This design comes from an exercise in tuning for a short achievable clock period on the open sky130 flow, not from production work. Where RTL was checked, it was by simulation tests only, not by an equivalence proof against the original. Some runs may be left out. An edit can pass the tests and still lose a function that they never use. Only the layout flow was run in runs 3 to 6; the RTL was not checked for function there.

Run 1, routing congestion:
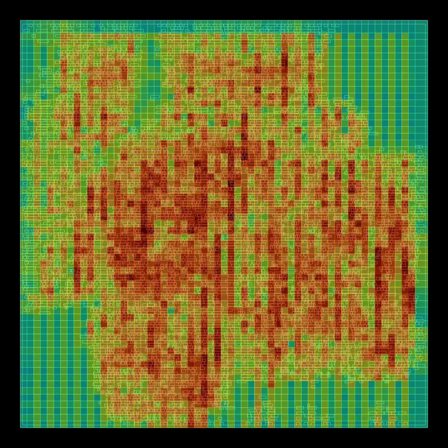
Run 1, M2 wires:
Scale bar: 100 um. Cells faint in the background.
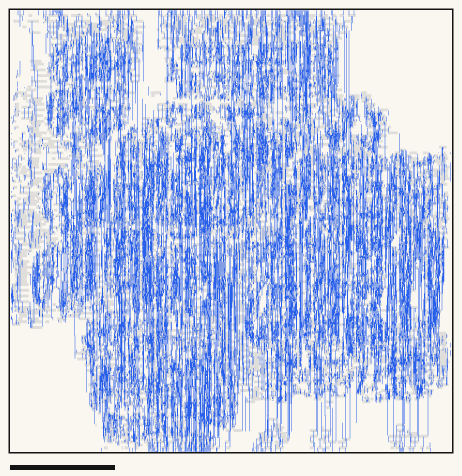
Run 1, routed metal, one colour a layer:
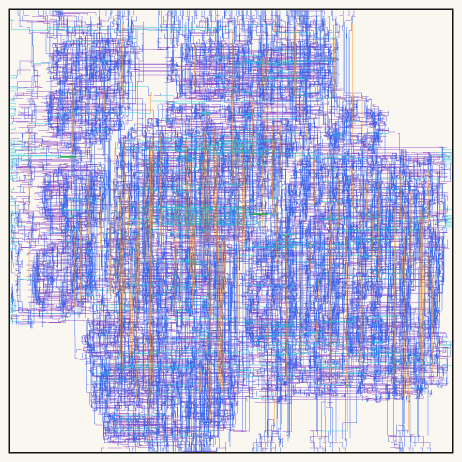
[flow/config.mk]
export PLATFORM = sky130hd
export DESIGN_NAME = spiking_neural_network
export DESIGN_NICKNAME = spiking_neural_network
export VERILOG_FILES = /design/flow/design.v
export SDC_FILE = /design/flow/constraint.sdc
export NUM_CORES = 4
export LEC_CHECK = 0
export CAP_MARGIN = 20
export CORE_MARGIN = 2
export CORE_UTILIZATION = 40
export PLACE_DENSITY = 0.6
export SETUP_SLACK_MARGIN = 5
export SLEW_MARGIN = 20
export SYNTH_HIERARCHICAL = 1
[flow/constraint.sdc]
create_clock -name core_clock -period 10.0 [get_ports {clk}]
set_input_delay 2.0000 -clock core_clock [delete_from_list [all_inputs] [get_ports {clk}]]
set_output_delay 2.0000 -clock core_clock [all_outputs]
set_load 0.01 [all_outputs]
[flow/design.v]
module pfx_n (
    input  logic g_hi, p_hi, g_lo, p_lo,
    output logic ng, np
);
    assign ng = ~(g_hi | (p_hi & g_lo));
    assign np = ~(p_hi & p_lo);
endmodule
module pfx_p (
    input  logic ng_hi, np_hi, ng_lo, np_lo,
    output logic g, p
);
    assign g = ~(ng_hi & (np_hi | ng_lo));
    assign p = ~(np_hi | np_lo);
endmodule
module ks_add #(
    parameter int W = 16
) (
    input  logic [W-1:0] a,
    input  logic [W-1:0] b,
    input  logic         cin,
    output logic [W-1:0] s
);
    localparam int L = $clog2(W);
    logic [W-1:0] p0;
    logic [W-1:0] g [0:L];
    logic [W-1:0] p [0:L];
    assign p0 = a ^ b;
    always_comb begin
        g[0] = a & b;
        g[0][0] = (a[0] & b[0]) | (p0[0] & cin);
    end
    assign p[0] = p0;
    genvar l, i;
    generate
        for (l = 1; l <= L; l++) begin : lvl
            for (i = 0; i < W; i++) begin : bit_
                if (i >= (1 << (l - 1))) begin : node
                    if (l % 2 == 1) begin : n
                        pfx_n u (.g_hi(g[l-1][i]), .p_hi(p[l-1][i]),
                                 .g_lo(g[l-1][i - (1 << (l - 1))]), .p_lo(p[l-1][i - (1 << (l - 1))]),
                                 .ng(g[l][i]), .np(p[l][i]));
                    end else begin : p_
                        pfx_p u (.ng_hi(g[l-1][i]), .np_hi(p[l-1][i]),
                                 .ng_lo(g[l-1][i - (1 << (l - 1))]), .np_lo(p[l-1][i - (1 << (l - 1))]),
                                 .g(g[l][i]), .p(p[l][i]));
                    end
                end else begin : pass
                    assign g[l][i] = ~g[l-1][i];
                    assign p[l][i] = ~p[l-1][i];
                end
            end
        end
    endgenerate
    logic [W-1:0] carry;    
    assign carry = (L % 2 == 1) ? {~g[L][W-2:0], cin} : {g[L][W-2:0], cin};
    assign s = p0 ^ carry;
endmodule
module csa #(
    parameter int W = 16
) (
    input  logic [W-1:0] a,
    input  logic [W-1:0] b,
    input  logic [W-1:0] c,
    output logic [W-1:0] s,
    output logic [W-1:0] c_out
);
    assign s     = a ^ b ^ c;
    assign c_out = (a & b) | (a & c) | (b & c);
endmodule
module lif_neuron #(
    parameter bit NEXT_OUT = 1    
) (
    input  logic clk,
    input  logic rst,
    input  logic [15:0] I_in,
    input  logic hold,
    input  logic [15:0] V_threshold,
    input  logic [17:0] n_leak,
    input  logic [17:0] c_x,
    input  logic [17:0] c_y,
    input  logic [15:0] V_max,
    input  logic [15:0] V_min,
    input  logic [4:0]  refr_reload,    
    output logic spike,
    output logic spike_next
);
    logic [15:0] V_mem;
    logic [4:0] refr_count;
    logic [17:0] v_x, i_x;
    assign v_x = {{2{V_mem[15]}}, V_mem};
    assign i_x = {{2{I_in[15]}}, I_in};
    logic [17:0] S, X, Y;
    logic [17:0] ss, sc, xs, xc, ys, yc;
    csa    #(18) u_cs (.a(v_x), .b(i_x), .c(n_leak), .s(ss), .c_out(sc));
    ks_add #(18) u_s  (.a(ss), .b({sc[16:0], 1'b0}), .cin(1'b1), .s(S));
    csa    #(18) u_cx (.a(v_x), .b(i_x), .c(c_x), .s(xs), .c_out(xc));
    ks_add #(18) u_x  (.a(xs), .b({xc[16:0], 1'b0}), .cin(1'b0), .s(X));
    csa    #(18) u_cy (.a(v_x), .b(i_x), .c(c_y), .s(ys), .c_out(yc));
    ks_add #(18) u_y  (.a(ys), .b({yc[16:0], 1'b0}), .cin(1'b0), .s(Y));
    logic wrapped, gt, lt;
    assign wrapped = S[17] ^ S[16];
    assign gt = ~(X[17] ^ wrapped);    
    assign lt = Y[17] ^ wrapped;       
    logic [15:0] V_sat;
    assign V_sat = gt ? V_max : (lt ? V_min : S[15:0]);
    logic [16:0] d_thr;
    ks_add #(17) u_thr (.a({V_mem[15], V_mem}), .b(~{V_threshold[15], V_threshold}),
                        .cin(1'b1), .s(d_thr));
    logic refr_zero, fire;
    assign refr_zero = (refr_count == 5'd0);
    assign fire = refr_zero & ~d_thr[16];
    generate
        if (NEXT_OUT) begin : g_next
            assign spike_next = hold ? spike : fire;
        end else begin : g_no_next
            assign spike_next = 1'b0;
        end
    endgenerate
    always_ff @(posedge clk or posedge rst) begin
        if (rst) begin
            V_mem      <= '0;
            spike      <= 1'b0;
            refr_count <= '0;
        end else begin
            if (!hold) begin
                spike <= fire;
                if (!refr_zero) begin
                    refr_count <= refr_count - 5'd1;
                end else if (fire) begin
                    V_mem      <= '0;
                    refr_count <= refr_reload;
                end else begin
                    V_mem      <= V_sat;
                end
            end
        end
    end
endmodule
module spiking_neural_network #(
    parameter int WIDTH = 16,       
    parameter int N_INPUT = 4,      
    parameter int N_OUTPUT = 3      
) (
    input  logic clk, rst,
    input  logic [N_INPUT*WIDTH-1:0] I_in,  
    input  logic load_params,   
    input  logic [WIDTH-1:0] new_V_threshold, new_leak_factor, new_refr_period,
    input  logic signed [WIDTH-1:0] new_V_max, new_V_min,
    input  logic [N_INPUT*N_OUTPUT*WIDTH-1:0] synapses,  
    output logic [N_OUTPUT-1:0] spike_L2   
);
    logic [15:0] V_threshold, V_max, V_min;
    logic [17:0] n_leak, c_x, c_y;
    logic [4:0]  refr_reload;    
    logic [17:0] nl_x, nmax_x, nmin_x;
    assign nl_x   = ~{{2{new_leak_factor[15]}}, new_leak_factor};
    assign nmax_x = ~{{2{new_V_max[15]}}, new_V_max};
    assign nmin_x = ~{{2{new_V_min[15]}}, new_V_min};
    logic [16:0] d_lim;
    ks_add #(17) u_lim (.a({new_V_max[15], new_V_max}), .b(~{new_V_min[15], new_V_min}),
                        .cin(1'b1), .s(d_lim));
    logic adj;
    assign adj = d_lim[16];
    logic [15:0] min_p1;
    ks_add #(16) u_inc (.a(new_V_min), .b(16'd0), .cin(1'b1), .s(min_p1));
    logic [17:0] cx_a, cx_b, cx_w, cy_n, cys, cyc;
    ks_add #(18) u_cxa (.a(nl_x), .b(nmax_x), .cin(1'b1), .s(cx_a));
    ks_add #(18) u_cxb (.a(nl_x), .b(nmin_x), .cin(1'b0), .s(cx_b));
    assign cx_w = {nl_x[17:15] + 3'd1, nl_x[14:0]};
    logic min_top;
    assign min_top = (new_V_min == 16'h7fff);
    csa    #(18) u_cyc (.a(nl_x), .b(nmin_x), .c(18'd2), .s(cys), .c_out(cyc));
    ks_add #(18) u_cy  (.a(cys), .b({cyc[16:0], 1'b0}), .cin(1'b0), .s(cy_n));
    localparam logic [17:0] CX_RST = -18'sd100 - 18'sd32767 - 18'sd1;
    localparam logic [17:0] CY_RST = -18'sd100 + 18'sd32768;
    always_ff @(posedge clk or posedge rst) begin
        if (rst) begin
            V_threshold <= 16'd30000;
            n_leak      <= ~18'd100;
            V_max       <= 16'h7fff;
            V_min       <= 16'h8000;
            c_x         <= CX_RST;
            c_y         <= CY_RST;
            refr_reload <= 5'd9;
        end else if (load_params) begin
            V_threshold <= new_V_threshold;
            n_leak      <= nl_x;
            V_max       <= adj ? min_p1 : new_V_max;
            V_min       <= new_V_min;
            c_x         <= adj ? (min_top ? cx_w : cx_b) : cx_a;
            c_y         <= cy_n;
            refr_reload <= new_refr_period[4:0] - 5'd1;
        end
    end
    logic [15:0] d_V_threshold, d_V_max, d_V_min;
    logic [17:0] d_n_leak, d_c_x, d_c_y;
    logic [4:0]  d_refr_reload;
    always_ff @(posedge clk or posedge rst) begin
        if (rst) begin
            d_V_threshold <= 16'd30000;
            d_n_leak      <= ~18'd100;
            d_V_max       <= 16'h7fff;
            d_V_min       <= 16'h8000;
            d_c_x         <= CX_RST;
            d_c_y         <= CY_RST;
            d_refr_reload <= 5'd9;
        end else begin
            d_V_threshold <= V_threshold;
            d_n_leak      <= n_leak;
            d_V_max       <= V_max;
            d_V_min       <= V_min;
            d_c_x         <= c_x;
            d_c_y         <= c_y;
            d_refr_reload <= refr_reload;
        end
    end
    logic [N_INPUT*WIDTH-1:0] I_in_d;
    always_ff @(posedge clk) I_in_d <= I_in;
    logic load_d;
    always_ff @(posedge clk or posedge rst) begin
        if (rst) load_d <= 1'b1;
        else     load_d <= load_params;
    end
    logic [N_INPUT*N_OUTPUT*WIDTH-1:0] weights;
    always_ff @(posedge clk) begin
        if (load_params) weights <= synapses;
    end
    logic [N_INPUT-1:0] spike_L1;    
    logic [N_INPUT-1:0] spike_L1_late;
    logic [WIDTH-1:0] I_syn [N_OUTPUT];
    genvar i;
    generate
        for (i = 0; i < N_INPUT; i++) begin : L1_NEURONS
            lif_neuron #(.NEXT_OUT(1)) neuron_L1 (
                .clk(clk), .rst(rst),
                .I_in(I_in_d[i*WIDTH +: WIDTH]),
                .hold(load_d),
                .V_threshold(d_V_threshold), .n_leak(d_n_leak), .c_x(d_c_x), .c_y(d_c_y),
                .V_max(d_V_max), .V_min(d_V_min), .refr_reload(d_refr_reload),
                .spike(spike_L1_late[i]),
                .spike_next(spike_L1[i])
            );
        end
    endgenerate
    genvar o, k;
    generate
        for (o = 0; o < N_OUTPUT; o++) begin : SYN
            logic [WIDTH-1:0] sum [N_INPUT];
            for (k = 0; k < N_INPUT; k++) begin : ADD
                ks_add #(WIDTH) u_syn (.a(I_syn[o]), .b(weights[(k*N_OUTPUT+o)*WIDTH +: WIDTH]),
                                       .cin(1'b0), .s(sum[k]));
            end
            always_ff @(posedge clk or posedge rst) begin
                if (rst)              I_syn[o] <= '0;
                else if (spike_L1[3]) I_syn[o] <= sum[3];
                else if (spike_L1[2]) I_syn[o] <= sum[2];
                else if (spike_L1[1]) I_syn[o] <= sum[1];
                else if (spike_L1[0]) I_syn[o] <= sum[0];
                else                  I_syn[o] <= '0;
            end
        end
    endgenerate
    logic [N_OUTPUT-1:0] spike_L2_next;
    generate
        for (o = 0; o < N_OUTPUT; o++) begin : L2_NEURONS
            lif_neuron #(.NEXT_OUT(0)) neuron_L2 (
                .clk(clk), .rst(rst),
                .I_in(I_syn[o]),
                .hold(load_params),
                .V_threshold(V_threshold), .n_leak(n_leak), .c_x(c_x), .c_y(c_y),
                .V_max(V_max), .V_min(V_min), .refr_reload(refr_reload),
                .spike(spike_L2[o]),
                .spike_next(spike_L2_next[o])
            );
        end
    endgenerate
endmodule
[flow/run.sh]
#!/bin/bash
# synth_recipe.tcl (not shown) runs the flow's synth.tcl, then flattens the netlist and writes it again
# the make line also repeats each setting of config.mk as NAME=value (left out here)
make -C /OpenROAD-flow-scripts/flow DESIGN_CONFIG=/design/flow/config.mk WORK_HOME=/design/flow/orfs CLKGATE_MAP_FILE= SYNTH_SCRIPT=/design/flow/synth_recipe.tcl finish
==> flow_metrics.tcl, run 1 <==
set metrics [dict create \
    report.final.slew_viol_count 0 \
    vias 53700 \
    ant_nets 0 \
    grt-busiest-layer "met2" \
    required_ns 10.57 \
    grt_pass1_wl_um 345000 \
    multi_input_area_share_pct 63.0 \
    n_all_inverters 498 \
    drt_iter0_drc 3652 \
    met1_usage_pct 33.6 \
    clock-sinks 669 \
    fin_ws_ns 5.22 \
    netlist_area_um2 69200 \
    finalCriticalPeriod_ns 4.78 \
    largest-register "weights" \
    routabilityCongestion 0.984 \
    drt-met1-wl_um 97600 \
    fin_cells 9686 \
    netlist_instances 6924 \
    drive_gt1_share_pct 26.4 \
    initial_utilization_pct 40.3 \
    yosysWarnings 345 \
    core_um2 172000 \
    crit_path_end_kind "flop" \
    dieArea_um2 176000 \
    sh_seq_area_pct 22.4 \
    finalHoldViolCount 0 \
    seq_cell_count 669 \
    grt_use_total_pct 26.7 \
    cts_buffer_depth 3 \
    worstMarginPinSlew_ns 1.10 \
    final_cell_mix "862 x nand2_1, 859 x a21oi_2, 694 x ha_1, 610 x o21ai_2, 503 x nor2_1" \
    min_path_type "flop to flop" \
    placed_area_um2 75300 \
    clk_share_pct 3.81 \
    vias_per_cell 5.54 \
    hold_ws_ns 0.441 \
    r2r_cells 14 \
    antenna_cells 5 \
    fin_skew_ns 0.0276 \
    tns_ns 0 \
    path_max_fanout 67 \
    grt_setup_unrepaired "false" \
    outcome "no timing/DRC/antenna violations" \
    post_cts_buffers 0 \
    area_delta_synth_final_pct 13.2 \
    routed_wl_um 236000 \
    holdPathStages 0 \
    slew_headroom_pct 26.7 \
    taps 2310 \
    timing.rr.end "I_syn[2][4]" \
    num_io_pins 342 \
    clkTransAtPathRegs_ns 0.06 \
    criticalPathCategory "flop to flop" \
    cts_tree "built" \
    rows 152 \
    arrival_ns 5.35 \
    grt_max_degree 162 \
    buffer_area_share_pct 4.68 \
    cts_inserted_buffers 86 \
    regArea_um2 17500 \
    clock_buffers 108 \
    ctsResizeCount 0 \
    clock.fmax_mhz 209 \
    r2r-start "d_V_threshold[5]" \
    hold_buffers 0 \
    crit_path_start "d_V_threshold[5]" \
    signal_buffers 370 \
    slowest_delay_ns 0.79 \
    overflow 0 \
    holdCritStartpoint "V_max[2]" \
    highest_layer "met5" \
]
## Picture notes: 'routing congestion'
met3 usage: 4.13%
met2 Track Usage GR: 44.1%
wire length per cell: 24.4 um
Util after Layout: 45.6%

## Picture notes: 'M2 wires'
7544 nets have wire on it. The longest straight run is 155 um.

## Picture notes: 'routed metal, one colour a layer'
Key: cyan = M3 [wire length 13100 um]; purple = M1 [wire length 97.6 mm]; orange = M4 [wire length 14500 um]; blue = M2 [wire length 111 mm]; green = M5 [wire length 27.6 um]

==> inputs of run 2 (changes only) <==
==> flow/flow/run.sh (new file) <==
#!/bin/bash
# The standard layout, with the timing repair aiming below the clock
# period (setup margin) so that it keeps improving paths that already meet
# the period. The clock, constraints and every other step are unchanged.
set -euo pipefail
bash standard.sh SETUP_SLACK_MARGIN=7.5 finish > standard_flow.log 2>&1
==> flow/standard.sh (new file) <==
#!/bin/bash
# synth_recipe.tcl (not shown) runs the flow's synth.tcl, then flattens the netlist and writes it again
# the make line also repeats each setting of config.mk as NAME=value (left out here)
make -C /OpenROAD-flow-scripts/flow DESIGN_CONFIG=/design/flow/config.mk WORK_HOME=/design/flow/orfs CLKGATE_MAP_FILE= SYNTH_SCRIPT=/design/flow/synth_recipe.tcl "${@:-finish}"
--- a/flow/config.mk
+++ b/flow/config.mk
@@ -11,3 +11,2 @@
 export PLACE_DENSITY = 0.6
-export SETUP_SLACK_MARGIN = 5
 export SLEW_MARGIN = 20
removed: flow/run.sh
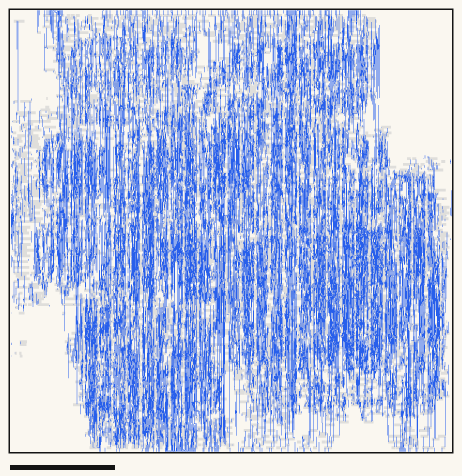
Run 2: M2 wires
Scale bar: 100 um. Cells faint in the background.
8203 nets have wire on it. The layer holds 46% of the routed length. The wires run mostly vertical. The layer carries 127 mm of wire. The longest straight run is 189 um.
vias: 58000
WL final: 274000 um
met2 Track Usage GR: 49.6%

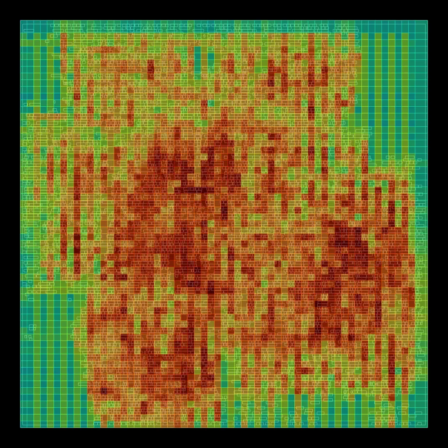
Run 2: routing congestion
GR peak layer: met2
GRT Total Usage: 30.5%

==> flow_metrics.tcl, run 2 <==
set metrics [dict create \
    use_met3_pct 4.86 \
    clk_latency_ns 0.76 \
    drt-met1-wl_um 109000 \
    synth.avg_cell_area_um2 10.0 \
    routabilityCongestion 0.971 \
    grt_max_degree 78 \
    clock.fmax_mhz 254 \
    grt_pass1_vias 59200 \
    finalHoldViolCount 0 \
    dieArea_um2 176000 \
    cts_tree "built" \
    antenna_cells 6 \
    cts_buffer_depth 3 \
    clock_buffers 110 \
    hold_buffers 0 \
    placed_area_um2 77400 \
    hold_ws_ns 0.476 \
    grt_setup_unrepaired "true" \
    holdPathStages 0 \
    drive_gt1_share_pct 43.1 \
    rows 152 \
    outcome "no timing/DRC/antenna violations" \
    fin_skew_ns 0.0396 \
    final_cell_mix "804 x a21oi_2, 799 x nand2_1, 606 x o21ai_2, 535 x ha_1, 418 x nor2_1" \
    core_um2 172000 \
    tns_ns 0 \
    final_core_util_pct 53.8 \
    finalCriticalPeriod_ns 3.94 \
    highest_layer "met5" \
    n_all_inverters 498 \
    vias_per_cell 5.66 \
    post_cts_buffers 358 \
    drt_iter0_drc 3958 \
    clkTransAtPathRegs_ns 0.07 \
    multi_input_area_share_pct 60.4 \
    r2r-start "d_n_leak[12]" \
    netlist_area_um2 69200 \
    area_delta_synth_final_pct 33.4 \
    slowest_delay_ns 0.67 \
    crit_path_end_kind "flop" \
    buffer_area_share_pct 11.6 \
    fin_ws_ns 6.06 \
    required_ns 10.59 \
    wl_met2_um 127000 \
    hold_path_end "d_V_max[5]" \
    yosysWarnings 345 \
    path_max_fanout 5 \
    timing.rr.end "L1_NEURONS[2].neuron_L1.V_mem[4]" \
    signal_buffers 918 \
    slew_headroom_pct 31.0 \
    cts_inserted_buffers 86 \
    holdCritStartpoint "V_max[5]" \
    min_path_type "flop to flop" \
    wl_per_cell_um 26.7 \
    antenna_found_initial 21 \
    largest-register "weights" \
    seq_cell_count 669 \
    met1_usage_pct 37.5 \
    grt_pass1_wl_um 390000 \
    clk_share_pct 3.21 \
    taps 2310 \
    ant_nets 0 \
    report.final.slew_viol_count 0 \
    arrival_ns 4.52 \
    crit_path_start "d_n_leak[12]" \
    overflow 0 \
    r2r_cells 16 \
    fin_cells 10200 \
    dr.pass1.iters 5 \
    clock-sinks 669 \
    sh_seq_area_pct 19.4 \
    worstMarginPinSlew_ns 1.04 \
    initial_utilization_pct 40.3 \
    netlist_instances 6924 \
    criticalPathCategory "flop to flop" \
]
==> inputs of run 3 (changes only) <==
--- a/flow/design.v
+++ b/flow/design.v
@@ -1,14 +1,13 @@
-module pfx_n (
+module pfx_gp (
     input  logic g_hi, p_hi, g_lo, p_lo,
-    output logic ng, np
-);
-    assign ng = ~(g_hi | (p_hi & g_lo));
-    assign np = ~(p_hi & p_lo);
-endmodule
-module pfx_p (
-    input  logic ng_hi, np_hi, ng_lo, np_lo,
     output logic g, p
 );
-    assign g = ~(ng_hi & (np_hi | ng_lo));
-    assign p = ~(np_hi | np_lo);
+    assign g = g_hi | (p_hi & g_lo);
+    assign p = p_hi & p_lo;
+endmodule
+module pfx_g (
+    input  logic g_hi, p_hi, g_lo,
+    output logic g
+);
+    assign g = g_hi | (p_hi & g_lo);
 endmodule
@@ -23,3 +22,3 @@
     localparam int L = $clog2(W);
-    logic [W-1:0] p0;
+    logic [W-1:0] p0, g0;
     logic [W-1:0] g [0:L];
@@ -27,7 +26,7 @@
     assign p0 = a ^ b;
-    always_comb begin
-        g[0] = a & b;
-        g[0][0] = (a[0] & b[0]) | (p0[0] & cin);
-    end
-    assign p[0] = p0;
+    assign g0 = a & b;
+    pfx_g u_cin (.g_hi(g0[0]), .p_hi(p0[0]), .g_lo(cin), .g(g[0][0]));
+    assign p[0][0] = p0[0];
+    assign g[0][W-1:1] = g0[W-1:1];
+    assign p[0][W-1:1] = p0[W-1:1];
     genvar l, i;
@@ -37,14 +36,8 @@
                 if (i >= (1 << (l - 1))) begin : node
-                    if (l % 2 == 1) begin : n
-                        pfx_n u (.g_hi(g[l-1][i]), .p_hi(p[l-1][i]),
-                                 .g_lo(g[l-1][i - (1 << (l - 1))]), .p_lo(p[l-1][i - (1 << (l - 1))]),
-                                 .ng(g[l][i]), .np(p[l][i]));
-                    end else begin : p_
-                        pfx_p u (.ng_hi(g[l-1][i]), .np_hi(p[l-1][i]),
-                                 .ng_lo(g[l-1][i - (1 << (l - 1))]), .np_lo(p[l-1][i - (1 << (l - 1))]),
-                                 .g(g[l][i]), .p(p[l][i]));
-                    end
+                    pfx_gp u (.g_hi(g[l-1][i]), .p_hi(p[l-1][i]),
+                              .g_lo(g[l-1][i - (1 << (l - 1))]), .p_lo(p[l-1][i - (1 << (l - 1))]),
+                              .g(g[l][i]), .p(p[l][i]));
                 end else begin : pass
-                    assign g[l][i] = ~g[l-1][i];
-                    assign p[l][i] = ~p[l-1][i];
+                    assign g[l][i] = g[l-1][i];
+                    assign p[l][i] = p[l-1][i];
                 end
@@ -53,5 +46,3 @@
     endgenerate
-    logic [W-1:0] carry;    
-    assign carry = (L % 2 == 1) ? {~g[L][W-2:0], cin} : {g[L][W-2:0], cin};
-    assign s = p0 ^ carry;
+    assign s = p0 ^ {g[L][W-2:0], cin};
 endmodule
@@ -69,5 +60,3 @@
 endmodule
-module lif_neuron #(
-    parameter bit NEXT_OUT = 1    
-) (
+module lif_neuron (
     input  logic clk,
@@ -111,9 +100,3 @@
     assign fire = refr_zero & ~d_thr[16];
-    generate
-        if (NEXT_OUT) begin : g_next
-            assign spike_next = hold ? spike : fire;
-        end else begin : g_no_next
-            assign spike_next = 1'b0;
-        end
-    endgenerate
+    assign spike_next = hold ? spike : fire;
     always_ff @(posedge clk or posedge rst) begin
@@ -124,4 +107,4 @@
         end else begin
+            spike <= spike_next;
             if (!hold) begin
-                spike <= fire;
                 if (!refr_zero) begin
@@ -233,3 +216,3 @@
         for (i = 0; i < N_INPUT; i++) begin : L1_NEURONS
-            lif_neuron #(.NEXT_OUT(1)) neuron_L1 (
+            lif_neuron neuron_L1 (
                 .clk(clk), .rst(rst),
@@ -265,3 +248,3 @@
         for (o = 0; o < N_OUTPUT; o++) begin : L2_NEURONS
-            lif_neuron #(.NEXT_OUT(0)) neuron_L2 (
+            lif_neuron neuron_L2 (
                 .clk(clk), .rst(rst),
==> flow/run.sh (new file) <==
#!/bin/bash
# synth_recipe.tcl (not shown) runs the flow's synth.tcl, then flattens the netlist and writes it again
# the make line also repeats each setting of config.mk as NAME=value (left out here)
make -C /OpenROAD-flow-scripts/flow DESIGN_CONFIG=/design/flow/config.mk WORK_HOME=/design/flow/orfs CLKGATE_MAP_FILE= SYNTH_SCRIPT=/design/flow/synth_recipe.tcl finish
--- a/flow/config.mk
+++ b/flow/config.mk
@@ -11,2 +11,3 @@
 export PLACE_DENSITY = 0.6
+export SETUP_SLACK_MARGIN = 5
 export SLEW_MARGIN = 20
removed: flow/flow/run.sh
removed: flow/standard.sh
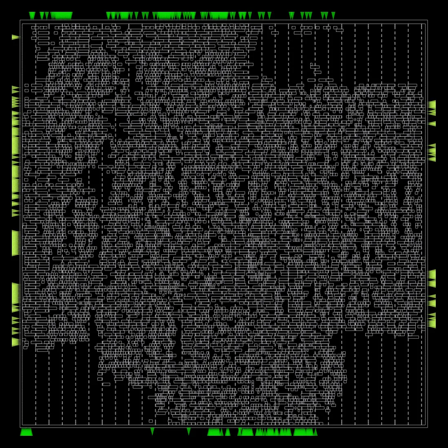
Run 3: placement view
Util after Layout: 45.7%
# Taps: 2325

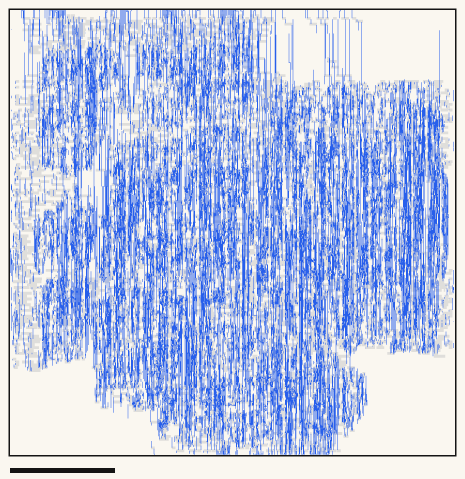
Run 3: M2 wires
Scale bar: 100 um. Cells faint in the background.
The longest straight run is 182 um. The wires run mostly vertical. The layer carries 117 mm of wire. The layer holds 45% of the routed length. 7580 nets have wire on it.

==> flow_metrics.tcl, run 3 <==
set metrics [dict create \
    hold_ws_ns 0.468 \
    grt_setup_unrepaired "false" \
    n_all_inverters 229 \
    r2r-start "L1_NEURONS[1].neuron_L1.V_mem[0]" \
    dr.pass1.iters 8 \
    min_path_type "flop to flop" \
    clock.fmax_mhz 210 \
    clk_share_pct 3.64 \
    cts_inserted_buffers 86 \
    rows 153 \
    synth.avg_cell_area_um2 10.1 \
    grt_use_total_pct 28.2 \
    path_max_fanout 51 \
    area_delta_synth_final_pct 13.3 \
    ant_nets 0 \
    yosysWarnings 28 \
    use_met3_pct 4.27 \
    fin_ws_ns 5.23 \
    vias 55700 \
    outcome "no timing/DRC/antenna violations" \
    clock-sinks 669 \
    worstMarginPinSlew_ns 1.13 \
    criticalPathCategory "flop to flop" \
    crit_path_start "L1_NEURONS[1].neuron_L1.V_mem[0]" \
    multi_input_area_share_pct 64.7 \
    grt_use_met2_pct 44.8 \
    timing.rr.end "I_syn[2][1]" \
    antenna_found_initial 12 \
    routabilityCongestion 0.951 \
    slew_headroom_pct 24.9 \
    clock_buffers 115 \
    met1_usage_pct 36.3 \
    cts_tree "built" \
    slowest_delay_ns 0.64 \
    dieArea_um2 179000 \
    placed_area_um2 76500 \
    holdPathStages 0 \
    buffer_area_share_pct 4.79 \
    vias_per_cell 5.71 \
]
==> inputs of run 4 (changes only) <==
==> flow/design.v (replaced) <==
module lif_neuron (
    input  logic clk,
    input  logic rst,
    input  logic signed [15:0] I_in,
    input  logic hold,                  
    input  logic signed [15:0] V_threshold,
    input  logic signed [15:0] leak_factor,
    input  logic signed [15:0] V_max,
    input  logic signed [15:0] V_min,
    input  logic [4:0] refr_reload,     
    output logic spike
);
    logic signed [15:0] V_mem;
    logic [4:0] refr_count;
    logic signed [16:0] A;        
    logic signed [17:0] K_max;    
    logic signed [17:0] K_min;    
    logic signed [17:0] K_wpos;   
    logic signed [17:0] K_wneg;   
    assign A      = 17'(V_mem) - 17'(leak_factor);
    assign K_max  = 18'(V_max) - 18'(A);
    assign K_min  = 18'(V_min) - 18'(A);
    assign K_wpos = 18'sd65536 - 18'(A);
    assign K_wneg = -18'sd65536 - 18'(A);
    logic signed [17:0] I_x;
    assign I_x = 18'(I_in);
    logic w_pos, w_neg, gt0, lt0, gt, lt;
    assign w_pos = I_x >= K_wpos;    
    assign w_neg = I_x <  K_wneg;    
    assign gt0   = I_x >  K_max;     
    assign lt0   = I_x <  K_min;     
    assign gt    = w_neg | (gt0 & ~w_pos);    
    assign lt    = w_pos | (lt0 & ~w_neg);    
    logic [15:0] S_lo;
    assign S_lo = A[15:0] + I_in;
    logic signed [15:0] V_sat;
    assign V_sat = gt ? V_max : (lt ? V_min : S_lo);
    always_ff @(posedge clk or posedge rst) begin
        if (rst) begin
            V_mem      <= '0;
            spike      <= 1'b0;
            refr_count <= '0;
        end else if (!hold) begin
            if (refr_count != 5'd0) begin
                refr_count <= refr_count - 5'd1;
                spike      <= 1'b0;
            end else if (V_mem >= V_threshold) begin
                spike      <= 1'b1;
                V_mem      <= '0;
                refr_count <= refr_reload;
            end else begin
                spike      <= 1'b0;
                V_mem      <= V_sat;
            end
        end
    end
endmodule
module spiking_neural_network #(
    parameter int WIDTH = 16,       
    parameter int N_INPUT = 4,      
    parameter int N_OUTPUT = 3      
) (
    input  logic clk, rst,
    input  logic [N_INPUT*WIDTH-1:0] I_in,  
    input  logic load_params,   
    input  logic [WIDTH-1:0] new_V_threshold, new_leak_factor, new_refr_period,
    input  logic signed [WIDTH-1:0] new_V_max, new_V_min,
    input  logic [N_INPUT*N_OUTPUT*WIDTH-1:0] synapses,  
    output logic [N_OUTPUT-1:0] spike_L2   
);
    logic signed [15:0] V_threshold, leak_factor, V_max, V_min;
    logic [4:0] refr_reload;    
    always_ff @(posedge clk or posedge rst) begin
        if (rst) begin
            V_threshold <= 16'sd30000;
            leak_factor <= 16'sd100;
            V_max       <= 16'sh7fff;
            V_min       <= 16'sh8000;
            refr_reload <= 5'd9;
        end else if (load_params) begin
            V_threshold <= new_V_threshold;
            leak_factor <= new_leak_factor;
            V_max       <= (new_V_max < new_V_min) ? new_V_min + 16'sd1 : new_V_max;
            V_min       <= new_V_min;
            refr_reload <= new_refr_period[4:0] - 5'd1;
        end
    end
    logic [N_INPUT*N_OUTPUT*WIDTH-1:0] weights;
    always_ff @(posedge clk) begin
        if (load_params) weights <= synapses;
    end
    logic [N_INPUT-1:0] spike_L1;
    logic [WIDTH-1:0] I_syn [N_OUTPUT];
    genvar i;
    generate
        for (i = 0; i < N_INPUT; i++) begin : L1_NEURONS
            lif_neuron neuron_L1 (
                .clk(clk), .rst(rst),
                .I_in(I_in[i*WIDTH +: WIDTH]),
                .hold(load_params),
                .V_threshold(V_threshold), .leak_factor(leak_factor),
                .V_max(V_max), .V_min(V_min), .refr_reload(refr_reload),
                .spike(spike_L1[i])
            );
        end
    endgenerate
    genvar o;
    generate
        for (o = 0; o < N_OUTPUT; o++) begin : SYN
            logic [WIDTH-1:0] w_sel;
            always_comb begin
                if (spike_L1[3])      w_sel = weights[(3*N_OUTPUT+o)*WIDTH +: WIDTH];
                else if (spike_L1[2]) w_sel = weights[(2*N_OUTPUT+o)*WIDTH +: WIDTH];
                else if (spike_L1[1]) w_sel = weights[(1*N_OUTPUT+o)*WIDTH +: WIDTH];
                else                  w_sel = weights[(0*N_OUTPUT+o)*WIDTH +: WIDTH];
            end
            always_ff @(posedge clk or posedge rst) begin
                if (rst)              I_syn[o] <= '0;
                else if (|spike_L1)   I_syn[o] <= I_syn[o] + w_sel;
                else                  I_syn[o] <= '0;
            end
        end
    endgenerate
    generate
        for (o = 0; o < N_OUTPUT; o++) begin : L2_NEURONS
            lif_neuron neuron_L2 (
                .clk(clk), .rst(rst),
                .I_in(I_syn[o]),
                .hold(load_params),
                .V_threshold(V_threshold), .leak_factor(leak_factor),
                .V_max(V_max), .V_min(V_min), .refr_reload(refr_reload),
                .spike(spike_L2[o])
            );
        end
    endgenerate
endmodule
--- a/flow/config.mk
+++ b/flow/config.mk
@@ -13,2 +13 @@
 export SLEW_MARGIN = 20
-export SYNTH_HIERARCHICAL = 1
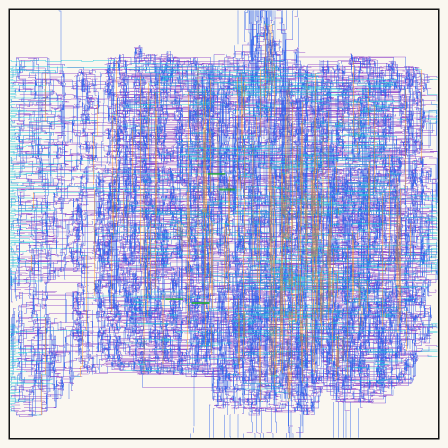
Run 4: routed metal, one colour a layer
Key: cyan = M3 [wire length 17700 um]; purple = M1 [wire length 85.5 mm]; blue = M2 [wire length 84.0 mm]; orange = M4 [wire length 11100 um]; green = M5 [wire length 53.4 um]
vias: 50900
wire length per cell: 22.9 um

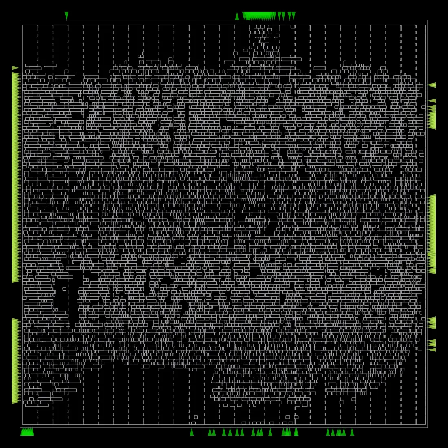
Run 4: placement view
flip-flop and latch count: 463
fill count: 12200
core box area: 134000 um2
row cnt: 134
Finished Layout Cells: 8673

==> flow_metrics.tcl, run 4 <==
set metrics [dict create \
    outcome "no timing/DRC/antenna violations" \
    multi_input_area_share_pct 63.8 \
    clk_share_pct 2.53 \
    crit_path_start "leak_factor[0]" \
    n_all_inverters 368 \
    placed_area_um2 60400 \
    cts_inserted_buffers 55 \
    holdPathStages 1 \
    grt_use_total_pct 27.4 \
    crit_path_end_kind "flop" \
    cts_tree "built" \
    taps 1768 \
    largest-register "weights" \
    path_max_fanout 6 \
    min_path_type "flop to flop" \
    clock_buffers 75 \
    yosysWarnings 4 \
    dieArea_um2 138000 \
    buffer_area_share_pct 10.1 \
    clock.fmax_mhz 152 \
    hold_ws_ns 0.478 \
    grt_use_met2_pct 42.0 \
    slew_headroom_pct 23.8 \
    criticalPathCategory "flop to flop" \
    drt_iter0_drc 3853 \
    path_buf_inv 8 \
    area_delta_synth_final_pct 27.3 \
    grt_setup_unrepaired "true" \
    routabilityCongestion 0.946 \
    worstMarginPinSlew_ns 1.14 \
    final_core_util_pct 51.4 \
    r2r-start "leak_factor[0]" \
    ant_nets 0 \
    clock-sinks 463 \
    drv_cap 0 \
    dr.pass1.iters 6 \
    timing.rr.end "L1_NEURONS[0].neuron_L1.V_mem[14]" \
    vias_per_cell 5.87 \
    fin_ws_ns 3.43 \
    grt-busiest-layer "met2" \
    antenna_found_initial 7 \
    synth.avg_cell_area_um2 8.70 \
]
==> inputs of run 5 (changes only) <==
--- a/flow/config.mk
+++ b/flow/config.mk
@@ -11,3 +11,2 @@
 export PLACE_DENSITY = 0.6
-export SETUP_SLACK_MARGIN = 5
 export SLEW_MARGIN = 20
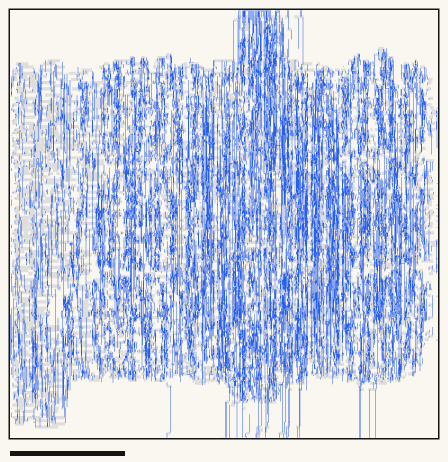
Run 5: M2 wires
Scale bar: 100 um. Cells faint in the background.
The layer holds 42% of the routed length. The layer carries 78.1 mm of wire. 6463 nets have wire on it. The longest straight run is 116 um. The wires run mostly vertical.
vias: 48600
WL final: 186000 um

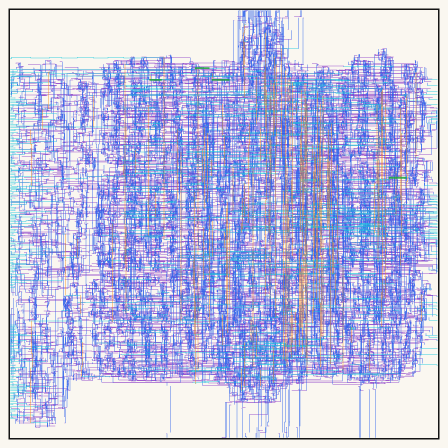
Run 5: routed metal, one colour a layer
Key: purple = M1 [wire length 82.4 mm]; orange = M4 [wire length 9200 um]; blue = M2 [wire length 78.1 mm]; green = M5 [wire length 47.8 um]; cyan = M3 [wire length 16700 um]
GRT Total Usage: 26.3%
wire length per cell: 22.3 um

==> flow_metrics.tcl, run 5 <==
set metrics [dict create \
    routabilityCongestion 0.952 \
    path_buf_inv 3 \
    worstMarginPinSlew_ns 1.16 \
    slew_headroom_pct 22.2 \
    path_max_fanout 18 \
    grt_setup_unrepaired "false" \
    vias_per_cell 5.80 \
    grt_use_met2_pct 40.1 \
    report.final.slew_viol_count 0 \
    drv_cap 0 \
    dieArea_um2 138000 \
    cts_tree "built" \
    ant_nets 0 \
    fill_cells 12900 \
    yosysWarnings 4 \
    final_core_util_pct 46.2 \
    taps 1768 \
    fin_cells 8374 \
    rows 134 \
    hold_ws_ns 0.480 \
    timing.rr.end "L1_NEURONS[2].neuron_L1.V_mem[2]" \
    num_io_pins 342 \
    holdPathStages 2 \
    buffer_area_share_pct 6.48 \
    r2r-start "leak_factor[1]" \
    drt_iter0_drc 3806 \
    clock.fmax_mhz 124 \
    outcome "no timing/DRC/antenna violations" \
    largest-register "weights" \
    clock_buffers 64 \
    min_path_type "flop to flop" \
    crit_path_start_kind "flop" \
    dr.pass1.iters 5 \
    core_um2 134000 \
    met3_length_um 16700 \
    synth.avg_cell_area_um2 8.70 \
    clk_share_pct 3.10 \
    clock-sinks 463 \
    top_area_cell_class "multi-input combinational cells" \
]
==> inputs of run 6 (changes only) <==
==> flow/design.v (replaced) <==
module lif_neuron #(
    parameter int WIDTH = 16   
) (
    input  logic clk,          
    input  logic rst,          
    input  logic signed [WIDTH-1:0] I_in,   
    input  logic load_params,   
    input  logic [WIDTH-1:0] new_V_threshold,  
    input  logic [WIDTH-1:0] new_leak_factor,  
    input  logic [WIDTH-1:0] new_refr_period,  
    input  logic signed [WIDTH-1:0] new_V_max,  
    input  logic signed [WIDTH-1:0] new_V_min,  
    output logic spike          
);
    logic signed [WIDTH-1:0] V_threshold;
    logic signed [WIDTH-1:0] leak_factor;
    logic signed [WIDTH-1:0] V_max, V_min;
    logic [$clog2(WIDTH):0] refr_period;  
    logic [$clog2(WIDTH):0] refr_count;   
    logic signed [WIDTH-1:0] V_mem;   
    logic signed [WIDTH:0] V_new;     
    localparam signed [WIDTH-1:0] MAX_LIMIT =  (2**(WIDTH-1)) - 1;
    localparam signed [WIDTH-1:0] MIN_LIMIT = -(2**(WIDTH-1));
    always_ff @(posedge clk or posedge rst) begin
        if (rst) begin
            V_mem <= 0;
            spike <= 0;
            refr_count <= 0;
            V_threshold <= 30000;
            leak_factor <= 100;
            refr_period <= 10;
            V_max <= MAX_LIMIT;
            V_min <= MIN_LIMIT;
        end else if (load_params) begin
            logic signed [WIDTH-1:0] temp_V_max, temp_V_min;
            temp_V_max = (new_V_max > MAX_LIMIT) ? MAX_LIMIT : new_V_max;
            temp_V_min = (new_V_min < MIN_LIMIT) ? MIN_LIMIT : new_V_min;
            if (temp_V_max < temp_V_min) begin
                V_max <= temp_V_min + 1;  
                V_min <= temp_V_min;
            end else begin
                V_max <= temp_V_max;
                V_min <= temp_V_min;
            end
            V_threshold <= new_V_threshold;
            leak_factor <= new_leak_factor;
            refr_period <= new_refr_period;
        end else begin
            if (refr_count > 0) begin
                refr_count <= refr_count - 1;
                spike <= 0;
            end else begin
                V_new = V_mem + I_in - leak_factor;
                if (V_new > V_max) begin
                    V_mem <= V_max;
                end else if (V_new < V_min) begin
                    V_mem <= V_min;
                end else begin
                    V_mem <= V_new[WIDTH-1:0];  
                end
                if (V_mem >= V_threshold) begin
                    spike <= 1;
                    V_mem <= 0;  
                    refr_count <= refr_period - 1;  
                end else begin
                    spike <= 0;
                end
            end
        end
    end
endmodule
module spiking_neural_network #(
    parameter int WIDTH = 16,       
    parameter int N_INPUT = 4,      
    parameter int N_OUTPUT = 3      
) (
    input  logic clk, rst,      
    input  logic [N_INPUT*WIDTH-1:0] I_in,  
    input  logic load_params,   
    input  logic [WIDTH-1:0] new_V_threshold, new_leak_factor, new_refr_period,
    input  logic signed [WIDTH-1:0] new_V_max, new_V_min,
    input  logic [N_INPUT*N_OUTPUT*WIDTH-1:0] synapses,  
    output logic [N_OUTPUT-1:0] spike_L2   
);
    logic [N_INPUT-1:0] spike_L1;   
    logic signed [WIDTH+4:0] I_syn [N_OUTPUT];  
    logic signed [WIDTH-1:0] synapse_matrix [N_INPUT][N_OUTPUT];
    always_ff @(posedge clk) begin
        if (load_params) begin
            for (int i = 0; i < N_INPUT; i++) begin
                for (int j = 0; j < N_OUTPUT; j++) begin
                    synapse_matrix[i][j] <= synapses[(i*N_OUTPUT+j)*WIDTH +: WIDTH];
                end
            end
        end
    end
    genvar i;
    generate
        for (i = 0; i < N_INPUT; i++) begin : L1_NEURONS
            lif_neuron #(.WIDTH(WIDTH)) neuron_L1 (
                .clk(clk),
                .rst(rst),
                .I_in(I_in[i*WIDTH +: WIDTH]),
                .load_params(load_params),
                .new_V_threshold(new_V_threshold),
                .new_leak_factor(new_leak_factor),
                .new_refr_period(new_refr_period),
                .new_V_max(new_V_max),
                .new_V_min(new_V_min),
                .spike(spike_L1[i])
            );
        end
    endgenerate
    integer j, k;
    always_ff @(posedge clk or posedge rst) begin
        if (rst) begin
            for (j = 0; j < N_OUTPUT; j = j + 1) begin
                I_syn[j] <= 0;
            end
        end else begin
            for (j = 0; j < N_OUTPUT; j = j + 1) begin
                I_syn[j] <= 0;  
                for (k = 0; k < N_INPUT; k = k + 1) begin
                    if (spike_L1[k]) begin
                        I_syn[j] <= I_syn[j] + signed'(synapse_matrix[k][j]);
                    end
                end
            end
        end
    end
    genvar o;
    generate
        for (o = 0; o < N_OUTPUT; o++) begin : L2_NEURONS
            lif_neuron #(.WIDTH(WIDTH)) neuron_L2 (
                .clk(clk),
                .rst(rst),
                .I_in(I_syn[o][WIDTH-1:0]),  
                .load_params(load_params),
                .new_V_threshold(new_V_threshold),
                .new_leak_factor(new_leak_factor),
                .new_refr_period(new_refr_period),
                .new_V_max(new_V_max),
                .new_V_min(new_V_min),
                .spike(spike_L2[o])
            );
        end
    endgenerate
endmodule
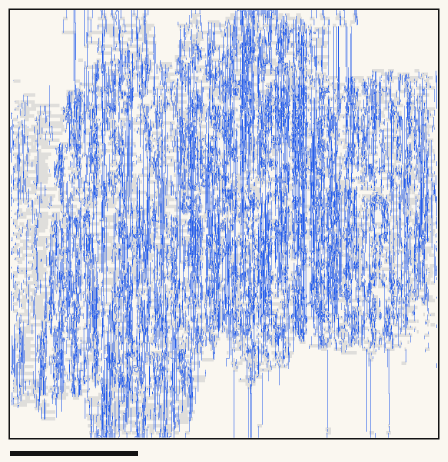
Run 6: M2 wires
Scale bar: 100 um. Cells faint in the background.
The longest straight run is 114 um. 5087 nets have wire on it. The wires run mostly vertical. The layer carries 65.3 mm of wire. The layer holds 42% of the routed length.

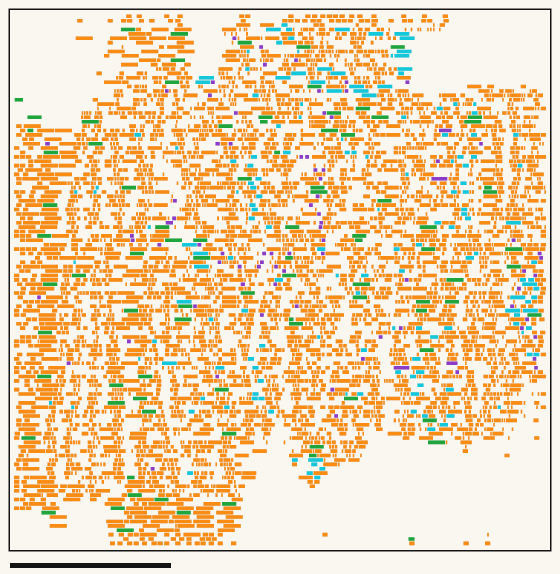
Run 6: sizing map
Scale bar: 100 um.
Key: purple = x3 and x4 [cells 81]; cyan = x2 [cells 159]; orange = x1 and smaller [cells 4755]; green = x6 and larger [cells 88]

==> flow_metrics.tcl, run 6 <==
set metrics [dict create \
    taps 1414 \
    clk_share_pct 4.40 \
    vias 37700 \
    met3_length_um 14200 \
    fill_cells 10200 \
    grt_use_total_pct 27.2 \
    setup_viol 0 \
    routabilityCongestion 0.933 \
    yosysWarnings 6 \
    dr.pass1.iters 8 \
    synth.avg_cell_area_um2 9.30 \
    rows 121 \
    core_um2 109000 \
    clockRootBuffer "clkbuf_16" \
    ant_nets 0 \
    clock.fmax_mhz 134 \
    buffer_area_share_pct 7.50 \
    timing.rr.end "L1_NEURONS[3].neuron_L1.V_mem[13]" \
    dieArea_um2 112000 \
    fin_cells 6499 \
    clock_buffers 73 \
    drv_cap 0 \
    drt_iter0_drc 3564 \
    grt_setup_unrepaired "false" \
    final_core_util_pct 47.0 \
    min_path_type "flop to flop" \
    routed_wl_um 155000 \
    slew_headroom_pct 20.8 \
    hold_ws_ns 0.474 \
    path_buf_inv 3 \
    largest-register "synapse_matrix" \
    wl_per_cell_um 23.8 \
    r2r-start "L2_NEURONS[1].neuron_L2.leak_factor[1]" \
    worstMarginPinSlew_ns 1.18 \
    arrival_ns 8.03 \
    outcome "no timing/DRC/antenna violations" \
    drive_gt1_share_pct 6.45 \
    path_max_fanout 14 \
    top_area_cell_class "multi-input combinational cells" \
    holdPathStages 2 \
    clock-sinks 463 \
    vias_per_cell 5.80 \
    met1_usage_pct 37.7 \
]
==> run 7: a larger rewrite; changed files in full <==
removed: flow/run.sh
==> flow/design.v <==
module pfx_n (
    input  logic g_hi, p_hi, g_lo, p_lo,
    output logic ng, np
);
    assign ng = ~(g_hi | (p_hi & g_lo));
    assign np = ~(p_hi & p_lo);
endmodule
module pfx_p (
    input  logic ng_hi, np_hi, ng_lo, np_lo,
    output logic g, p
);
    assign g = ~(ng_hi & (np_hi | ng_lo));
    assign p = ~(np_hi | np_lo);
endmodule
module ks_carry #(
    parameter int W = 16
) (
    input  logic [W-1:0] a,
    input  logic [W-1:0] b,
    input  logic         cin,
    output logic [W-1:0] p0,
    output logic [W:0]   c
);
    localparam int L = $clog2(W);
    logic [W-1:0] g [0:L];
    logic [W-1:0] p [0:L];
    assign p0 = a ^ b;
    always_comb begin
        g[0] = a & b;
        g[0][0] = (a[0] & b[0]) | (p0[0] & cin);
    end
    assign p[0] = p0;
    genvar l, i;
    generate
        for (l = 1; l <= L; l++) begin : lvl
            for (i = 0; i < W; i++) begin : bit_
                if (i >= (1 << (l - 1))) begin : node
                    if (l % 2 == 1) begin : n
                        pfx_n u (.g_hi(g[l-1][i]), .p_hi(p[l-1][i]),
                                 .g_lo(g[l-1][i - (1 << (l - 1))]), .p_lo(p[l-1][i - (1 << (l - 1))]),
                                 .ng(g[l][i]), .np(p[l][i]));
                    end else begin : p_
                        pfx_p u (.ng_hi(g[l-1][i]), .np_hi(p[l-1][i]),
                                 .ng_lo(g[l-1][i - (1 << (l - 1))]), .np_lo(p[l-1][i - (1 << (l - 1))]),
                                 .g(g[l][i]), .p(p[l][i]));
                    end
                end else begin : pass
                    assign g[l][i] = ~g[l-1][i];
                    assign p[l][i] = ~p[l-1][i];
                end
            end
        end
    endgenerate
    assign c = (L % 2 == 1) ? {~g[L], cin} : {g[L], cin};
endmodule
module ks_add #(
    parameter int W = 16
) (
    input  logic [W-1:0] a,
    input  logic [W-1:0] b,
    input  logic         cin,
    output logic [W-1:0] s
);
    logic [W-1:0] p0;
    logic [W:0] c;
    ks_carry #(W) u_c (.a(a), .b(b), .cin(cin), .p0(p0), .c(c));
    assign s = p0 ^ c[W-1:0];
endmodule
module mux_bit (
    input  logic sel,
    input  logic d1,
    input  logic d0,
    output logic y
);
    assign y = sel ? d1 : d0;
endmodule
module muxi_bit (
    input  logic sel,
    input  logic d1,
    input  logic d0,
    output logic y_n
);
    assign y_n = ~(sel ? d1 : d0);
endmodule
module xor_bit (
    input  logic late,
    input  logic early,
    output logic y
);
    assign y = late ^ early;
endmodule
module csa #(
    parameter int W = 16
) (
    input  logic [W-1:0] a,
    input  logic [W-1:0] b,
    input  logic [W-1:0] c,
    output logic [W-1:0] s,
    output logic [W-1:0] c_out
);
    assign s     = a ^ b ^ c;
    assign c_out = (a & b) | (a & c) | (b & c);
endmodule
module lif_neuron #(
    parameter bit NEXT_OUT = 1    
) (
    input  logic clk,
    input  logic rst,
    input  logic [15:0] I_in,
    input  logic hold,
    input  logic [15:0] V_threshold,
    input  logic [17:0] n_leak,
    input  logic [17:0] c_x,
    input  logic [17:0] c_y,
    input  logic [15:0] V_max,
    input  logic [15:0] V_min,
    input  logic [4:0]  refr_reload,    
    output logic spike,
    output logic spike_next
);
    logic [15:0] V_mem;
    logic [4:0] refr_count;
    logic [17:0] v_x, i_x;
    assign v_x = {{2{V_mem[15]}}, V_mem};
    assign i_x = {{2{I_in[15]}}, I_in};
    logic [17:0] ss, sc, xs, xc, ys, yc;
    logic [17:0] s_b, x_b, y_b;
    csa #(18) u_cs (.a(v_x), .b(i_x), .c(n_leak), .s(ss), .c_out(sc));
    csa #(18) u_cx (.a(v_x), .b(i_x), .c(c_x), .s(xs), .c_out(xc));
    csa #(18) u_cy (.a(v_x), .b(i_x), .c(c_y), .s(ys), .c_out(yc));
    assign s_b = {sc[16:0], 1'b0};
    assign x_b = {xc[16:0], 1'b0};
    assign y_b = {yc[16:0], 1'b0};
    logic [17:0] ps, px, py;
    logic [18:0] cs, cx, cy;
    ks_carry #(18) u_s (.a(ss), .b(s_b), .cin(1'b1), .p0(ps), .c(cs));
    ks_carry #(18) u_x (.a(xs), .b(x_b), .cin(1'b0), .p0(px), .c(cx));
    ks_carry #(18) u_y (.a(ys), .b(y_b), .cin(1'b0), .p0(py), .c(cy));
    logic gen16, kill16, w0, w1;
    assign gen16  = ss[16] & s_b[16];
    assign kill16 = ~(ss[16] | s_b[16]);
    assign w0 = ps[16] ^ ps[17] ^ gen16;     
    assign w1 = ps[16] ^ ps[17] ^ kill16;    
    logic gt_w, lt_w, gt, lt;
    mux_bit u_gtw (.sel(cs[16]), .d1(~(px[17] ^ w1)), .d0(~(px[17] ^ w0)), .y(gt_w));
    mux_bit u_ltw (.sel(cs[16]), .d1(py[17] ^ w1), .d0(py[17] ^ w0), .y(lt_w));
    xor_bit u_gt (.late(cx[17]), .early(gt_w), .y(gt));
    xor_bit u_lt (.late(cy[17]), .early(lt_w), .y(lt));
    logic [16:0] d_thr;
    ks_add #(17) u_thr (.a({V_mem[15], V_mem}), .b(~{V_threshold[15], V_threshold}),
                        .cin(1'b1), .s(d_thr));
    logic refr_zero, fire;
    assign refr_zero = (refr_count == 5'd0);
    assign fire = refr_zero & ~d_thr[16];
    logic [15:0] a0, b0, c0, a_n, b_v, c_v, r_n, v_next, s_lo;
    assign s_lo = ps[15:0] ^ cs[15:0];
    assign a0 = ~refr_zero ? V_mem : (fire ? 16'd0 : V_max);
    assign b0 = ~refr_zero ? V_mem : (fire ? 16'd0 : V_min);
    assign c0 = ~refr_zero ? V_mem : (fire ? 16'd0 : s_lo);
    genvar i;
    generate
        for (i = 0; i < 16; i++) begin : SEL
            muxi_bit u_ha (.sel(hold), .d1(V_mem[i]), .d0(a0[i]), .y_n(a_n[i]));
            mux_bit  u_hb (.sel(hold), .d1(V_mem[i]), .d0(b0[i]), .y(b_v[i]));
            mux_bit  u_hc (.sel(hold), .d1(V_mem[i]), .d0(c0[i]), .y(c_v[i]));
            muxi_bit u_lt (.sel(lt), .d1(b_v[i]), .d0(c_v[i]), .y_n(r_n[i]));
            muxi_bit u_gt (.sel(gt), .d1(a_n[i]), .d0(r_n[i]), .y_n(v_next[i]));
        end
    endgenerate
    generate
        if (NEXT_OUT) begin : g_next
            assign spike_next = hold ? spike : fire;
        end else begin : g_no_next
            assign spike_next = 1'b0;
        end
    endgenerate
    always_ff @(posedge clk or posedge rst) begin
        if (rst) V_mem <= '0;
        else     V_mem <= v_next;
    end
    always_ff @(posedge clk or posedge rst) begin
        if (rst) begin
            spike      <= 1'b0;
            refr_count <= '0;
        end else if (!hold) begin
            spike <= fire;
            if (!refr_zero) begin
                refr_count <= refr_count - 5'd1;
            end else if (fire) begin
                refr_count <= refr_reload;
            end
        end
    end
endmodule
module spiking_neural_network #(
    parameter int WIDTH = 16,       
    parameter int N_INPUT = 4,      
    parameter int N_OUTPUT = 3      
) (
    input  logic clk, rst,
    input  logic [N_INPUT*WIDTH-1:0] I_in,  
    input  logic load_params,   
    input  logic [WIDTH-1:0] new_V_threshold, new_leak_factor, new_refr_period,
    input  logic signed [WIDTH-1:0] new_V_max, new_V_min,
    input  logic [N_INPUT*N_OUTPUT*WIDTH-1:0] synapses,  
    output logic [N_OUTPUT-1:0] spike_L2   
);
    logic [15:0] V_threshold, V_max, V_min;
    logic [17:0] n_leak, c_x, c_y;
    logic [4:0]  refr_reload;    
    logic [17:0] nl_x, nmax_x, nmin_x;
    assign nl_x   = ~{{2{new_leak_factor[15]}}, new_leak_factor};
    assign nmax_x = ~{{2{new_V_max[15]}}, new_V_max};
    assign nmin_x = ~{{2{new_V_min[15]}}, new_V_min};
    logic [16:0] d_lim;
    ks_add #(17) u_lim (.a({new_V_max[15], new_V_max}), .b(~{new_V_min[15], new_V_min}),
                        .cin(1'b1), .s(d_lim));
    logic adj;
    assign adj = d_lim[16];
    logic [15:0] min_p1;
    ks_add #(16) u_inc (.a(new_V_min), .b(16'd0), .cin(1'b1), .s(min_p1));
    logic [17:0] cx_a, cx_b, cx_w, cy_n, cys, cyc;
    ks_add #(18) u_cxa (.a(nl_x), .b(nmax_x), .cin(1'b1), .s(cx_a));
    ks_add #(18) u_cxb (.a(nl_x), .b(nmin_x), .cin(1'b0), .s(cx_b));
    assign cx_w = {nl_x[17:15] + 3'd1, nl_x[14:0]};
    logic min_top;
    assign min_top = (new_V_min == 16'h7fff);
    csa    #(18) u_cyc (.a(nl_x), .b(nmin_x), .c(18'd2), .s(cys), .c_out(cyc));
    ks_add #(18) u_cy  (.a(cys), .b({cyc[16:0], 1'b0}), .cin(1'b0), .s(cy_n));
    localparam logic [17:0] CX_RST = -18'sd100 - 18'sd32767 - 18'sd1;
    localparam logic [17:0] CY_RST = -18'sd100 + 18'sd32768;
    always_ff @(posedge clk or posedge rst) begin
        if (rst) begin
            V_threshold <= 16'd30000;
            n_leak      <= ~18'd100;
            V_max       <= 16'h7fff;
            V_min       <= 16'h8000;
            c_x         <= CX_RST;
            c_y         <= CY_RST;
            refr_reload <= 5'd9;
        end else if (load_params) begin
            V_threshold <= new_V_threshold;
            n_leak      <= nl_x;
            V_max       <= adj ? min_p1 : new_V_max;
            V_min       <= new_V_min;
            c_x         <= adj ? (min_top ? cx_w : cx_b) : cx_a;
            c_y         <= cy_n;
            refr_reload <= new_refr_period[4:0] - 5'd1;
        end
    end
    logic [15:0] d_V_threshold, d_V_max, d_V_min;
    logic [17:0] d_n_leak, d_c_x, d_c_y;
    logic [4:0]  d_refr_reload;
    always_ff @(posedge clk or posedge rst) begin
        if (rst) begin
            d_V_threshold <= 16'd30000;
            d_n_leak      <= ~18'd100;
            d_V_max       <= 16'h7fff;
            d_V_min       <= 16'h8000;
            d_c_x         <= CX_RST;
            d_c_y         <= CY_RST;
            d_refr_reload <= 5'd9;
        end else begin
            d_V_threshold <= V_threshold;
            d_n_leak      <= n_leak;
            d_V_max       <= V_max;
            d_V_min       <= V_min;
            d_c_x         <= c_x;
            d_c_y         <= c_y;
            d_refr_reload <= refr_reload;
        end
    end
    logic [N_INPUT*WIDTH-1:0] I_in_d;
    always_ff @(posedge clk) I_in_d <= I_in;
    logic load_d;
    always_ff @(posedge clk or posedge rst) begin
        if (rst) load_d <= 1'b1;
        else     load_d <= load_params;
    end
    logic [N_INPUT*N_OUTPUT*WIDTH-1:0] weights;
    always_ff @(posedge clk) begin
        if (load_params) weights <= synapses;
    end
    logic [N_INPUT-1:0] spike_L1;    
    logic [N_INPUT-1:0] spike_L1_late;
    logic [WIDTH-1:0] I_syn [N_OUTPUT];
    genvar i;
    generate
        for (i = 0; i < N_INPUT; i++) begin : L1_NEURONS
            lif_neuron #(.NEXT_OUT(1)) neuron_L1 (
                .clk(clk), .rst(rst),
                .I_in(I_in_d[i*WIDTH +: WIDTH]),
                .hold(load_d),
                .V_threshold(d_V_threshold), .n_leak(d_n_leak), .c_x(d_c_x), .c_y(d_c_y),
                .V_max(d_V_max), .V_min(d_V_min), .refr_reload(d_refr_reload),
                .spike(spike_L1_late[i]),
                .spike_next(spike_L1[i])
            );
        end
    endgenerate
    genvar o, k;
    generate
        for (o = 0; o < N_OUTPUT; o++) begin : SYN
            logic [WIDTH-1:0] sum [N_INPUT];
            for (k = 0; k < N_INPUT; k++) begin : ADD
                ks_add #(WIDTH) u_syn (.a(I_syn[o]), .b(weights[(k*N_OUTPUT+o)*WIDTH +: WIDTH]),
                                       .cin(1'b0), .s(sum[k]));
            end
            always_ff @(posedge clk or posedge rst) begin
                if (rst)              I_syn[o] <= '0;
                else if (spike_L1[3]) I_syn[o] <= sum[3];
                else if (spike_L1[2]) I_syn[o] <= sum[2];
                else if (spike_L1[1]) I_syn[o] <= sum[1];
                else if (spike_L1[0]) I_syn[o] <= sum[0];
                else                  I_syn[o] <= '0;
            end
        end
    endgenerate
    logic [N_OUTPUT-1:0] spike_L2_next;
    generate
        for (o = 0; o < N_OUTPUT; o++) begin : L2_NEURONS
            lif_neuron #(.NEXT_OUT(0)) neuron_L2 (
                .clk(clk), .rst(rst),
                .I_in(I_syn[o]),
                .hold(load_params),
                .V_threshold(V_threshold), .n_leak(n_leak), .c_x(c_x), .c_y(c_y),
                .V_max(V_max), .V_min(V_min), .refr_reload(refr_reload),
                .spike(spike_L2[o]),
                .spike_next(spike_L2_next[o])
            );
        end
    endgenerate
endmodule
==> flow/flow/run.sh <==
#!/bin/bash
# The standard layout, with the timing repair aiming below the clock
# period (setup margin) so that it keeps improving paths that already meet
# the period. The clock, constraints and every other step are unchanged.
set -euo pipefail
bash standard.sh SETUP_SLACK_MARGIN=7.5 finish > standard_flow.log 2>&1
==> flow/standard.sh <==
#!/bin/bash
# synth_recipe.tcl (not shown) runs the flow's synth.tcl, then flattens the netlist and writes it again
# the make line also repeats each setting of config.mk as NAME=value (left out here)
make -C /OpenROAD-flow-scripts/flow DESIGN_CONFIG=/design/flow/config.mk WORK_HOME=/design/flow/orfs CLKGATE_MAP_FILE= SYNTH_SCRIPT=/design/flow/synth_recipe.tcl "${@:-finish}"
==> flow/config.mk <==
export PLATFORM = sky130hd
export DESIGN_NAME = spiking_neural_network
export DESIGN_NICKNAME = spiking_neural_network
export VERILOG_FILES = /design/flow/design.v
export SDC_FILE = /design/flow/constraint.sdc
export NUM_CORES = 4
export LEC_CHECK = 0
export CAP_MARGIN = 20
export CORE_MARGIN = 2
export CORE_UTILIZATION = 40
export PLACE_DENSITY = 0.6
export SLEW_MARGIN = 20
export SYNTH_HIERARCHICAL = 1
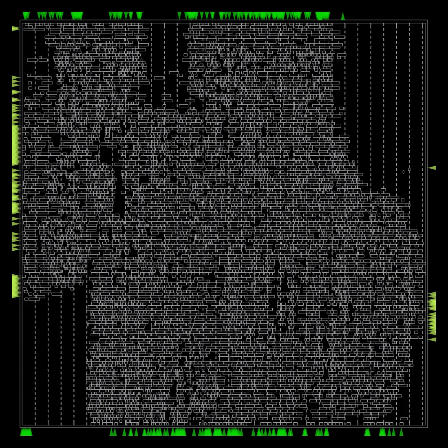
Run 7: placement view
fraction of area in registers: 18.8%
# Taps: 2480
flip-flop and latch count: 669

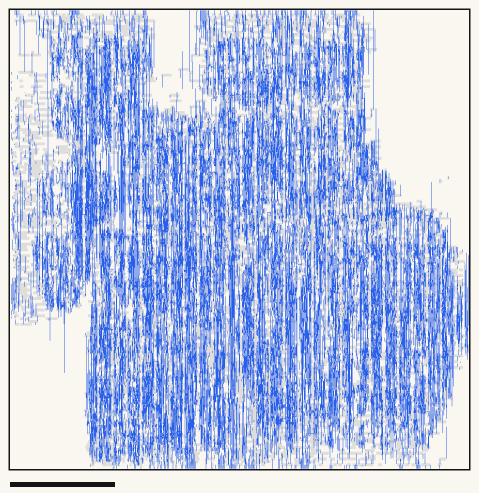
Run 7: M2 wires
Scale bar: 100 um. Cells faint in the background.
The layer carries 130 mm of wire. The longest straight run is 176 um.
vias: 58400
met2 Track Usage GR: 46.4%
WL final: 278000 um

==> flow_metrics.tcl, run 7 <==
set metrics [dict create \
    fin_skew_ns 0.0941 \
    regArea_um2 17900 \
    netlist_area_um2 74600 \
    die_w_um 436 \
    grt_use_total_pct 28.4 \
    reg2reg_slack_ns 6.48 \
    clock-sinks 669 \
    cts_tree "built" \
    top_area_cell_class "multi-input combinational cells" \
    grt_setup_unrepaired "true" \
    cts_buffer_depth 3 \
    r2r-start "n_leak[0]" \
    crit_chain "buf_8, clkinvlp_4, fa_1, ha_4, a21oi_2, o21ai_2, a21oi_2, o21ai_2, a21oi_2, inv_1, xor2_1, mux2_4" \
    dieArea_um2 190000 \
    grt_pass1_wl_um 397000 \
    dr.pass1.iters 5 \
    antenna_cells 4 \
    initial_utilization_pct 40.2 \
    ant_nets 0 \
    clock_buffers 109 \
    dp.cells 9769 \
    buffer_area_share_pct 10.3 \
    crit_family "adder cells" \
    setup_viol 0 \
    hold_path_end "d_refr_reload[3]" \
    signal_buffers 870 \
    slew_headroom_pct 13.6 \
    worstMarginPinSlew_ns 1.29 \
    largest-register "weights" \
    drv_cap 0 \
    grt_pass1_vias 59400 \
    vias_per_cell 5.58 \
    placed_area_um2 81700 \
    holdCritStartpoint "refr_reload[3]" \
    yosysWarnings 345 \
    fin_ws_ns 6.44 \
    met1_usage_pct 36.4 \
    clk_latency_ns 0.79 \
    path_depth 12 \
    synth.avg_cell_area_um2 10.4 \
    path_buf_inv 3 \
    fin_area_um2 95300 \
    drive_gt1_share_pct 43.2 \
    dp_slack_ns 4.57 \
    fin_cells 10500 \
    criticalPathCategory "input pin to flop" \
    clkTransAtPathRegs_ns 0.06 \
    clockRootBuffer "clkbuf_16" \
    clk_share_pct 3.13 \
    crit_path_start "new_leak_factor[15]" \
    multi_input_area_share_pct 62.8 \
    final_core_util_pct 51.4 \
    finalCriticalPeriod_ns 3.56 \
    slowest_delay_ns 0.63 \
    holdPathStages 0 \
    wl_per_cell_um 26.5 \
    met3_length_um 15400 \
    mostFrequentLayoutCell "a21oi_2" \
    required_ns 10.62 \
    grt_max_degree 106 \
    hold_buffers 0 \
    overflow 0 \
    rows 158 \
    core_um2 185000 \
    dp_hpwl_um 194000 \
    use_met3_pct 4.14 \
    arrival_ns 4.18 \
    largest_reg_flops 192 \
    drt_iter0_drc 4012 \
    routabilityCongestion 0.956 \
    fill_cells 16400 \
    hold_ws_ns 0.464 \
    timing.rr.end "L2_NEURONS[0].neuron_L2.V_mem[12]" \
    path_max_fanout 4 \
    outcome "no timing/DRC/antenna violations" \
    min_path_type "flop to flop" \
    highest_layer "met5" \
    nMultiInputCombCells 5895 \
    top_regs "weights: 192 flops, I_in_d: 64 flops, L1_NEURONS.neuron_L1.V_mem: 64 flops" \
    clock.fmax_mhz 281 \
    netlist_instances 7174 \
]
==> inputs of run 8 (changes only) <==
--- a/flow/design.v
+++ b/flow/design.v
@@ -84,2 +84,9 @@
 endmodule
+module xnor_bit (
+    input  logic late,
+    input  logic early,
+    output logic y
+);
+    assign y = ~(late ^ early);
+endmodule
 module xor_bit (
@@ -143,7 +150,13 @@
     assign w1 = ps[16] ^ ps[17] ^ kill16;    
-    logic gt_w, lt_w, gt, lt;
-    mux_bit u_gtw (.sel(cs[16]), .d1(~(px[17] ^ w1)), .d0(~(px[17] ^ w0)), .y(gt_w));
-    mux_bit u_ltw (.sel(cs[16]), .d1(py[17] ^ w1), .d0(py[17] ^ w0), .y(lt_w));
-    xor_bit u_gt (.late(cx[17]), .early(gt_w), .y(gt));
-    xor_bit u_lt (.late(cy[17]), .early(lt_w), .y(lt));
+    logic gt_wn, lt_wn;
+    logic [1:0] gt, lt;
+    muxi_bit u_gtw (.sel(cs[16]), .d1(px[17] ^ w1), .d0(px[17] ^ w0), .y_n(gt_wn));
+    muxi_bit u_ltw (.sel(cs[16]), .d1(py[17] ^ w1), .d0(py[17] ^ w0), .y_n(lt_wn));
+    genvar h;
+    generate
+        for (h = 0; h < 2; h++) begin : GL
+            xor_bit  u_gt (.late(cx[17]), .early(gt_wn), .y(gt[h]));
+            xnor_bit u_lt (.late(cy[17]), .early(lt_wn), .y(lt[h]));
+        end
+    endgenerate
     logic [16:0] d_thr;
@@ -165,4 +178,4 @@
             mux_bit  u_hc (.sel(hold), .d1(V_mem[i]), .d0(c0[i]), .y(c_v[i]));
-            muxi_bit u_lt (.sel(lt), .d1(b_v[i]), .d0(c_v[i]), .y_n(r_n[i]));
-            muxi_bit u_gt (.sel(gt), .d1(a_n[i]), .d0(r_n[i]), .y_n(v_next[i]));
+            muxi_bit u_lt (.sel(lt[i / 8]), .d1(b_v[i]), .d0(c_v[i]), .y_n(r_n[i]));
+            muxi_bit u_gt (.sel(gt[i / 8]), .d1(a_n[i]), .d0(r_n[i]), .y_n(v_next[i]));
         end
@@ -227,3 +240,4 @@
     assign min_top = (new_V_min == 16'h7fff);
-    csa    #(18) u_cyc (.a(nl_x), .b(nmin_x), .c(18'd2), .s(cys), .c_out(cyc));
+    assign cys = nl_x ^ nmin_x ^ 18'd2;
+    assign cyc = (nl_x & nmin_x) | ((nl_x | nmin_x) & 18'd2);
     ks_add #(18) u_cy  (.a(cys), .b({cyc[16:0], 1'b0}), .cin(1'b0), .s(cy_n));
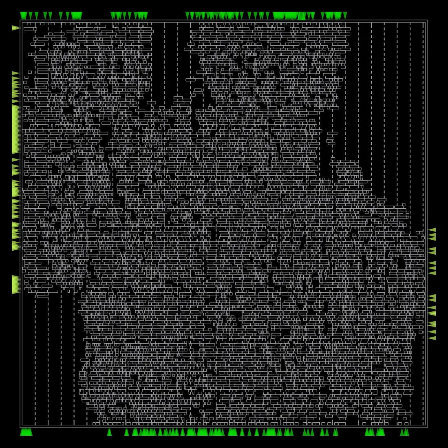
Run 8: placement view
core box area: 185000 um2
fraction of area in registers: 18.7%

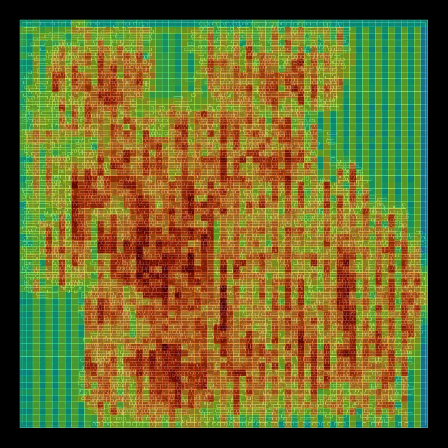
Run 8: routing congestion
grt met1 use: 35.0%
Util after Layout: 51.5%
wire length per cell: 25.9 um
GRT Total Usage: 27.5%
met3 usage: 3.83%

==> flow_metrics.tcl, run 8 <==
set metrics [dict create \
    outcome "no timing/DRC/antenna violations" \
    taps 2480 \
    arrival_ns 4.06 \
    overflow 0 \
    drv_cap 0 \
    multi_input_area_share_pct 62.9 \
    grt_pass1_vias 59200 \
    r2r-start "n_leak[0]" \
    largest_reg_flops 192 \
    top_area_cell_class "multi-input combinational cells" \
    min_path_type "flop to flop" \
    holdPathStages 0 \
    dieArea_um2 189000 \
    grt_use_met2_pct 45.5 \
    cts_tree "built" \
    placed_area_um2 81600 \
    clk_share_pct 3.29 \
    dp.cells 9772 \
    fill_cells 16400 \
    worstMarginPinSlew_ns 0.974 \
    routed_wl_um 269000 \
    drt_iter0_drc 3756 \
    clock_buffers 103 \
    fin_area_um2 95400 \
    slowest_delay_ns 0.34 \
    netlist_area_um2 74400 \
    regArea_um2 17900 \
    mostFrequentLayoutCell "a21oi_2" \
    criticalPathCategory "input pin to flop" \
    seq_cell_count 669 \
    largest-register "weights" \
    crit_family "buffers and inverters" \
    nMultiInputCombCells 5883 \
    reg2reg_slack_ns 6.61 \
    slew_headroom_pct 34.2 \
    fin_skew_ns 0.0410 \
    drive_gt1_share_pct 43.2 \
    vias 58000 \
    path_max_fanout 4 \
    holdCritStartpoint "refr_reload[3]" \
    dr.pass1.iters 5 \
]
==> run 9: a larger rewrite; changed files in full <==
==> flow/design.v <==
module pfx_n (
    input  logic g_hi, p_hi, g_lo, p_lo,
    output logic ng, np
);
    assign ng = ~(g_hi | (p_hi & g_lo));
    assign np = ~(p_hi & p_lo);
endmodule
module pfx_p (
    input  logic ng_hi, np_hi, ng_lo, np_lo,
    output logic g, p
);
    assign g = ~(ng_hi & (np_hi | ng_lo));
    assign p = ~(np_hi | np_lo);
endmodule
module ks_carry #(
    parameter int W = 16
) (
    input  logic [W-1:0] a,
    input  logic [W-1:0] b,
    input  logic         cin,
    output logic [W-1:0] p0,
    output logic [W:0]   c
);
    localparam int L = $clog2(W);
    logic [W-1:0] g [0:L];
    logic [W-1:0] p [0:L];
    logic [W-1:0] g0;
    genvar j;
    generate
        for (j = 0; j < W; j++) begin : PG
            xor_bit u_p (.late(a[j]), .early(b[j]), .y(p0[j]));
            and_bit u_g (.a(a[j]), .b(b[j]), .y(g0[j]));
        end
    endgenerate
    always_comb begin
        g[0] = g0;
        g[0][0] = g0[0] | (p0[0] & cin);
    end
    assign p[0] = p0;
    genvar l, i;
    generate
        for (l = 1; l <= L; l++) begin : lvl
            for (i = 0; i < W; i++) begin : bit_
                if (i >= (1 << (l - 1))) begin : node
                    if (l % 2 == 1) begin : n
                        pfx_n u (.g_hi(g[l-1][i]), .p_hi(p[l-1][i]),
                                 .g_lo(g[l-1][i - (1 << (l - 1))]), .p_lo(p[l-1][i - (1 << (l - 1))]),
                                 .ng(g[l][i]), .np(p[l][i]));
                    end else begin : p_
                        pfx_p u (.ng_hi(g[l-1][i]), .np_hi(p[l-1][i]),
                                 .ng_lo(g[l-1][i - (1 << (l - 1))]), .np_lo(p[l-1][i - (1 << (l - 1))]),
                                 .g(g[l][i]), .p(p[l][i]));
                    end
                end else begin : pass
                    assign g[l][i] = ~g[l-1][i];
                    assign p[l][i] = ~p[l-1][i];
                end
            end
        end
    endgenerate
    assign c = (L % 2 == 1) ? {~g[L], cin} : {g[L], cin};
endmodule
module ks_add #(
    parameter int W = 16
) (
    input  logic [W-1:0] a,
    input  logic [W-1:0] b,
    input  logic         cin,
    output logic [W-1:0] s
);
    logic [W-1:0] p0;
    logic [W:0] c;
    ks_carry #(W) u_c (.a(a), .b(b), .cin(cin), .p0(p0), .c(c));
    assign s = p0 ^ c[W-1:0];
endmodule
module mux_bit (
    input  logic sel,
    input  logic d1,
    input  logic d0,
    output logic y
);
    assign y = sel ? d1 : d0;
endmodule
module muxi_bit (
    input  logic sel,
    input  logic d1,
    input  logic d0,
    output logic y_n
);
    assign y_n = ~(sel ? d1 : d0);
endmodule
module xnor_bit (
    input  logic late,
    input  logic early,
    output logic y
);
    assign y = ~(late ^ early);
endmodule
module xor_bit (
    input  logic late,
    input  logic early,
    output logic y
);
    assign y = late ^ early;
endmodule
module csa #(
    parameter int W = 16
) (
    input  logic [W-1:0] a,
    input  logic [W-1:0] b,
    input  logic [W-1:0] c,
    output logic [W-1:0] s,
    output logic [W-1:0] c_out
);
    logic [W-1:0] ab;
    genvar j;
    generate
        for (j = 0; j < W; j++) begin : B
            xor_bit u_ab (.late(a[j]), .early(b[j]), .y(ab[j]));
            xor_bit u_s  (.late(ab[j]), .early(c[j]), .y(s[j]));
            maj_bit u_c  (.a(a[j]), .b(b[j]), .c(c[j]), .y(c_out[j]));
        end
    endgenerate
endmodule
module maj_bit (
    input  logic a,
    input  logic b,
    input  logic c,
    output logic y
);
    assign y = (a & b) | (c & (a | b));
endmodule
module and_bit (
    input  logic a,
    input  logic b,
    output logic y
);
    assign y = a & b;
endmodule
module lif_neuron #(
    parameter bit NEXT_OUT = 1    
) (
    input  logic clk,
    input  logic rst,
    input  logic [15:0] I_in,
    input  logic hold,
    input  logic [15:0] V_threshold,
    input  logic [17:0] n_leak,
    input  logic [17:0] c_x,
    input  logic [17:0] c_y,
    input  logic [15:0] V_max,
    input  logic [15:0] V_min,
    input  logic [4:0]  refr_reload,    
    output logic spike,
    output logic [2:0] spike_next      
);
    logic [15:0] V_mem;
    logic [4:0] refr_count;
    logic [17:0] v_x, i_x;
    assign v_x = {{2{V_mem[15]}}, V_mem};
    assign i_x = {{2{I_in[15]}}, I_in};
    logic [17:0] ss, sc, xs, xc, ys, yc;
    logic [17:0] s_b, x_b, y_b;
    csa #(18) u_cs (.a(v_x), .b(i_x), .c(n_leak), .s(ss), .c_out(sc));
    csa #(18) u_cx (.a(v_x), .b(i_x), .c(c_x), .s(xs), .c_out(xc));
    csa #(18) u_cy (.a(v_x), .b(i_x), .c(c_y), .s(ys), .c_out(yc));
    assign s_b = {sc[16:0], 1'b0};
    assign x_b = {xc[16:0], 1'b0};
    assign y_b = {yc[16:0], 1'b0};
    logic [17:0] ps, px, py;
    logic [18:0] cs, cx, cy;
    ks_carry #(18) u_s (.a(ss), .b(s_b), .cin(1'b1), .p0(ps), .c(cs));
    ks_carry #(18) u_x (.a(xs), .b(x_b), .cin(1'b0), .p0(px), .c(cx));
    ks_carry #(18) u_y (.a(ys), .b(y_b), .cin(1'b0), .p0(py), .c(cy));
    logic gen16, kill16, w0, w1;
    assign gen16  = ss[16] & s_b[16];
    assign kill16 = ~(ss[16] | s_b[16]);
    assign w0 = ps[16] ^ ps[17] ^ gen16;     
    assign w1 = ps[16] ^ ps[17] ^ kill16;    
    logic gt_wn, lt_wn;
    logic [1:0] gt, lt;
    muxi_bit u_gtw (.sel(cs[16]), .d1(px[17] ^ w1), .d0(px[17] ^ w0), .y_n(gt_wn));
    muxi_bit u_ltw (.sel(cs[16]), .d1(py[17] ^ w1), .d0(py[17] ^ w0), .y_n(lt_wn));
    genvar h;
    generate
        for (h = 0; h < 2; h++) begin : GL
            xor_bit  u_gt (.late(cx[17]), .early(gt_wn), .y(gt[h]));
            xnor_bit u_lt (.late(cy[17]), .early(lt_wn), .y(lt[h]));
        end
    endgenerate
    logic [15:0] p_thr;
    logic [16:0] c_thr;
    ks_carry #(16) u_thr (.a({~V_mem[15], V_mem[14:0]}), .b({V_threshold[15], ~V_threshold[14:0]}),
                          .cin(1'b1), .p0(p_thr), .c(c_thr));
    logic refr_zero, fire;
    assign refr_zero = (refr_count == 5'd0);
    assign fire = refr_zero & c_thr[16];
    logic [15:0] a0, b0, c0, a_n, b_v, c_v, r_n, v_next, s_lo;
    assign s_lo = ps[15:0] ^ cs[15:0];
    assign a0 = ~refr_zero ? V_mem : (fire ? 16'd0 : V_max);
    assign b0 = ~refr_zero ? V_mem : (fire ? 16'd0 : V_min);
    assign c0 = ~refr_zero ? V_mem : (fire ? 16'd0 : s_lo);
    genvar i;
    generate
        for (i = 0; i < 16; i++) begin : SEL
            muxi_bit u_ha (.sel(hold), .d1(V_mem[i]), .d0(a0[i]), .y_n(a_n[i]));
            mux_bit  u_hb (.sel(hold), .d1(V_mem[i]), .d0(b0[i]), .y(b_v[i]));
            mux_bit  u_hc (.sel(hold), .d1(V_mem[i]), .d0(c0[i]), .y(c_v[i]));
            muxi_bit u_lt (.sel(lt[i / 8]), .d1(b_v[i]), .d0(c_v[i]), .y_n(r_n[i]));
            muxi_bit u_gt (.sel(gt[i / 8]), .d1(a_n[i]), .d0(r_n[i]), .y_n(v_next[i]));
        end
    endgenerate
    genvar n;
    generate
        if (NEXT_OUT) begin : g_next
            for (n = 0; n < 3; n++) begin : CP
                mux_bit u_next (.sel(hold), .d1(spike), .d0(fire), .y(spike_next[n]));
            end
        end else begin : g_no_next
            assign spike_next = '0;
        end
    endgenerate
    always_ff @(posedge clk or posedge rst) begin
        if (rst) V_mem <= '0;
        else     V_mem <= v_next;
    end
    always_ff @(posedge clk or posedge rst) begin
        if (rst) begin
            spike      <= 1'b0;
            refr_count <= '0;
        end else if (!hold) begin
            spike <= fire;
            if (!refr_zero) begin
                refr_count <= refr_count - 5'd1;
            end else if (fire) begin
                refr_count <= refr_reload;
            end
        end
    end
endmodule
module spiking_neural_network #(
    parameter int WIDTH = 16,       
    parameter int N_INPUT = 4,      
    parameter int N_OUTPUT = 3      
) (
    input  logic clk, rst,
    input  logic [N_INPUT*WIDTH-1:0] I_in,  
    input  logic load_params,   
    input  logic [WIDTH-1:0] new_V_threshold, new_leak_factor, new_refr_period,
    input  logic signed [WIDTH-1:0] new_V_max, new_V_min,
    input  logic [N_INPUT*N_OUTPUT*WIDTH-1:0] synapses,  
    output logic [N_OUTPUT-1:0] spike_L2   
);
    localparam logic [15:0] THR_R  = 16'd30000;
    localparam logic [17:0] NL_R   = ~18'd100;
    localparam logic [15:0] VMAX_R = 16'h7fff;
    localparam logic [15:0] VMIN_R = 16'h8000;
    localparam logic [17:0] CX_R   = -18'sd100 - 18'sd32767 - 18'sd1;
    localparam logic [17:0] CY_R   = -18'sd100 + 18'sd32768;
    localparam logic [4:0]  RR_R   = 5'd9;
    logic [15:0] thr_e, vmax_a_e, vmax_b, vmin_e;
    logic [17:0] nl_e, cx_e, cy_e;
    logic [4:0]  rr_e;
    logic        adj_r;
    logic [15:0] V_threshold, V_max, V_min;
    logic [17:0] n_leak, c_x, c_y;
    logic [4:0]  refr_reload;    
    assign V_threshold = thr_e ^ THR_R;
    assign V_max       = adj_r ? vmax_b : (vmax_a_e ^ VMAX_R);
    assign V_min       = vmin_e ^ VMIN_R;
    assign n_leak      = nl_e ^ NL_R;
    assign c_x         = cx_e ^ CX_R;
    assign c_y         = cy_e ^ CY_R;
    assign refr_reload = rr_e ^ RR_R;
    logic [17:0] nl_x, nmax_x, nmin_x;
    assign nl_x   = ~{{2{new_leak_factor[15]}}, new_leak_factor};
    assign nmax_x = ~{{2{new_V_max[15]}}, new_V_max};
    assign nmin_x = ~{{2{new_V_min[15]}}, new_V_min};
    logic [3:0] adj;
    genvar q;
    generate
        for (q = 0; q < 4; q++) begin : LIM
            logic [15:0] p_lim;
            logic [16:0] c_lim;
            ks_carry #(16) u_lim (.a({~new_V_max[15], new_V_max[14:0]}),
                                  .b({new_V_min[15], ~new_V_min[14:0]}),
                                  .cin(1'b1), .p0(p_lim), .c(c_lim));
            assign adj[q] = ~c_lim[16];
        end
    endgenerate
    logic [15:0] min_p1;
    ks_add #(16) u_inc (.a(new_V_min), .b(16'd0), .cin(1'b1), .s(min_p1));
    logic [17:0] cx_a, cx_b, cx_bw, cx_n, cy_n, cys, cyc;
    ks_add #(18) u_cxa (.a(nl_x), .b(nmax_x), .cin(1'b1), .s(cx_a));
    ks_add #(18) u_cxb (.a(nl_x), .b(nmin_x), .cin(1'b0), .s(cx_b));
    logic min_top;
    assign min_top = (new_V_min == 16'h7fff);
    assign cx_bw = {cx_b[17:16] + {1'b0, min_top}, cx_b[15:0]};
    assign cx_n  = {adj[2] ? cx_bw[17:12] : cx_a[17:12], adj[1] ? cx_bw[11:6] : cx_a[11:6],
                    adj[0] ? cx_bw[5:0] : cx_a[5:0]};
    assign cys = nl_x ^ nmin_x ^ 18'd2;
    assign cyc = (nl_x & nmin_x) | ((nl_x | nmin_x) & 18'd2);
    ks_add #(18) u_cy (.a(cys), .b({cyc[16:0], 1'b0}), .cin(1'b0), .s(cy_n));
    logic adj_n;
    assign adj_n = adj[3];
    always_ff @(posedge clk or posedge rst) begin
        if (rst) begin
            thr_e    <= '0;
            nl_e     <= '0;
            vmax_a_e <= '0;
            vmax_b   <= '0;
            adj_r    <= 1'b0;
            vmin_e   <= '0;
            cx_e     <= '0;
            cy_e     <= '0;
            rr_e     <= '0;
        end else if (load_params) begin
            thr_e    <= new_V_threshold ^ THR_R;
            nl_e     <= nl_x ^ NL_R;
            vmax_a_e <= new_V_max ^ VMAX_R;
            vmax_b   <= min_p1;
            adj_r    <= adj_n;
            vmin_e   <= new_V_min ^ VMIN_R;
            cx_e     <= cx_n ^ CX_R;
            cy_e     <= cy_n ^ CY_R;
            rr_e     <= (new_refr_period[4:0] - 5'd1) ^ RR_R;
        end
    end
    logic [15:0] d_thr_e, d_vmax_e, d_vmin_e;
    logic [17:0] d_nl_e, d_cx_e, d_cy_e;
    logic [4:0]  d_rr_e;
    always_ff @(posedge clk or posedge rst) begin
        if (rst) begin
            d_thr_e  <= '0;
            d_nl_e   <= '0;
            d_vmax_e <= '0;
            d_vmin_e <= '0;
            d_cx_e   <= '0;
            d_cy_e   <= '0;
            d_rr_e   <= '0;
        end else begin
            d_thr_e  <= thr_e;
            d_nl_e   <= nl_e;
            d_vmax_e <= V_max ^ VMAX_R;
            d_vmin_e <= vmin_e;
            d_cx_e   <= cx_e;
            d_cy_e   <= cy_e;
            d_rr_e   <= rr_e;
        end
    end
    logic [N_INPUT*WIDTH-1:0] I_in_d;
    always_ff @(posedge clk) I_in_d <= I_in;
    logic load_d;
    always_ff @(posedge clk or posedge rst) begin
        if (rst) load_d <= 1'b1;
        else     load_d <= load_params;
    end
    logic [N_INPUT*N_OUTPUT*WIDTH-1:0] weights;
    always_ff @(posedge clk) begin
        if (load_params) weights <= synapses;
    end
    logic [N_INPUT-1:0] spike_L1 [N_OUTPUT];
    logic [N_INPUT-1:0] spike_L1_late;
    logic [WIDTH-1:0] I_syn [N_OUTPUT];
    genvar i;
    generate
        for (i = 0; i < N_INPUT; i++) begin : L1_NEURONS
            logic [2:0] nxt;
            lif_neuron #(.NEXT_OUT(1)) neuron_L1 (
                .clk(clk), .rst(rst),
                .I_in(I_in_d[i*WIDTH +: WIDTH]),
                .hold(load_d),
                .V_threshold(d_thr_e ^ THR_R), .n_leak(d_nl_e ^ NL_R),
                .c_x(d_cx_e ^ CX_R), .c_y(d_cy_e ^ CY_R),
                .V_max(d_vmax_e ^ VMAX_R), .V_min(d_vmin_e ^ VMIN_R),
                .refr_reload(d_rr_e ^ RR_R),
                .spike(spike_L1_late[i]),
                .spike_next(nxt)
            );
            assign spike_L1[0][i] = nxt[0];
            assign spike_L1[1][i] = nxt[1];
            assign spike_L1[2][i] = nxt[2];
        end
    endgenerate
    genvar o, k;
    generate
        for (o = 0; o < N_OUTPUT; o++) begin : SYN
            logic [WIDTH-1:0] sum [N_INPUT];
            for (k = 0; k < N_INPUT; k++) begin : ADD
                ks_add #(WIDTH) u_syn (.a(I_syn[o]), .b(weights[(k*N_OUTPUT+o)*WIDTH +: WIDTH]),
                                       .cin(1'b0), .s(sum[k]));
            end
            logic [N_INPUT-1:0] sp, pick;
            assign sp = spike_L1[o];
            assign pick[3] = sp[3];
            assign pick[2] = ~sp[3] & sp[2];
            assign pick[1] = ~sp[3] & ~sp[2] & sp[1];
            assign pick[0] = ~sp[3] & ~sp[2] & ~sp[1] & sp[0];
            always_ff @(posedge clk or posedge rst) begin
                if (rst) I_syn[o] <= '0;
                else     I_syn[o] <= ({WIDTH{pick[3]}} & sum[3]) | ({WIDTH{pick[2]}} & sum[2])
                                   | ({WIDTH{pick[1]}} & sum[1]) | ({WIDTH{pick[0]}} & sum[0]);
            end
        end
    endgenerate
    logic [2:0] spike_L2_next [N_OUTPUT];
    generate
        for (o = 0; o < N_OUTPUT; o++) begin : L2_NEURONS
            lif_neuron #(.NEXT_OUT(0)) neuron_L2 (
                .clk(clk), .rst(rst),
                .I_in(I_syn[o]),
                .hold(load_params),
                .V_threshold(V_threshold), .n_leak(n_leak), .c_x(c_x), .c_y(c_y),
                .V_max(V_max), .V_min(V_min), .refr_reload(refr_reload),
                .spike(spike_L2[o]),
                .spike_next(spike_L2_next[o])
            );
        end
    endgenerate
endmodule
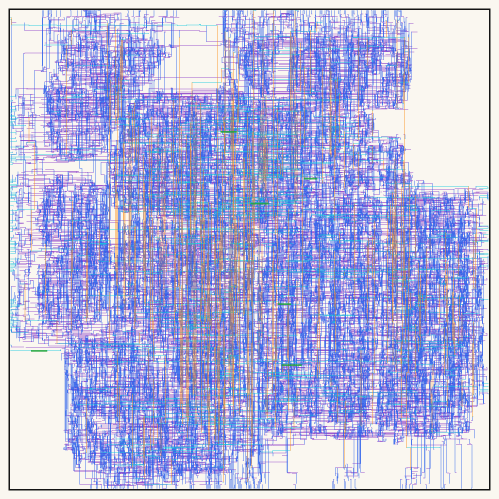
Run 9: routed metal, one colour a layer
Key: green = M5 [wire length 82.8 um]; blue = M2 [wire length 147 mm]; orange = M4 [wire length 21.7 mm]; purple = M1 [wire length 128 mm]; cyan = M3 [wire length 17200 um]

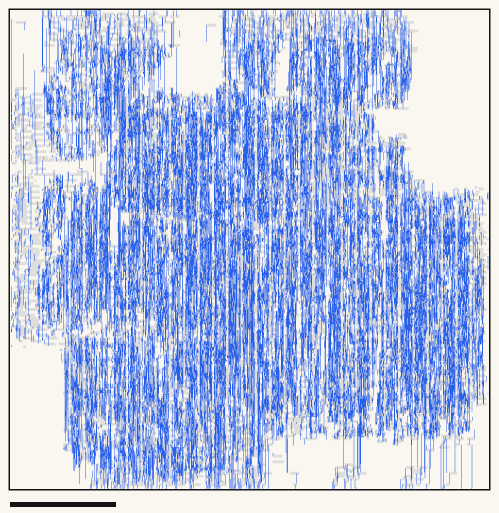
Run 9: M2 wires
Scale bar: 100 um. Cells faint in the background.
The layer carries 147 mm of wire. 9289 nets have wire on it. The longest straight run is 181 um. The wires run mostly vertical. The layer holds 47% of the routed length.

==> flow_metrics.tcl, run 9 <==
set metrics [dict create \
    required_ns 10.67 \
    n_all_inverters 519 \
    wl_per_cell_um 24.2 \
    met3_length_um 17200 \
    report.final.slew_viol_count 0 \
    drive_gt1_share_pct 44.0 \
    dp.cells 11800 \
    dieArea_um2 206000 \
    ctsResizeCount 1618 \
    sh_seq_area_pct 17.0 \
    drt-met1-wl_um 128000 \
    grt_use_total_pct 29.5 \
    clk_latency_ns 0.76 \
    largest_reg_flops 192 \
    hold_buffers 0 \
    criticalPathCategory "input pin to flop" \
    die_w_um 454 \
    final_core_util_pct 53.5 \
    vias_per_cell 5.41 \
    dp_slack_ns 4.52 \
    multi_input_area_share_pct 62.1 \
    routabilityCongestion 0.942 \
    fin_ws_ns 6.56 \
    crit_path_start "new_leak_factor[6]" \
    timing.rr.end "L2_NEURONS[1].neuron_L2.V_mem[6]" \
    area_delta_synth_final_pct 33.4 \
    grt-busiest-layer "met2" \
    holdPathStages 0 \
    slowest_delay_ns 0.29 \
    reg2reg_slack_ns 6.61 \
    fill_cells 17900 \
    holdCritStartpoint "nl_e[16]" \
    r2r-start "nl_e[0]" \
    netlist_area_um2 80900 \
    routed_wl_um 314000 \
    cts_tree "built" \
    arrival_ns 4.11 \
    drt_iter0_drc 4536 \
    grt_pass1_vias 70000 \
    mostFrequentLayoutCell "xor2_1" \
    dr.pass1.iters 5 \
    regArea_um2 18300 \
    post_cts_buffers 806 \
    fin_skew_ns 0.0333 \
    fin_crit_sh_pct 34.4 \
    met1_usage_pct 36.6 \
    worstMarginPinSlew_ns 1.30 \
    placed_area_um2 88200 \
    crit_path_start_kind "input pin" \
    top_area_cell_class "multi-input combinational cells" \
    rows 165 \
    clock_buffers 109 \
    clk_share_pct 2.85 \
    core_um2 202000 \
    crit_slowest_cell "mux2_2" \
    fin_area_um2 108000 \
    nMultiInputCombCells 7567 \
    seq_cell_count 686 \
    cts_inserted_buffers 91 \
    htreeDepth 3 \
    crit_family "compound AO/OA/AOI/OAI gates" \
    slew_headroom_pct 11.4 \
    crit_path_frequent_cell "a21oi_2" \
    num_io_pins 342 \
    clock.fmax_mhz 291 \
    vias 70100 \
    grt_setup_unrepaired "true" \
    clkTransAtPathRegs_ns 0.06 \
    antenna_cells 13 \
    cp-endpoint "cx_e[17]" \
    grt_use_met2_pct 48.7 \
    path_max_fanout 4 \
    drv_cap 0 \
    largest-register "weights" \
    outcome "no timing/DRC/antenna violations" \
    r2r_cells 17 \
    taps 2672 \
    overflow 0 \
    use_met3_pct 4.03 \
    min_path_type "flop to flop" \
    port_buffers 330 \
    highest_layer "met5" \
]
==> run 10: too many edits to list; what changed since run 9 <==
flow/design.v: 420 -> 480 lines; modules unchanged: 11
  lif_neuron: edited, 101 -> 139 lines
  spiking_neural_network: edited, 180 -> 202 lines
==> module lif_neuron as of run 10 <==
module lif_neuron #(
    parameter bit NEXT_OUT = 1,
    parameter bit TRUE_OUT = 0
) (
    input  logic clk,
    input  logic rst,
    input  logic [15:0] I_in,
    input  logic hold,
    input  logic [15:0] V_threshold,
    input  logic [17:0] n_leak,
    input  logic [17:0] c_x,
    input  logic [17:0] c_y,
    input  logic [15:0] V_max,
    input  logic [15:0] V_min,
    input  logic [4:0]  refr_reload,    
    input  logic        load_now,
    input  logic [15:0] thr_now,
    input  logic [17:0] c_t,
    input  logic        max_at_thr,     
    input  logic        min_at_thr,     
    output logic spike,
    output logic [2:0] spike_next      
);
    logic [15:0] V_mem;
    logic [4:0] refr_count;
    logic [17:0] v_x, i_x;
    assign v_x = {{2{V_mem[15]}}, V_mem};
    assign i_x = {{2{I_in[15]}}, I_in};
    logic [17:0] ss, sc, xs, xc, ys, yc;
    logic [17:0] s_b, x_b, y_b;
    csa #(18) u_cs (.a(v_x), .b(i_x), .c(n_leak), .s(ss), .c_out(sc));
    csa #(18) u_cx (.a(v_x), .b(i_x), .c(c_x), .s(xs), .c_out(xc));
    csa #(18) u_cy (.a(v_x), .b(i_x), .c(c_y), .s(ys), .c_out(yc));
    assign s_b = {sc[16:0], 1'b0};
    assign x_b = {xc[16:0], 1'b0};
    assign y_b = {yc[16:0], 1'b0};
    logic [17:0] ps, px, py;
    logic [18:0] cs, cx, cy;
    ks_carry #(18) u_s (.a(ss), .b(s_b), .cin(1'b1), .p0(ps), .c(cs));
    ks_carry #(18) u_x (.a(xs), .b(x_b), .cin(1'b0), .p0(px), .c(cx));
    ks_carry #(18) u_y (.a(ys), .b(y_b), .cin(1'b0), .p0(py), .c(cy));
    logic gen16, kill16, w0, w1;
    assign gen16  = ss[16] & s_b[16];
    assign kill16 = ~(ss[16] | s_b[16]);
    assign w0 = ps[16] ^ ps[17] ^ gen16;     
    assign w1 = ps[16] ^ ps[17] ^ kill16;    
    logic gt_wn, lt_wn;
    logic [1:0] gt, lt;
    muxi_bit u_gtw (.sel(cs[16]), .d1(px[17] ^ w1), .d0(px[17] ^ w0), .y_n(gt_wn));
    muxi_bit u_ltw (.sel(cs[16]), .d1(py[17] ^ w1), .d0(py[17] ^ w0), .y_n(lt_wn));
    genvar h;
    generate
        for (h = 0; h < 2; h++) begin : GL
            xor_bit  u_gt (.late(cx[17]), .early(gt_wn), .y(gt[h]));
            xnor_bit u_lt (.late(cy[17]), .early(lt_wn), .y(lt[h]));
        end
    endgenerate
    logic [15:0] p_thr;
    logic [16:0] c_thr;
    ks_carry #(16) u_thr (.a({~V_mem[15], V_mem[14:0]}), .b({V_threshold[15], ~V_threshold[14:0]}),
                          .cin(1'b1), .p0(p_thr), .c(c_thr));
    logic refr_zero, fire, keep;
    assign refr_zero = (refr_count == 5'd0);
    assign fire = refr_zero & c_thr[16];
    assign keep = hold | ~refr_zero;
    logic [15:0] a0, b0, c0, a_n, b_v, c_v, r_n, v_next, s_lo;
    assign s_lo = ps[15:0] ^ cs[15:0];
    assign a0 = ~refr_zero ? V_mem : (fire ? 16'd0 : V_max);
    assign b0 = ~refr_zero ? V_mem : (fire ? 16'd0 : V_min);
    assign c0 = ~refr_zero ? V_mem : (fire ? 16'd0 : s_lo);
    genvar i;
    generate
        for (i = 0; i < 16; i++) begin : SEL
            muxi_bit u_ha (.sel(hold), .d1(V_mem[i]), .d0(a0[i]), .y_n(a_n[i]));
            mux_bit  u_hb (.sel(hold), .d1(V_mem[i]), .d0(b0[i]), .y(b_v[i]));
            mux_bit  u_hc (.sel(hold), .d1(V_mem[i]), .d0(c0[i]), .y(c_v[i]));
            muxi_bit u_lt (.sel(lt[i / 8]), .d1(b_v[i]), .d0(c_v[i]), .y_n(r_n[i]));
            muxi_bit u_gt (.sel(gt[i / 8]), .d1(a_n[i]), .d0(r_n[i]), .y_n(v_next[i]));
        end
    endgenerate
    logic [4:0] refr_next;
    assign refr_next = hold ? refr_count
                     : (~refr_zero ? refr_count - 5'd1 : (fire ? refr_reload : 5'd0));
    always_ff @(posedge clk or posedge rst) begin
        if (rst) begin
            V_mem      <= '0;
            refr_count <= '0;
        end else begin
            V_mem      <= v_next;
            refr_count <= refr_next;
        end
    end
    genvar n;
    generate
        if (NEXT_OUT) begin : g_next
            logic spike_late;
            always_ff @(posedge clk or posedge rst) begin
                if (rst)        spike_late <= 1'b0;
                else if (!hold) spike_late <= fire;
            end
            for (n = 0; n < 3; n++) begin : CP
                mux_bit u_next (.sel(hold), .d1(spike_late), .d0(fire), .y(spike_next[n]));
            end
        end else begin : g_no_next
            assign spike_next = '0;
        end
        if (TRUE_OUT) begin : g_true
            logic [17:0] ts, tc, pt;
            logic [18:0] ct;
            csa      #(18) u_ct (.a(v_x), .b(i_x), .c(c_t), .s(ts), .c_out(tc));
            ks_carry #(18) u_t  (.a(ts), .b({tc[16:0], 1'b0}), .cin(1'b0), .p0(pt), .c(ct));
            logic [15:0] p_u;
            logic [16:0] c_u;
            ks_carry #(16) u_u (.a({~V_mem[15], V_mem[14:0]}), .b({thr_now[15], ~thr_now[14:0]}),
                                .cin(1'b1), .p0(p_u), .c(c_u));
            logic zero_at_thr;
            assign zero_at_thr = thr_now[15] | (thr_now == 16'd0);
            logic rz_next, e_kf, kf, sel_s, e_c;
            assign rz_next = (refr_next == 5'd0);
            assign kf      = keep | fire;
            assign e_kf    = rz_next & (keep ? c_u[16] : zero_at_thr);
            assign sel_s   = ~load_now & ~kf;
            assign e_c     = load_now ? spike : e_kf;
            logic a_t, b_t, c_t1, a_tn, r_tn, d_t;
            assign a_t = load_now ? spike : (kf ? e_kf : max_at_thr);
            assign b_t = load_now ? spike : (kf ? e_kf : min_at_thr);
            mux_bit  u_tc (.sel(sel_s), .d1(~(pt[17] ^ ct[17])), .d0(e_c), .y(c_t1));
            assign a_tn = ~a_t;
            muxi_bit u_tl (.sel(lt[1]), .d1(b_t), .d0(c_t1), .y_n(r_tn));
            muxi_bit u_tg (.sel(gt[1]), .d1(a_tn), .d0(r_tn), .y_n(d_t));
            always_ff @(posedge clk or posedge rst) begin
                if (rst) spike <= 1'b0;
                else     spike <= d_t;
            end
        end else begin : g_no_true
            assign spike = 1'b0;
        end
    endgenerate
endmodule
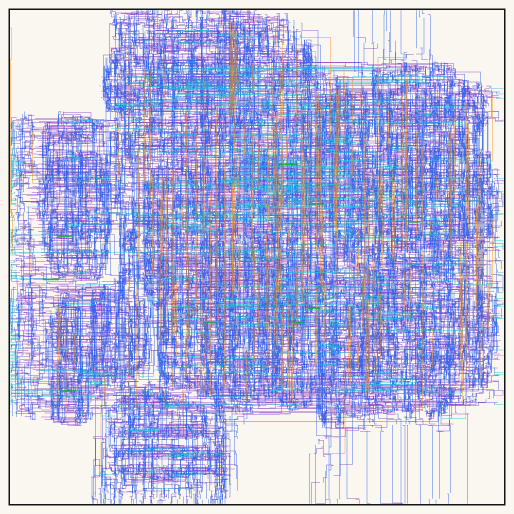
Run 10: routed metal, one colour a layer
Key: green = M5 [wire length 108 um]; blue = M2 [wire length 143 mm]; purple = M1 [wire length 140 mm]; orange = M4 [wire length 22.2 mm]; cyan = M3 [wire length 26.5 mm]
WL final: 331000 um
GRT Total Usage: 29.1%
wire length per cell: 24.7 um
vias: 73400

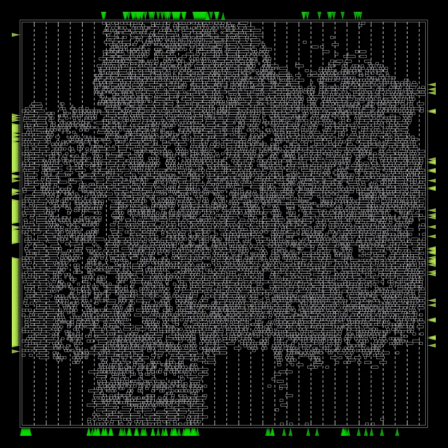
Run 10: placement view
# Taps: 2838
Util after Layout: 50.0%
fill count: 19900

==> flow_metrics.tcl, run 10 <==
set metrics [dict create \
    port_buffers 330 \
    worstMarginPinSlew_ns 1.31 \
    met3_length_um 26500 \
    use_met3_pct 6.26 \
    min_path_type "flop to flop" \
    clk_latency_ns 0.81 \
    antenna_cells 11 \
    cts_inserted_buffers 94 \
    report.final.slew_viol_count 0 \
    r2r-start "d_nl_e[16]" \
    dr.pass1.iters 6 \
    vias_per_cell 5.47 \
    dieArea_um2 219000 \
    fin_crit_sh_pct 34.6 \
    top_area_cell_class "multi-input combinational cells" \
    slew_headroom_pct 12.5 \
    grt-busiest-layer "met2" \
    placed_area_um2 92000 \
    fin_area_um2 107000 \
    cts_tree "built" \
    grt_pass1_vias 70600 \
    holdCritStartpoint "rp_e[0]" \
    outcome "no timing/DRC/antenna violations" \
    hold_buffers 0 \
    post_cts_buffers 348 \
    regArea_um2 18400 \
    drt_iter0_drc 5953 \
    crit_slowest_cell "dfrtp_2" \
    multi_input_area_share_pct 64.4 \
    grt_setup_unrepaired "true" \
    drive_gt1_share_pct 37.6 \
    sh_seq_area_pct 17.2 \
]
--- run 11: outline of the changes from run 10 ---
flow/design.v: 480 -> 466 lines; modules unchanged: 11
  lif_neuron: edited, 139 -> 128 lines
  spiking_neural_network: edited, 202 -> 199 lines
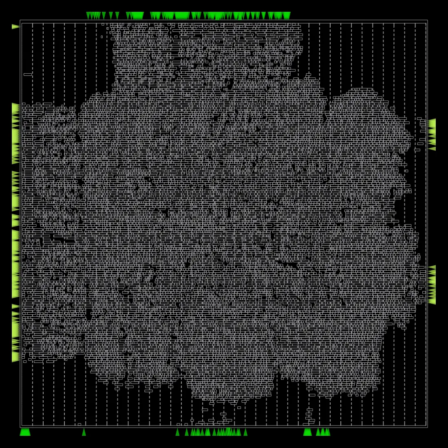
Run 11: placement view
Finished Layout Cells: 18400
row cnt: 192
flip-flop and latch count: 954
fill count: 22400
core box area: 274000 um2

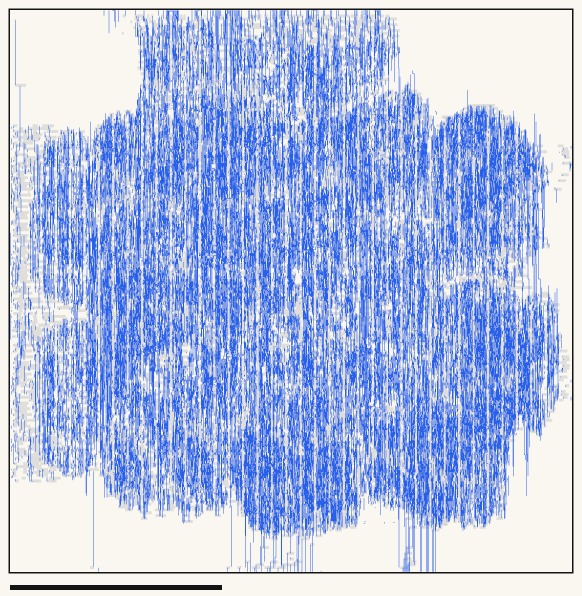
Run 11: M2 wires
Scale bar: 200 um. Cells faint in the background.
12996 nets have wire on it. The layer carries 203 mm of wire. The longest straight run is 178 um. The layer holds 43% of the routed length.
vias: 102000
WL final: 476000 um
met2 Track Usage GR: 46.2%

==> flow_metrics.tcl, run 11 <==
set metrics [dict create \
    port_buffers 330 \
    largest-register "weights" \
    grt_pass1_vias 93200 \
    antenna_cells 29 \
    highest_layer "met5" \
    report.final.slew_viol_count 0 \
    dp.cells 16600 \
    hold_ws_ns 0.429 \
    finalHoldViolCount 0 \
    netlist_instances 12800 \
    clock.fmax_mhz 293 \
    use_met3_pct 5.33 \
    crit_path_end_kind "output port" \
    antenna_found_initial 34 \
    placed_area_um2 118000 \
    drv_cap 0 \
    wl_per_cell_um 25.8 \
    dp_slack_ns 5.13 \
    met3_length_um 45100 \
    num_io_pins 342 \
    clk_latency_ns 0.88 \
    min_path_type "flop to flop" \
    ctsResizeCount 2862 \
    path_buf_inv 1 \
    drt-met1-wl_um 185000 \
    dp_hpwl_um 274000 \
    clock-sinks 954 \
    outcome "no timing/DRC/antenna violations" \
    drive_gt1_share_pct 52.1 \
    final_cell_mix "1642 x xor2_1, 1390 x a21oi_2, 1160 x buf_4, 1142 x and2_1, 1052 x nand2_1" \
    sh_seq_area_pct 14.7 \
    taps 3686 \
    fin_crit_sh_pct 34.1 \
    hold_buffers 0 \
    cts_inserted_buffers 119 \
    slew_headroom_pct 15.2 \
    clock_buffers 169 \
    regArea_um2 23000 \
    crit_path_start_kind "flop" \
    met1_usage_pct 38.6 \
    post_cts_buffers 1023 \
    holdCritStartpoint "rp_e[0]" \
    grt_setup_unrepaired "true" \
    slowest_delay_ns 0.41 \
    dr.pass1.iters 6 \
    nMultiInputCombCells 10800 \
    setup_viol 0 \
    largest_reg_flops 192 \
    worstMarginPinSlew_ns 1.27 \
    crit_slowest_cell "dfxtp_4" \
    grt_pass1_wl_um 616000 \
    crit_chain "buf_6" \
    grt_use_total_pct 29.9 \
    r2r-start "d_thr_e[0]" \
    cts_buffer_depth 3 \
    clkTransAtPathRegs_ns 0.07 \
    die_y_um 529 \
    fin_area_um2 157000 \
    wl_met2_um 203000 \
    die_w_um 529 \
    cp-endpoint "spike_L2[0]" \
    top_area_cell_class "multi-input combinational cells" \
    area_delta_synth_final_pct 42.5 \
    initial_utilization_pct 40.3 \
    final_core_util_pct 57.4 \
    dieArea_um2 280000 \
    grt-busiest-layer "met2" \
    cts_tree "built" \
    arrival_ns 1.41 \
    multi_input_area_share_pct 63.8 \
    crit_family "flip-flops" \
    required_ns 8.00 \
    drt_iter0_drc 9227 \
    clk_share_pct 2.62 \
    vias_per_cell 5.51 \
    mostFrequentLayoutCell "xor2_1" \
]
==> inputs of run 12 (changes only) <==
--- a/flow/design.v
+++ b/flow/design.v
@@ -159,3 +159,2 @@
     output logic spike,
-    output logic spike_d,              
     output logic [2:0] spike_next      
@@ -260,6 +259,4 @@
             always_ff @(posedge clk) spike <= d_t;
-            assign spike_d = d_t;
         end else begin : g_no_true
             assign spike = 1'b0;
-            assign spike_d = 1'b0;
         end
@@ -403,3 +400,3 @@
                 .max_at_thr(1'b0), .min_at_thr(1'b0),
-                .spike(unused), .spike_d(),
+                .spike(unused),
                 .spike_next(nxt)
@@ -451,3 +448,2 @@
             logic [2:0] unused;
-            logic spike_d;
             lif_neuron #(.NEXT_OUT(0), .TRUE_OUT(1)) neuron_L2 (
@@ -459,6 +455,5 @@
                 .max_at_thr(d_mx), .min_at_thr(d_mn),
-                .spike(), .spike_d(spike_d),
+                .spike(spike_L2[o]),
                 .spike_next(unused)
             );
-            always_ff @(posedge clk) spike_L2[o] <= spike_d;
         end
--- a/flow/config.mk
+++ b/flow/config.mk
@@ -9,4 +9,4 @@
 export CORE_MARGIN = 2
-export CORE_UTILIZATION = 40
-export PLACE_DENSITY = 0.6
+export CORE_UTILIZATION = 65
+export PLACE_DENSITY = 0.8
 export SLEW_MARGIN = 20
==> flow_metrics.tcl, run 12 <==
set metrics [dict create \
    outcome "did not finish" \
    haltStage "5_1_grt" \
    error "[ERROR GRT-0232] Routing congestion too high. Check the congestion heatmap in the GUI." \
    placed_area_um2 116000 \
    worstEndpointType "top-level output" \
    rows 151 \
    crit_endpoint "spike_L2[2]" \
    die_w_um 416 \
    num_io_pins 342 \
    grt_use_total_pct 103 \
    routabilityCongestion 1.01 \
    yosysWarnings 226 \
    dp.cells 15100 \
    grt_use_met2_pct 117 \
    met1_usage_pct 96.7 \
    cts_buffer_depth 3 \
    die_y_um 416 \
    ctsResizeCount 2922 \
    initial_utilization_pct 65.3 \
    grt_max_degree 88 \
    grt-busiest-layer "met2" \
    htreeDepth 3 \
    dp_hpwl_um 273000 \
    post_cts_buffers 1139 \
    clockRootBuffer "clkbuf_16" \
    dp_slack_ns 5.11 \
    netlist_instances 12800 \
    hold_buffers 0 \
    use_met3_pct 94.4 \
    port_buffers 330 \
    synth.avg_cell_area_um2 8.62 \
    netlist_area_um2 110000 \
    overflow 11000 \
    cts_inserted_buffers 113 \
]

==> screenshots <==
M2 wires.
Scale bar: 100 um. Cells faint in the background.
picture 1
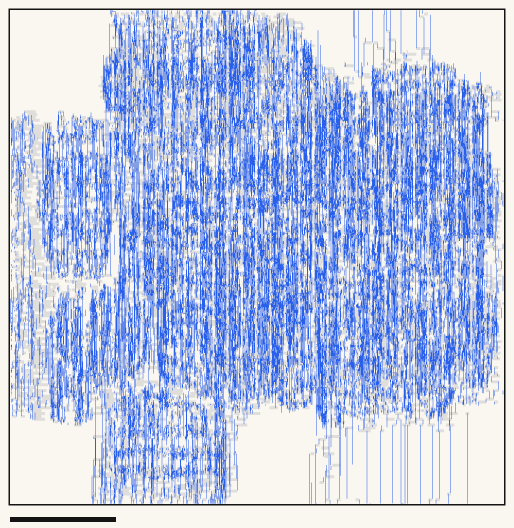
picture 2
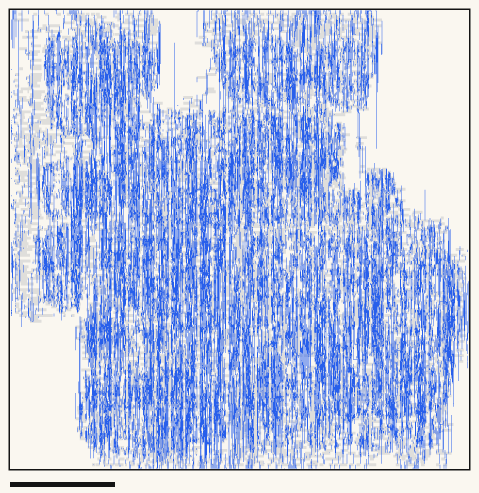
picture 3
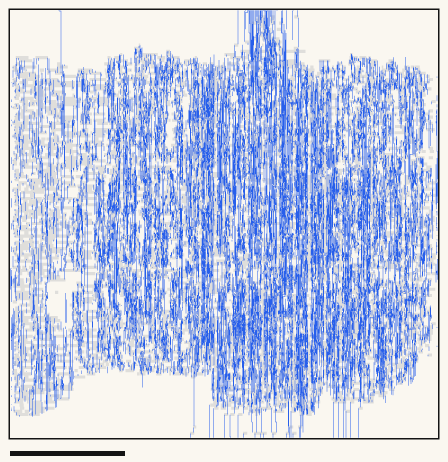
- run 4 = picture 3
- run 10 = picture 1
- run 8 = picture 2
- smallest die: picture 3
- largest die: picture 1


## Gallery

Routed metal, one colour a layer.
panel A
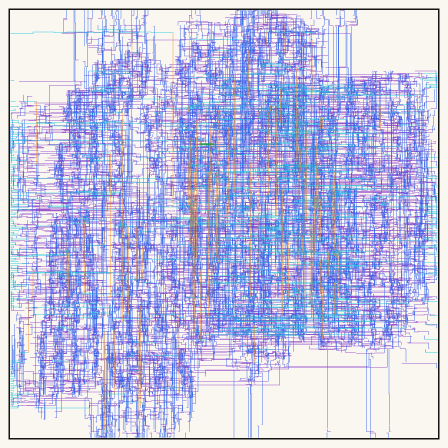
panel B
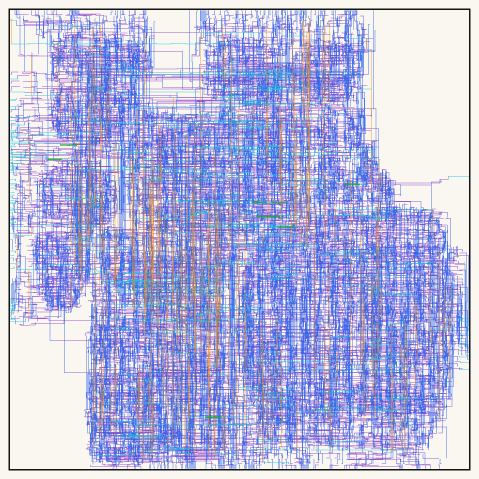
panel C
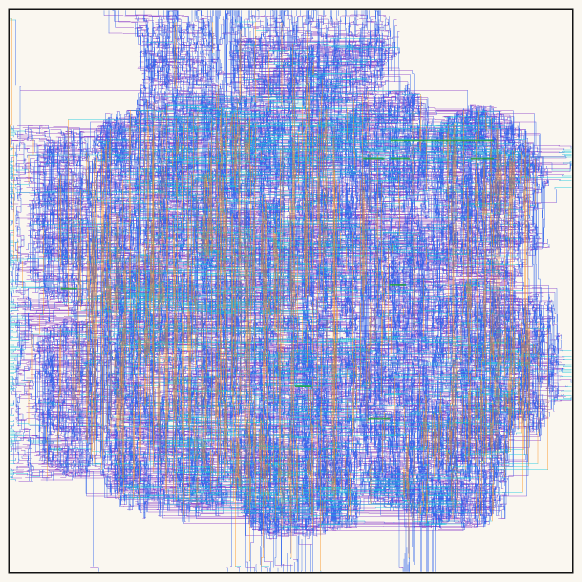
panel D
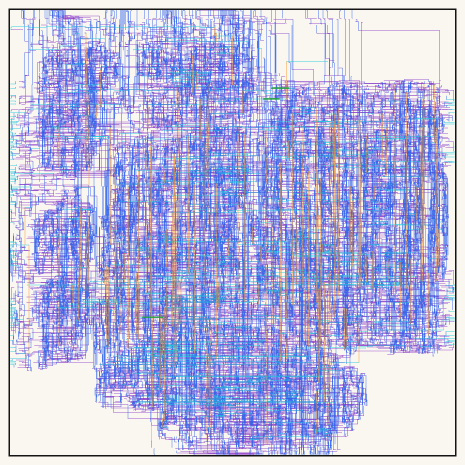
Run 7 is panel B.
Run 6 is panel A.
Run 11 is panel C.
Run 3 is panel D.
Of these, most wire: panel C

Key to panel A:
Key: blue = M2 [wire length 65.3 mm]; purple = M1 [wire length 68.5 mm]; green = M5 [wire length 10.1 um]; cyan = M3 [wire length 14200 um]; orange = M4 [wire length 6720 um]

-- separate check: timing with driven ports --
No port has a modelled driver above. Below, the same layouts with a new extraction and two added sets of constraints. Step 1 assumes that a clkbuf_16 drives the clock port and a buf_2 every other input. Step 2, shift: input delay + t, output delay - t, t = (earliest + latest rising clock arrival at the registers) / 2. This alone moves slack from input paths to output paths. Slacks: ideal / step 1 / step 2; pairs: ideal / step 1.
run | t (ns) | slack for setup (ns) | pins driven straight from the clock port
run 1 | 0.805 | 5.219 / 5.219 / 4.709 | 1
run 2 | 0.830 | 6.061 / 6.061 / 5.599 | 1
run 3 | 0.815 | 5.231 / 5.231 / 4.562 | 1
run 4 | 0.727 | 3.432 / 3.432 / 3.432 | 1
run 5 | 0.710 | 1.943 / 1.943 / 1.943 | 1
run 6 | 0.742 | 2.555 / 2.581 / 1.839 | 1
run 7 | 0.832 | 6.444 / 6.458 / 5.626 | 1
run 8 | 0.829 | 6.549 / 6.576 / 5.748 | 1
run 9 | 0.843 | 6.565 / 6.496 / 5.759 | 1
run 10 | 0.873 | 6.544 / 6.449 / 6.676 | 1
run 11 | 0.935 | 6.590 / 6.486 / 5.891 | 1
After both steps every run listed still meets setup and hold. For run 7, which loses most, drivers alone change the setup slack by +0.014 ns; drivers and shift together by -0.818 ns.
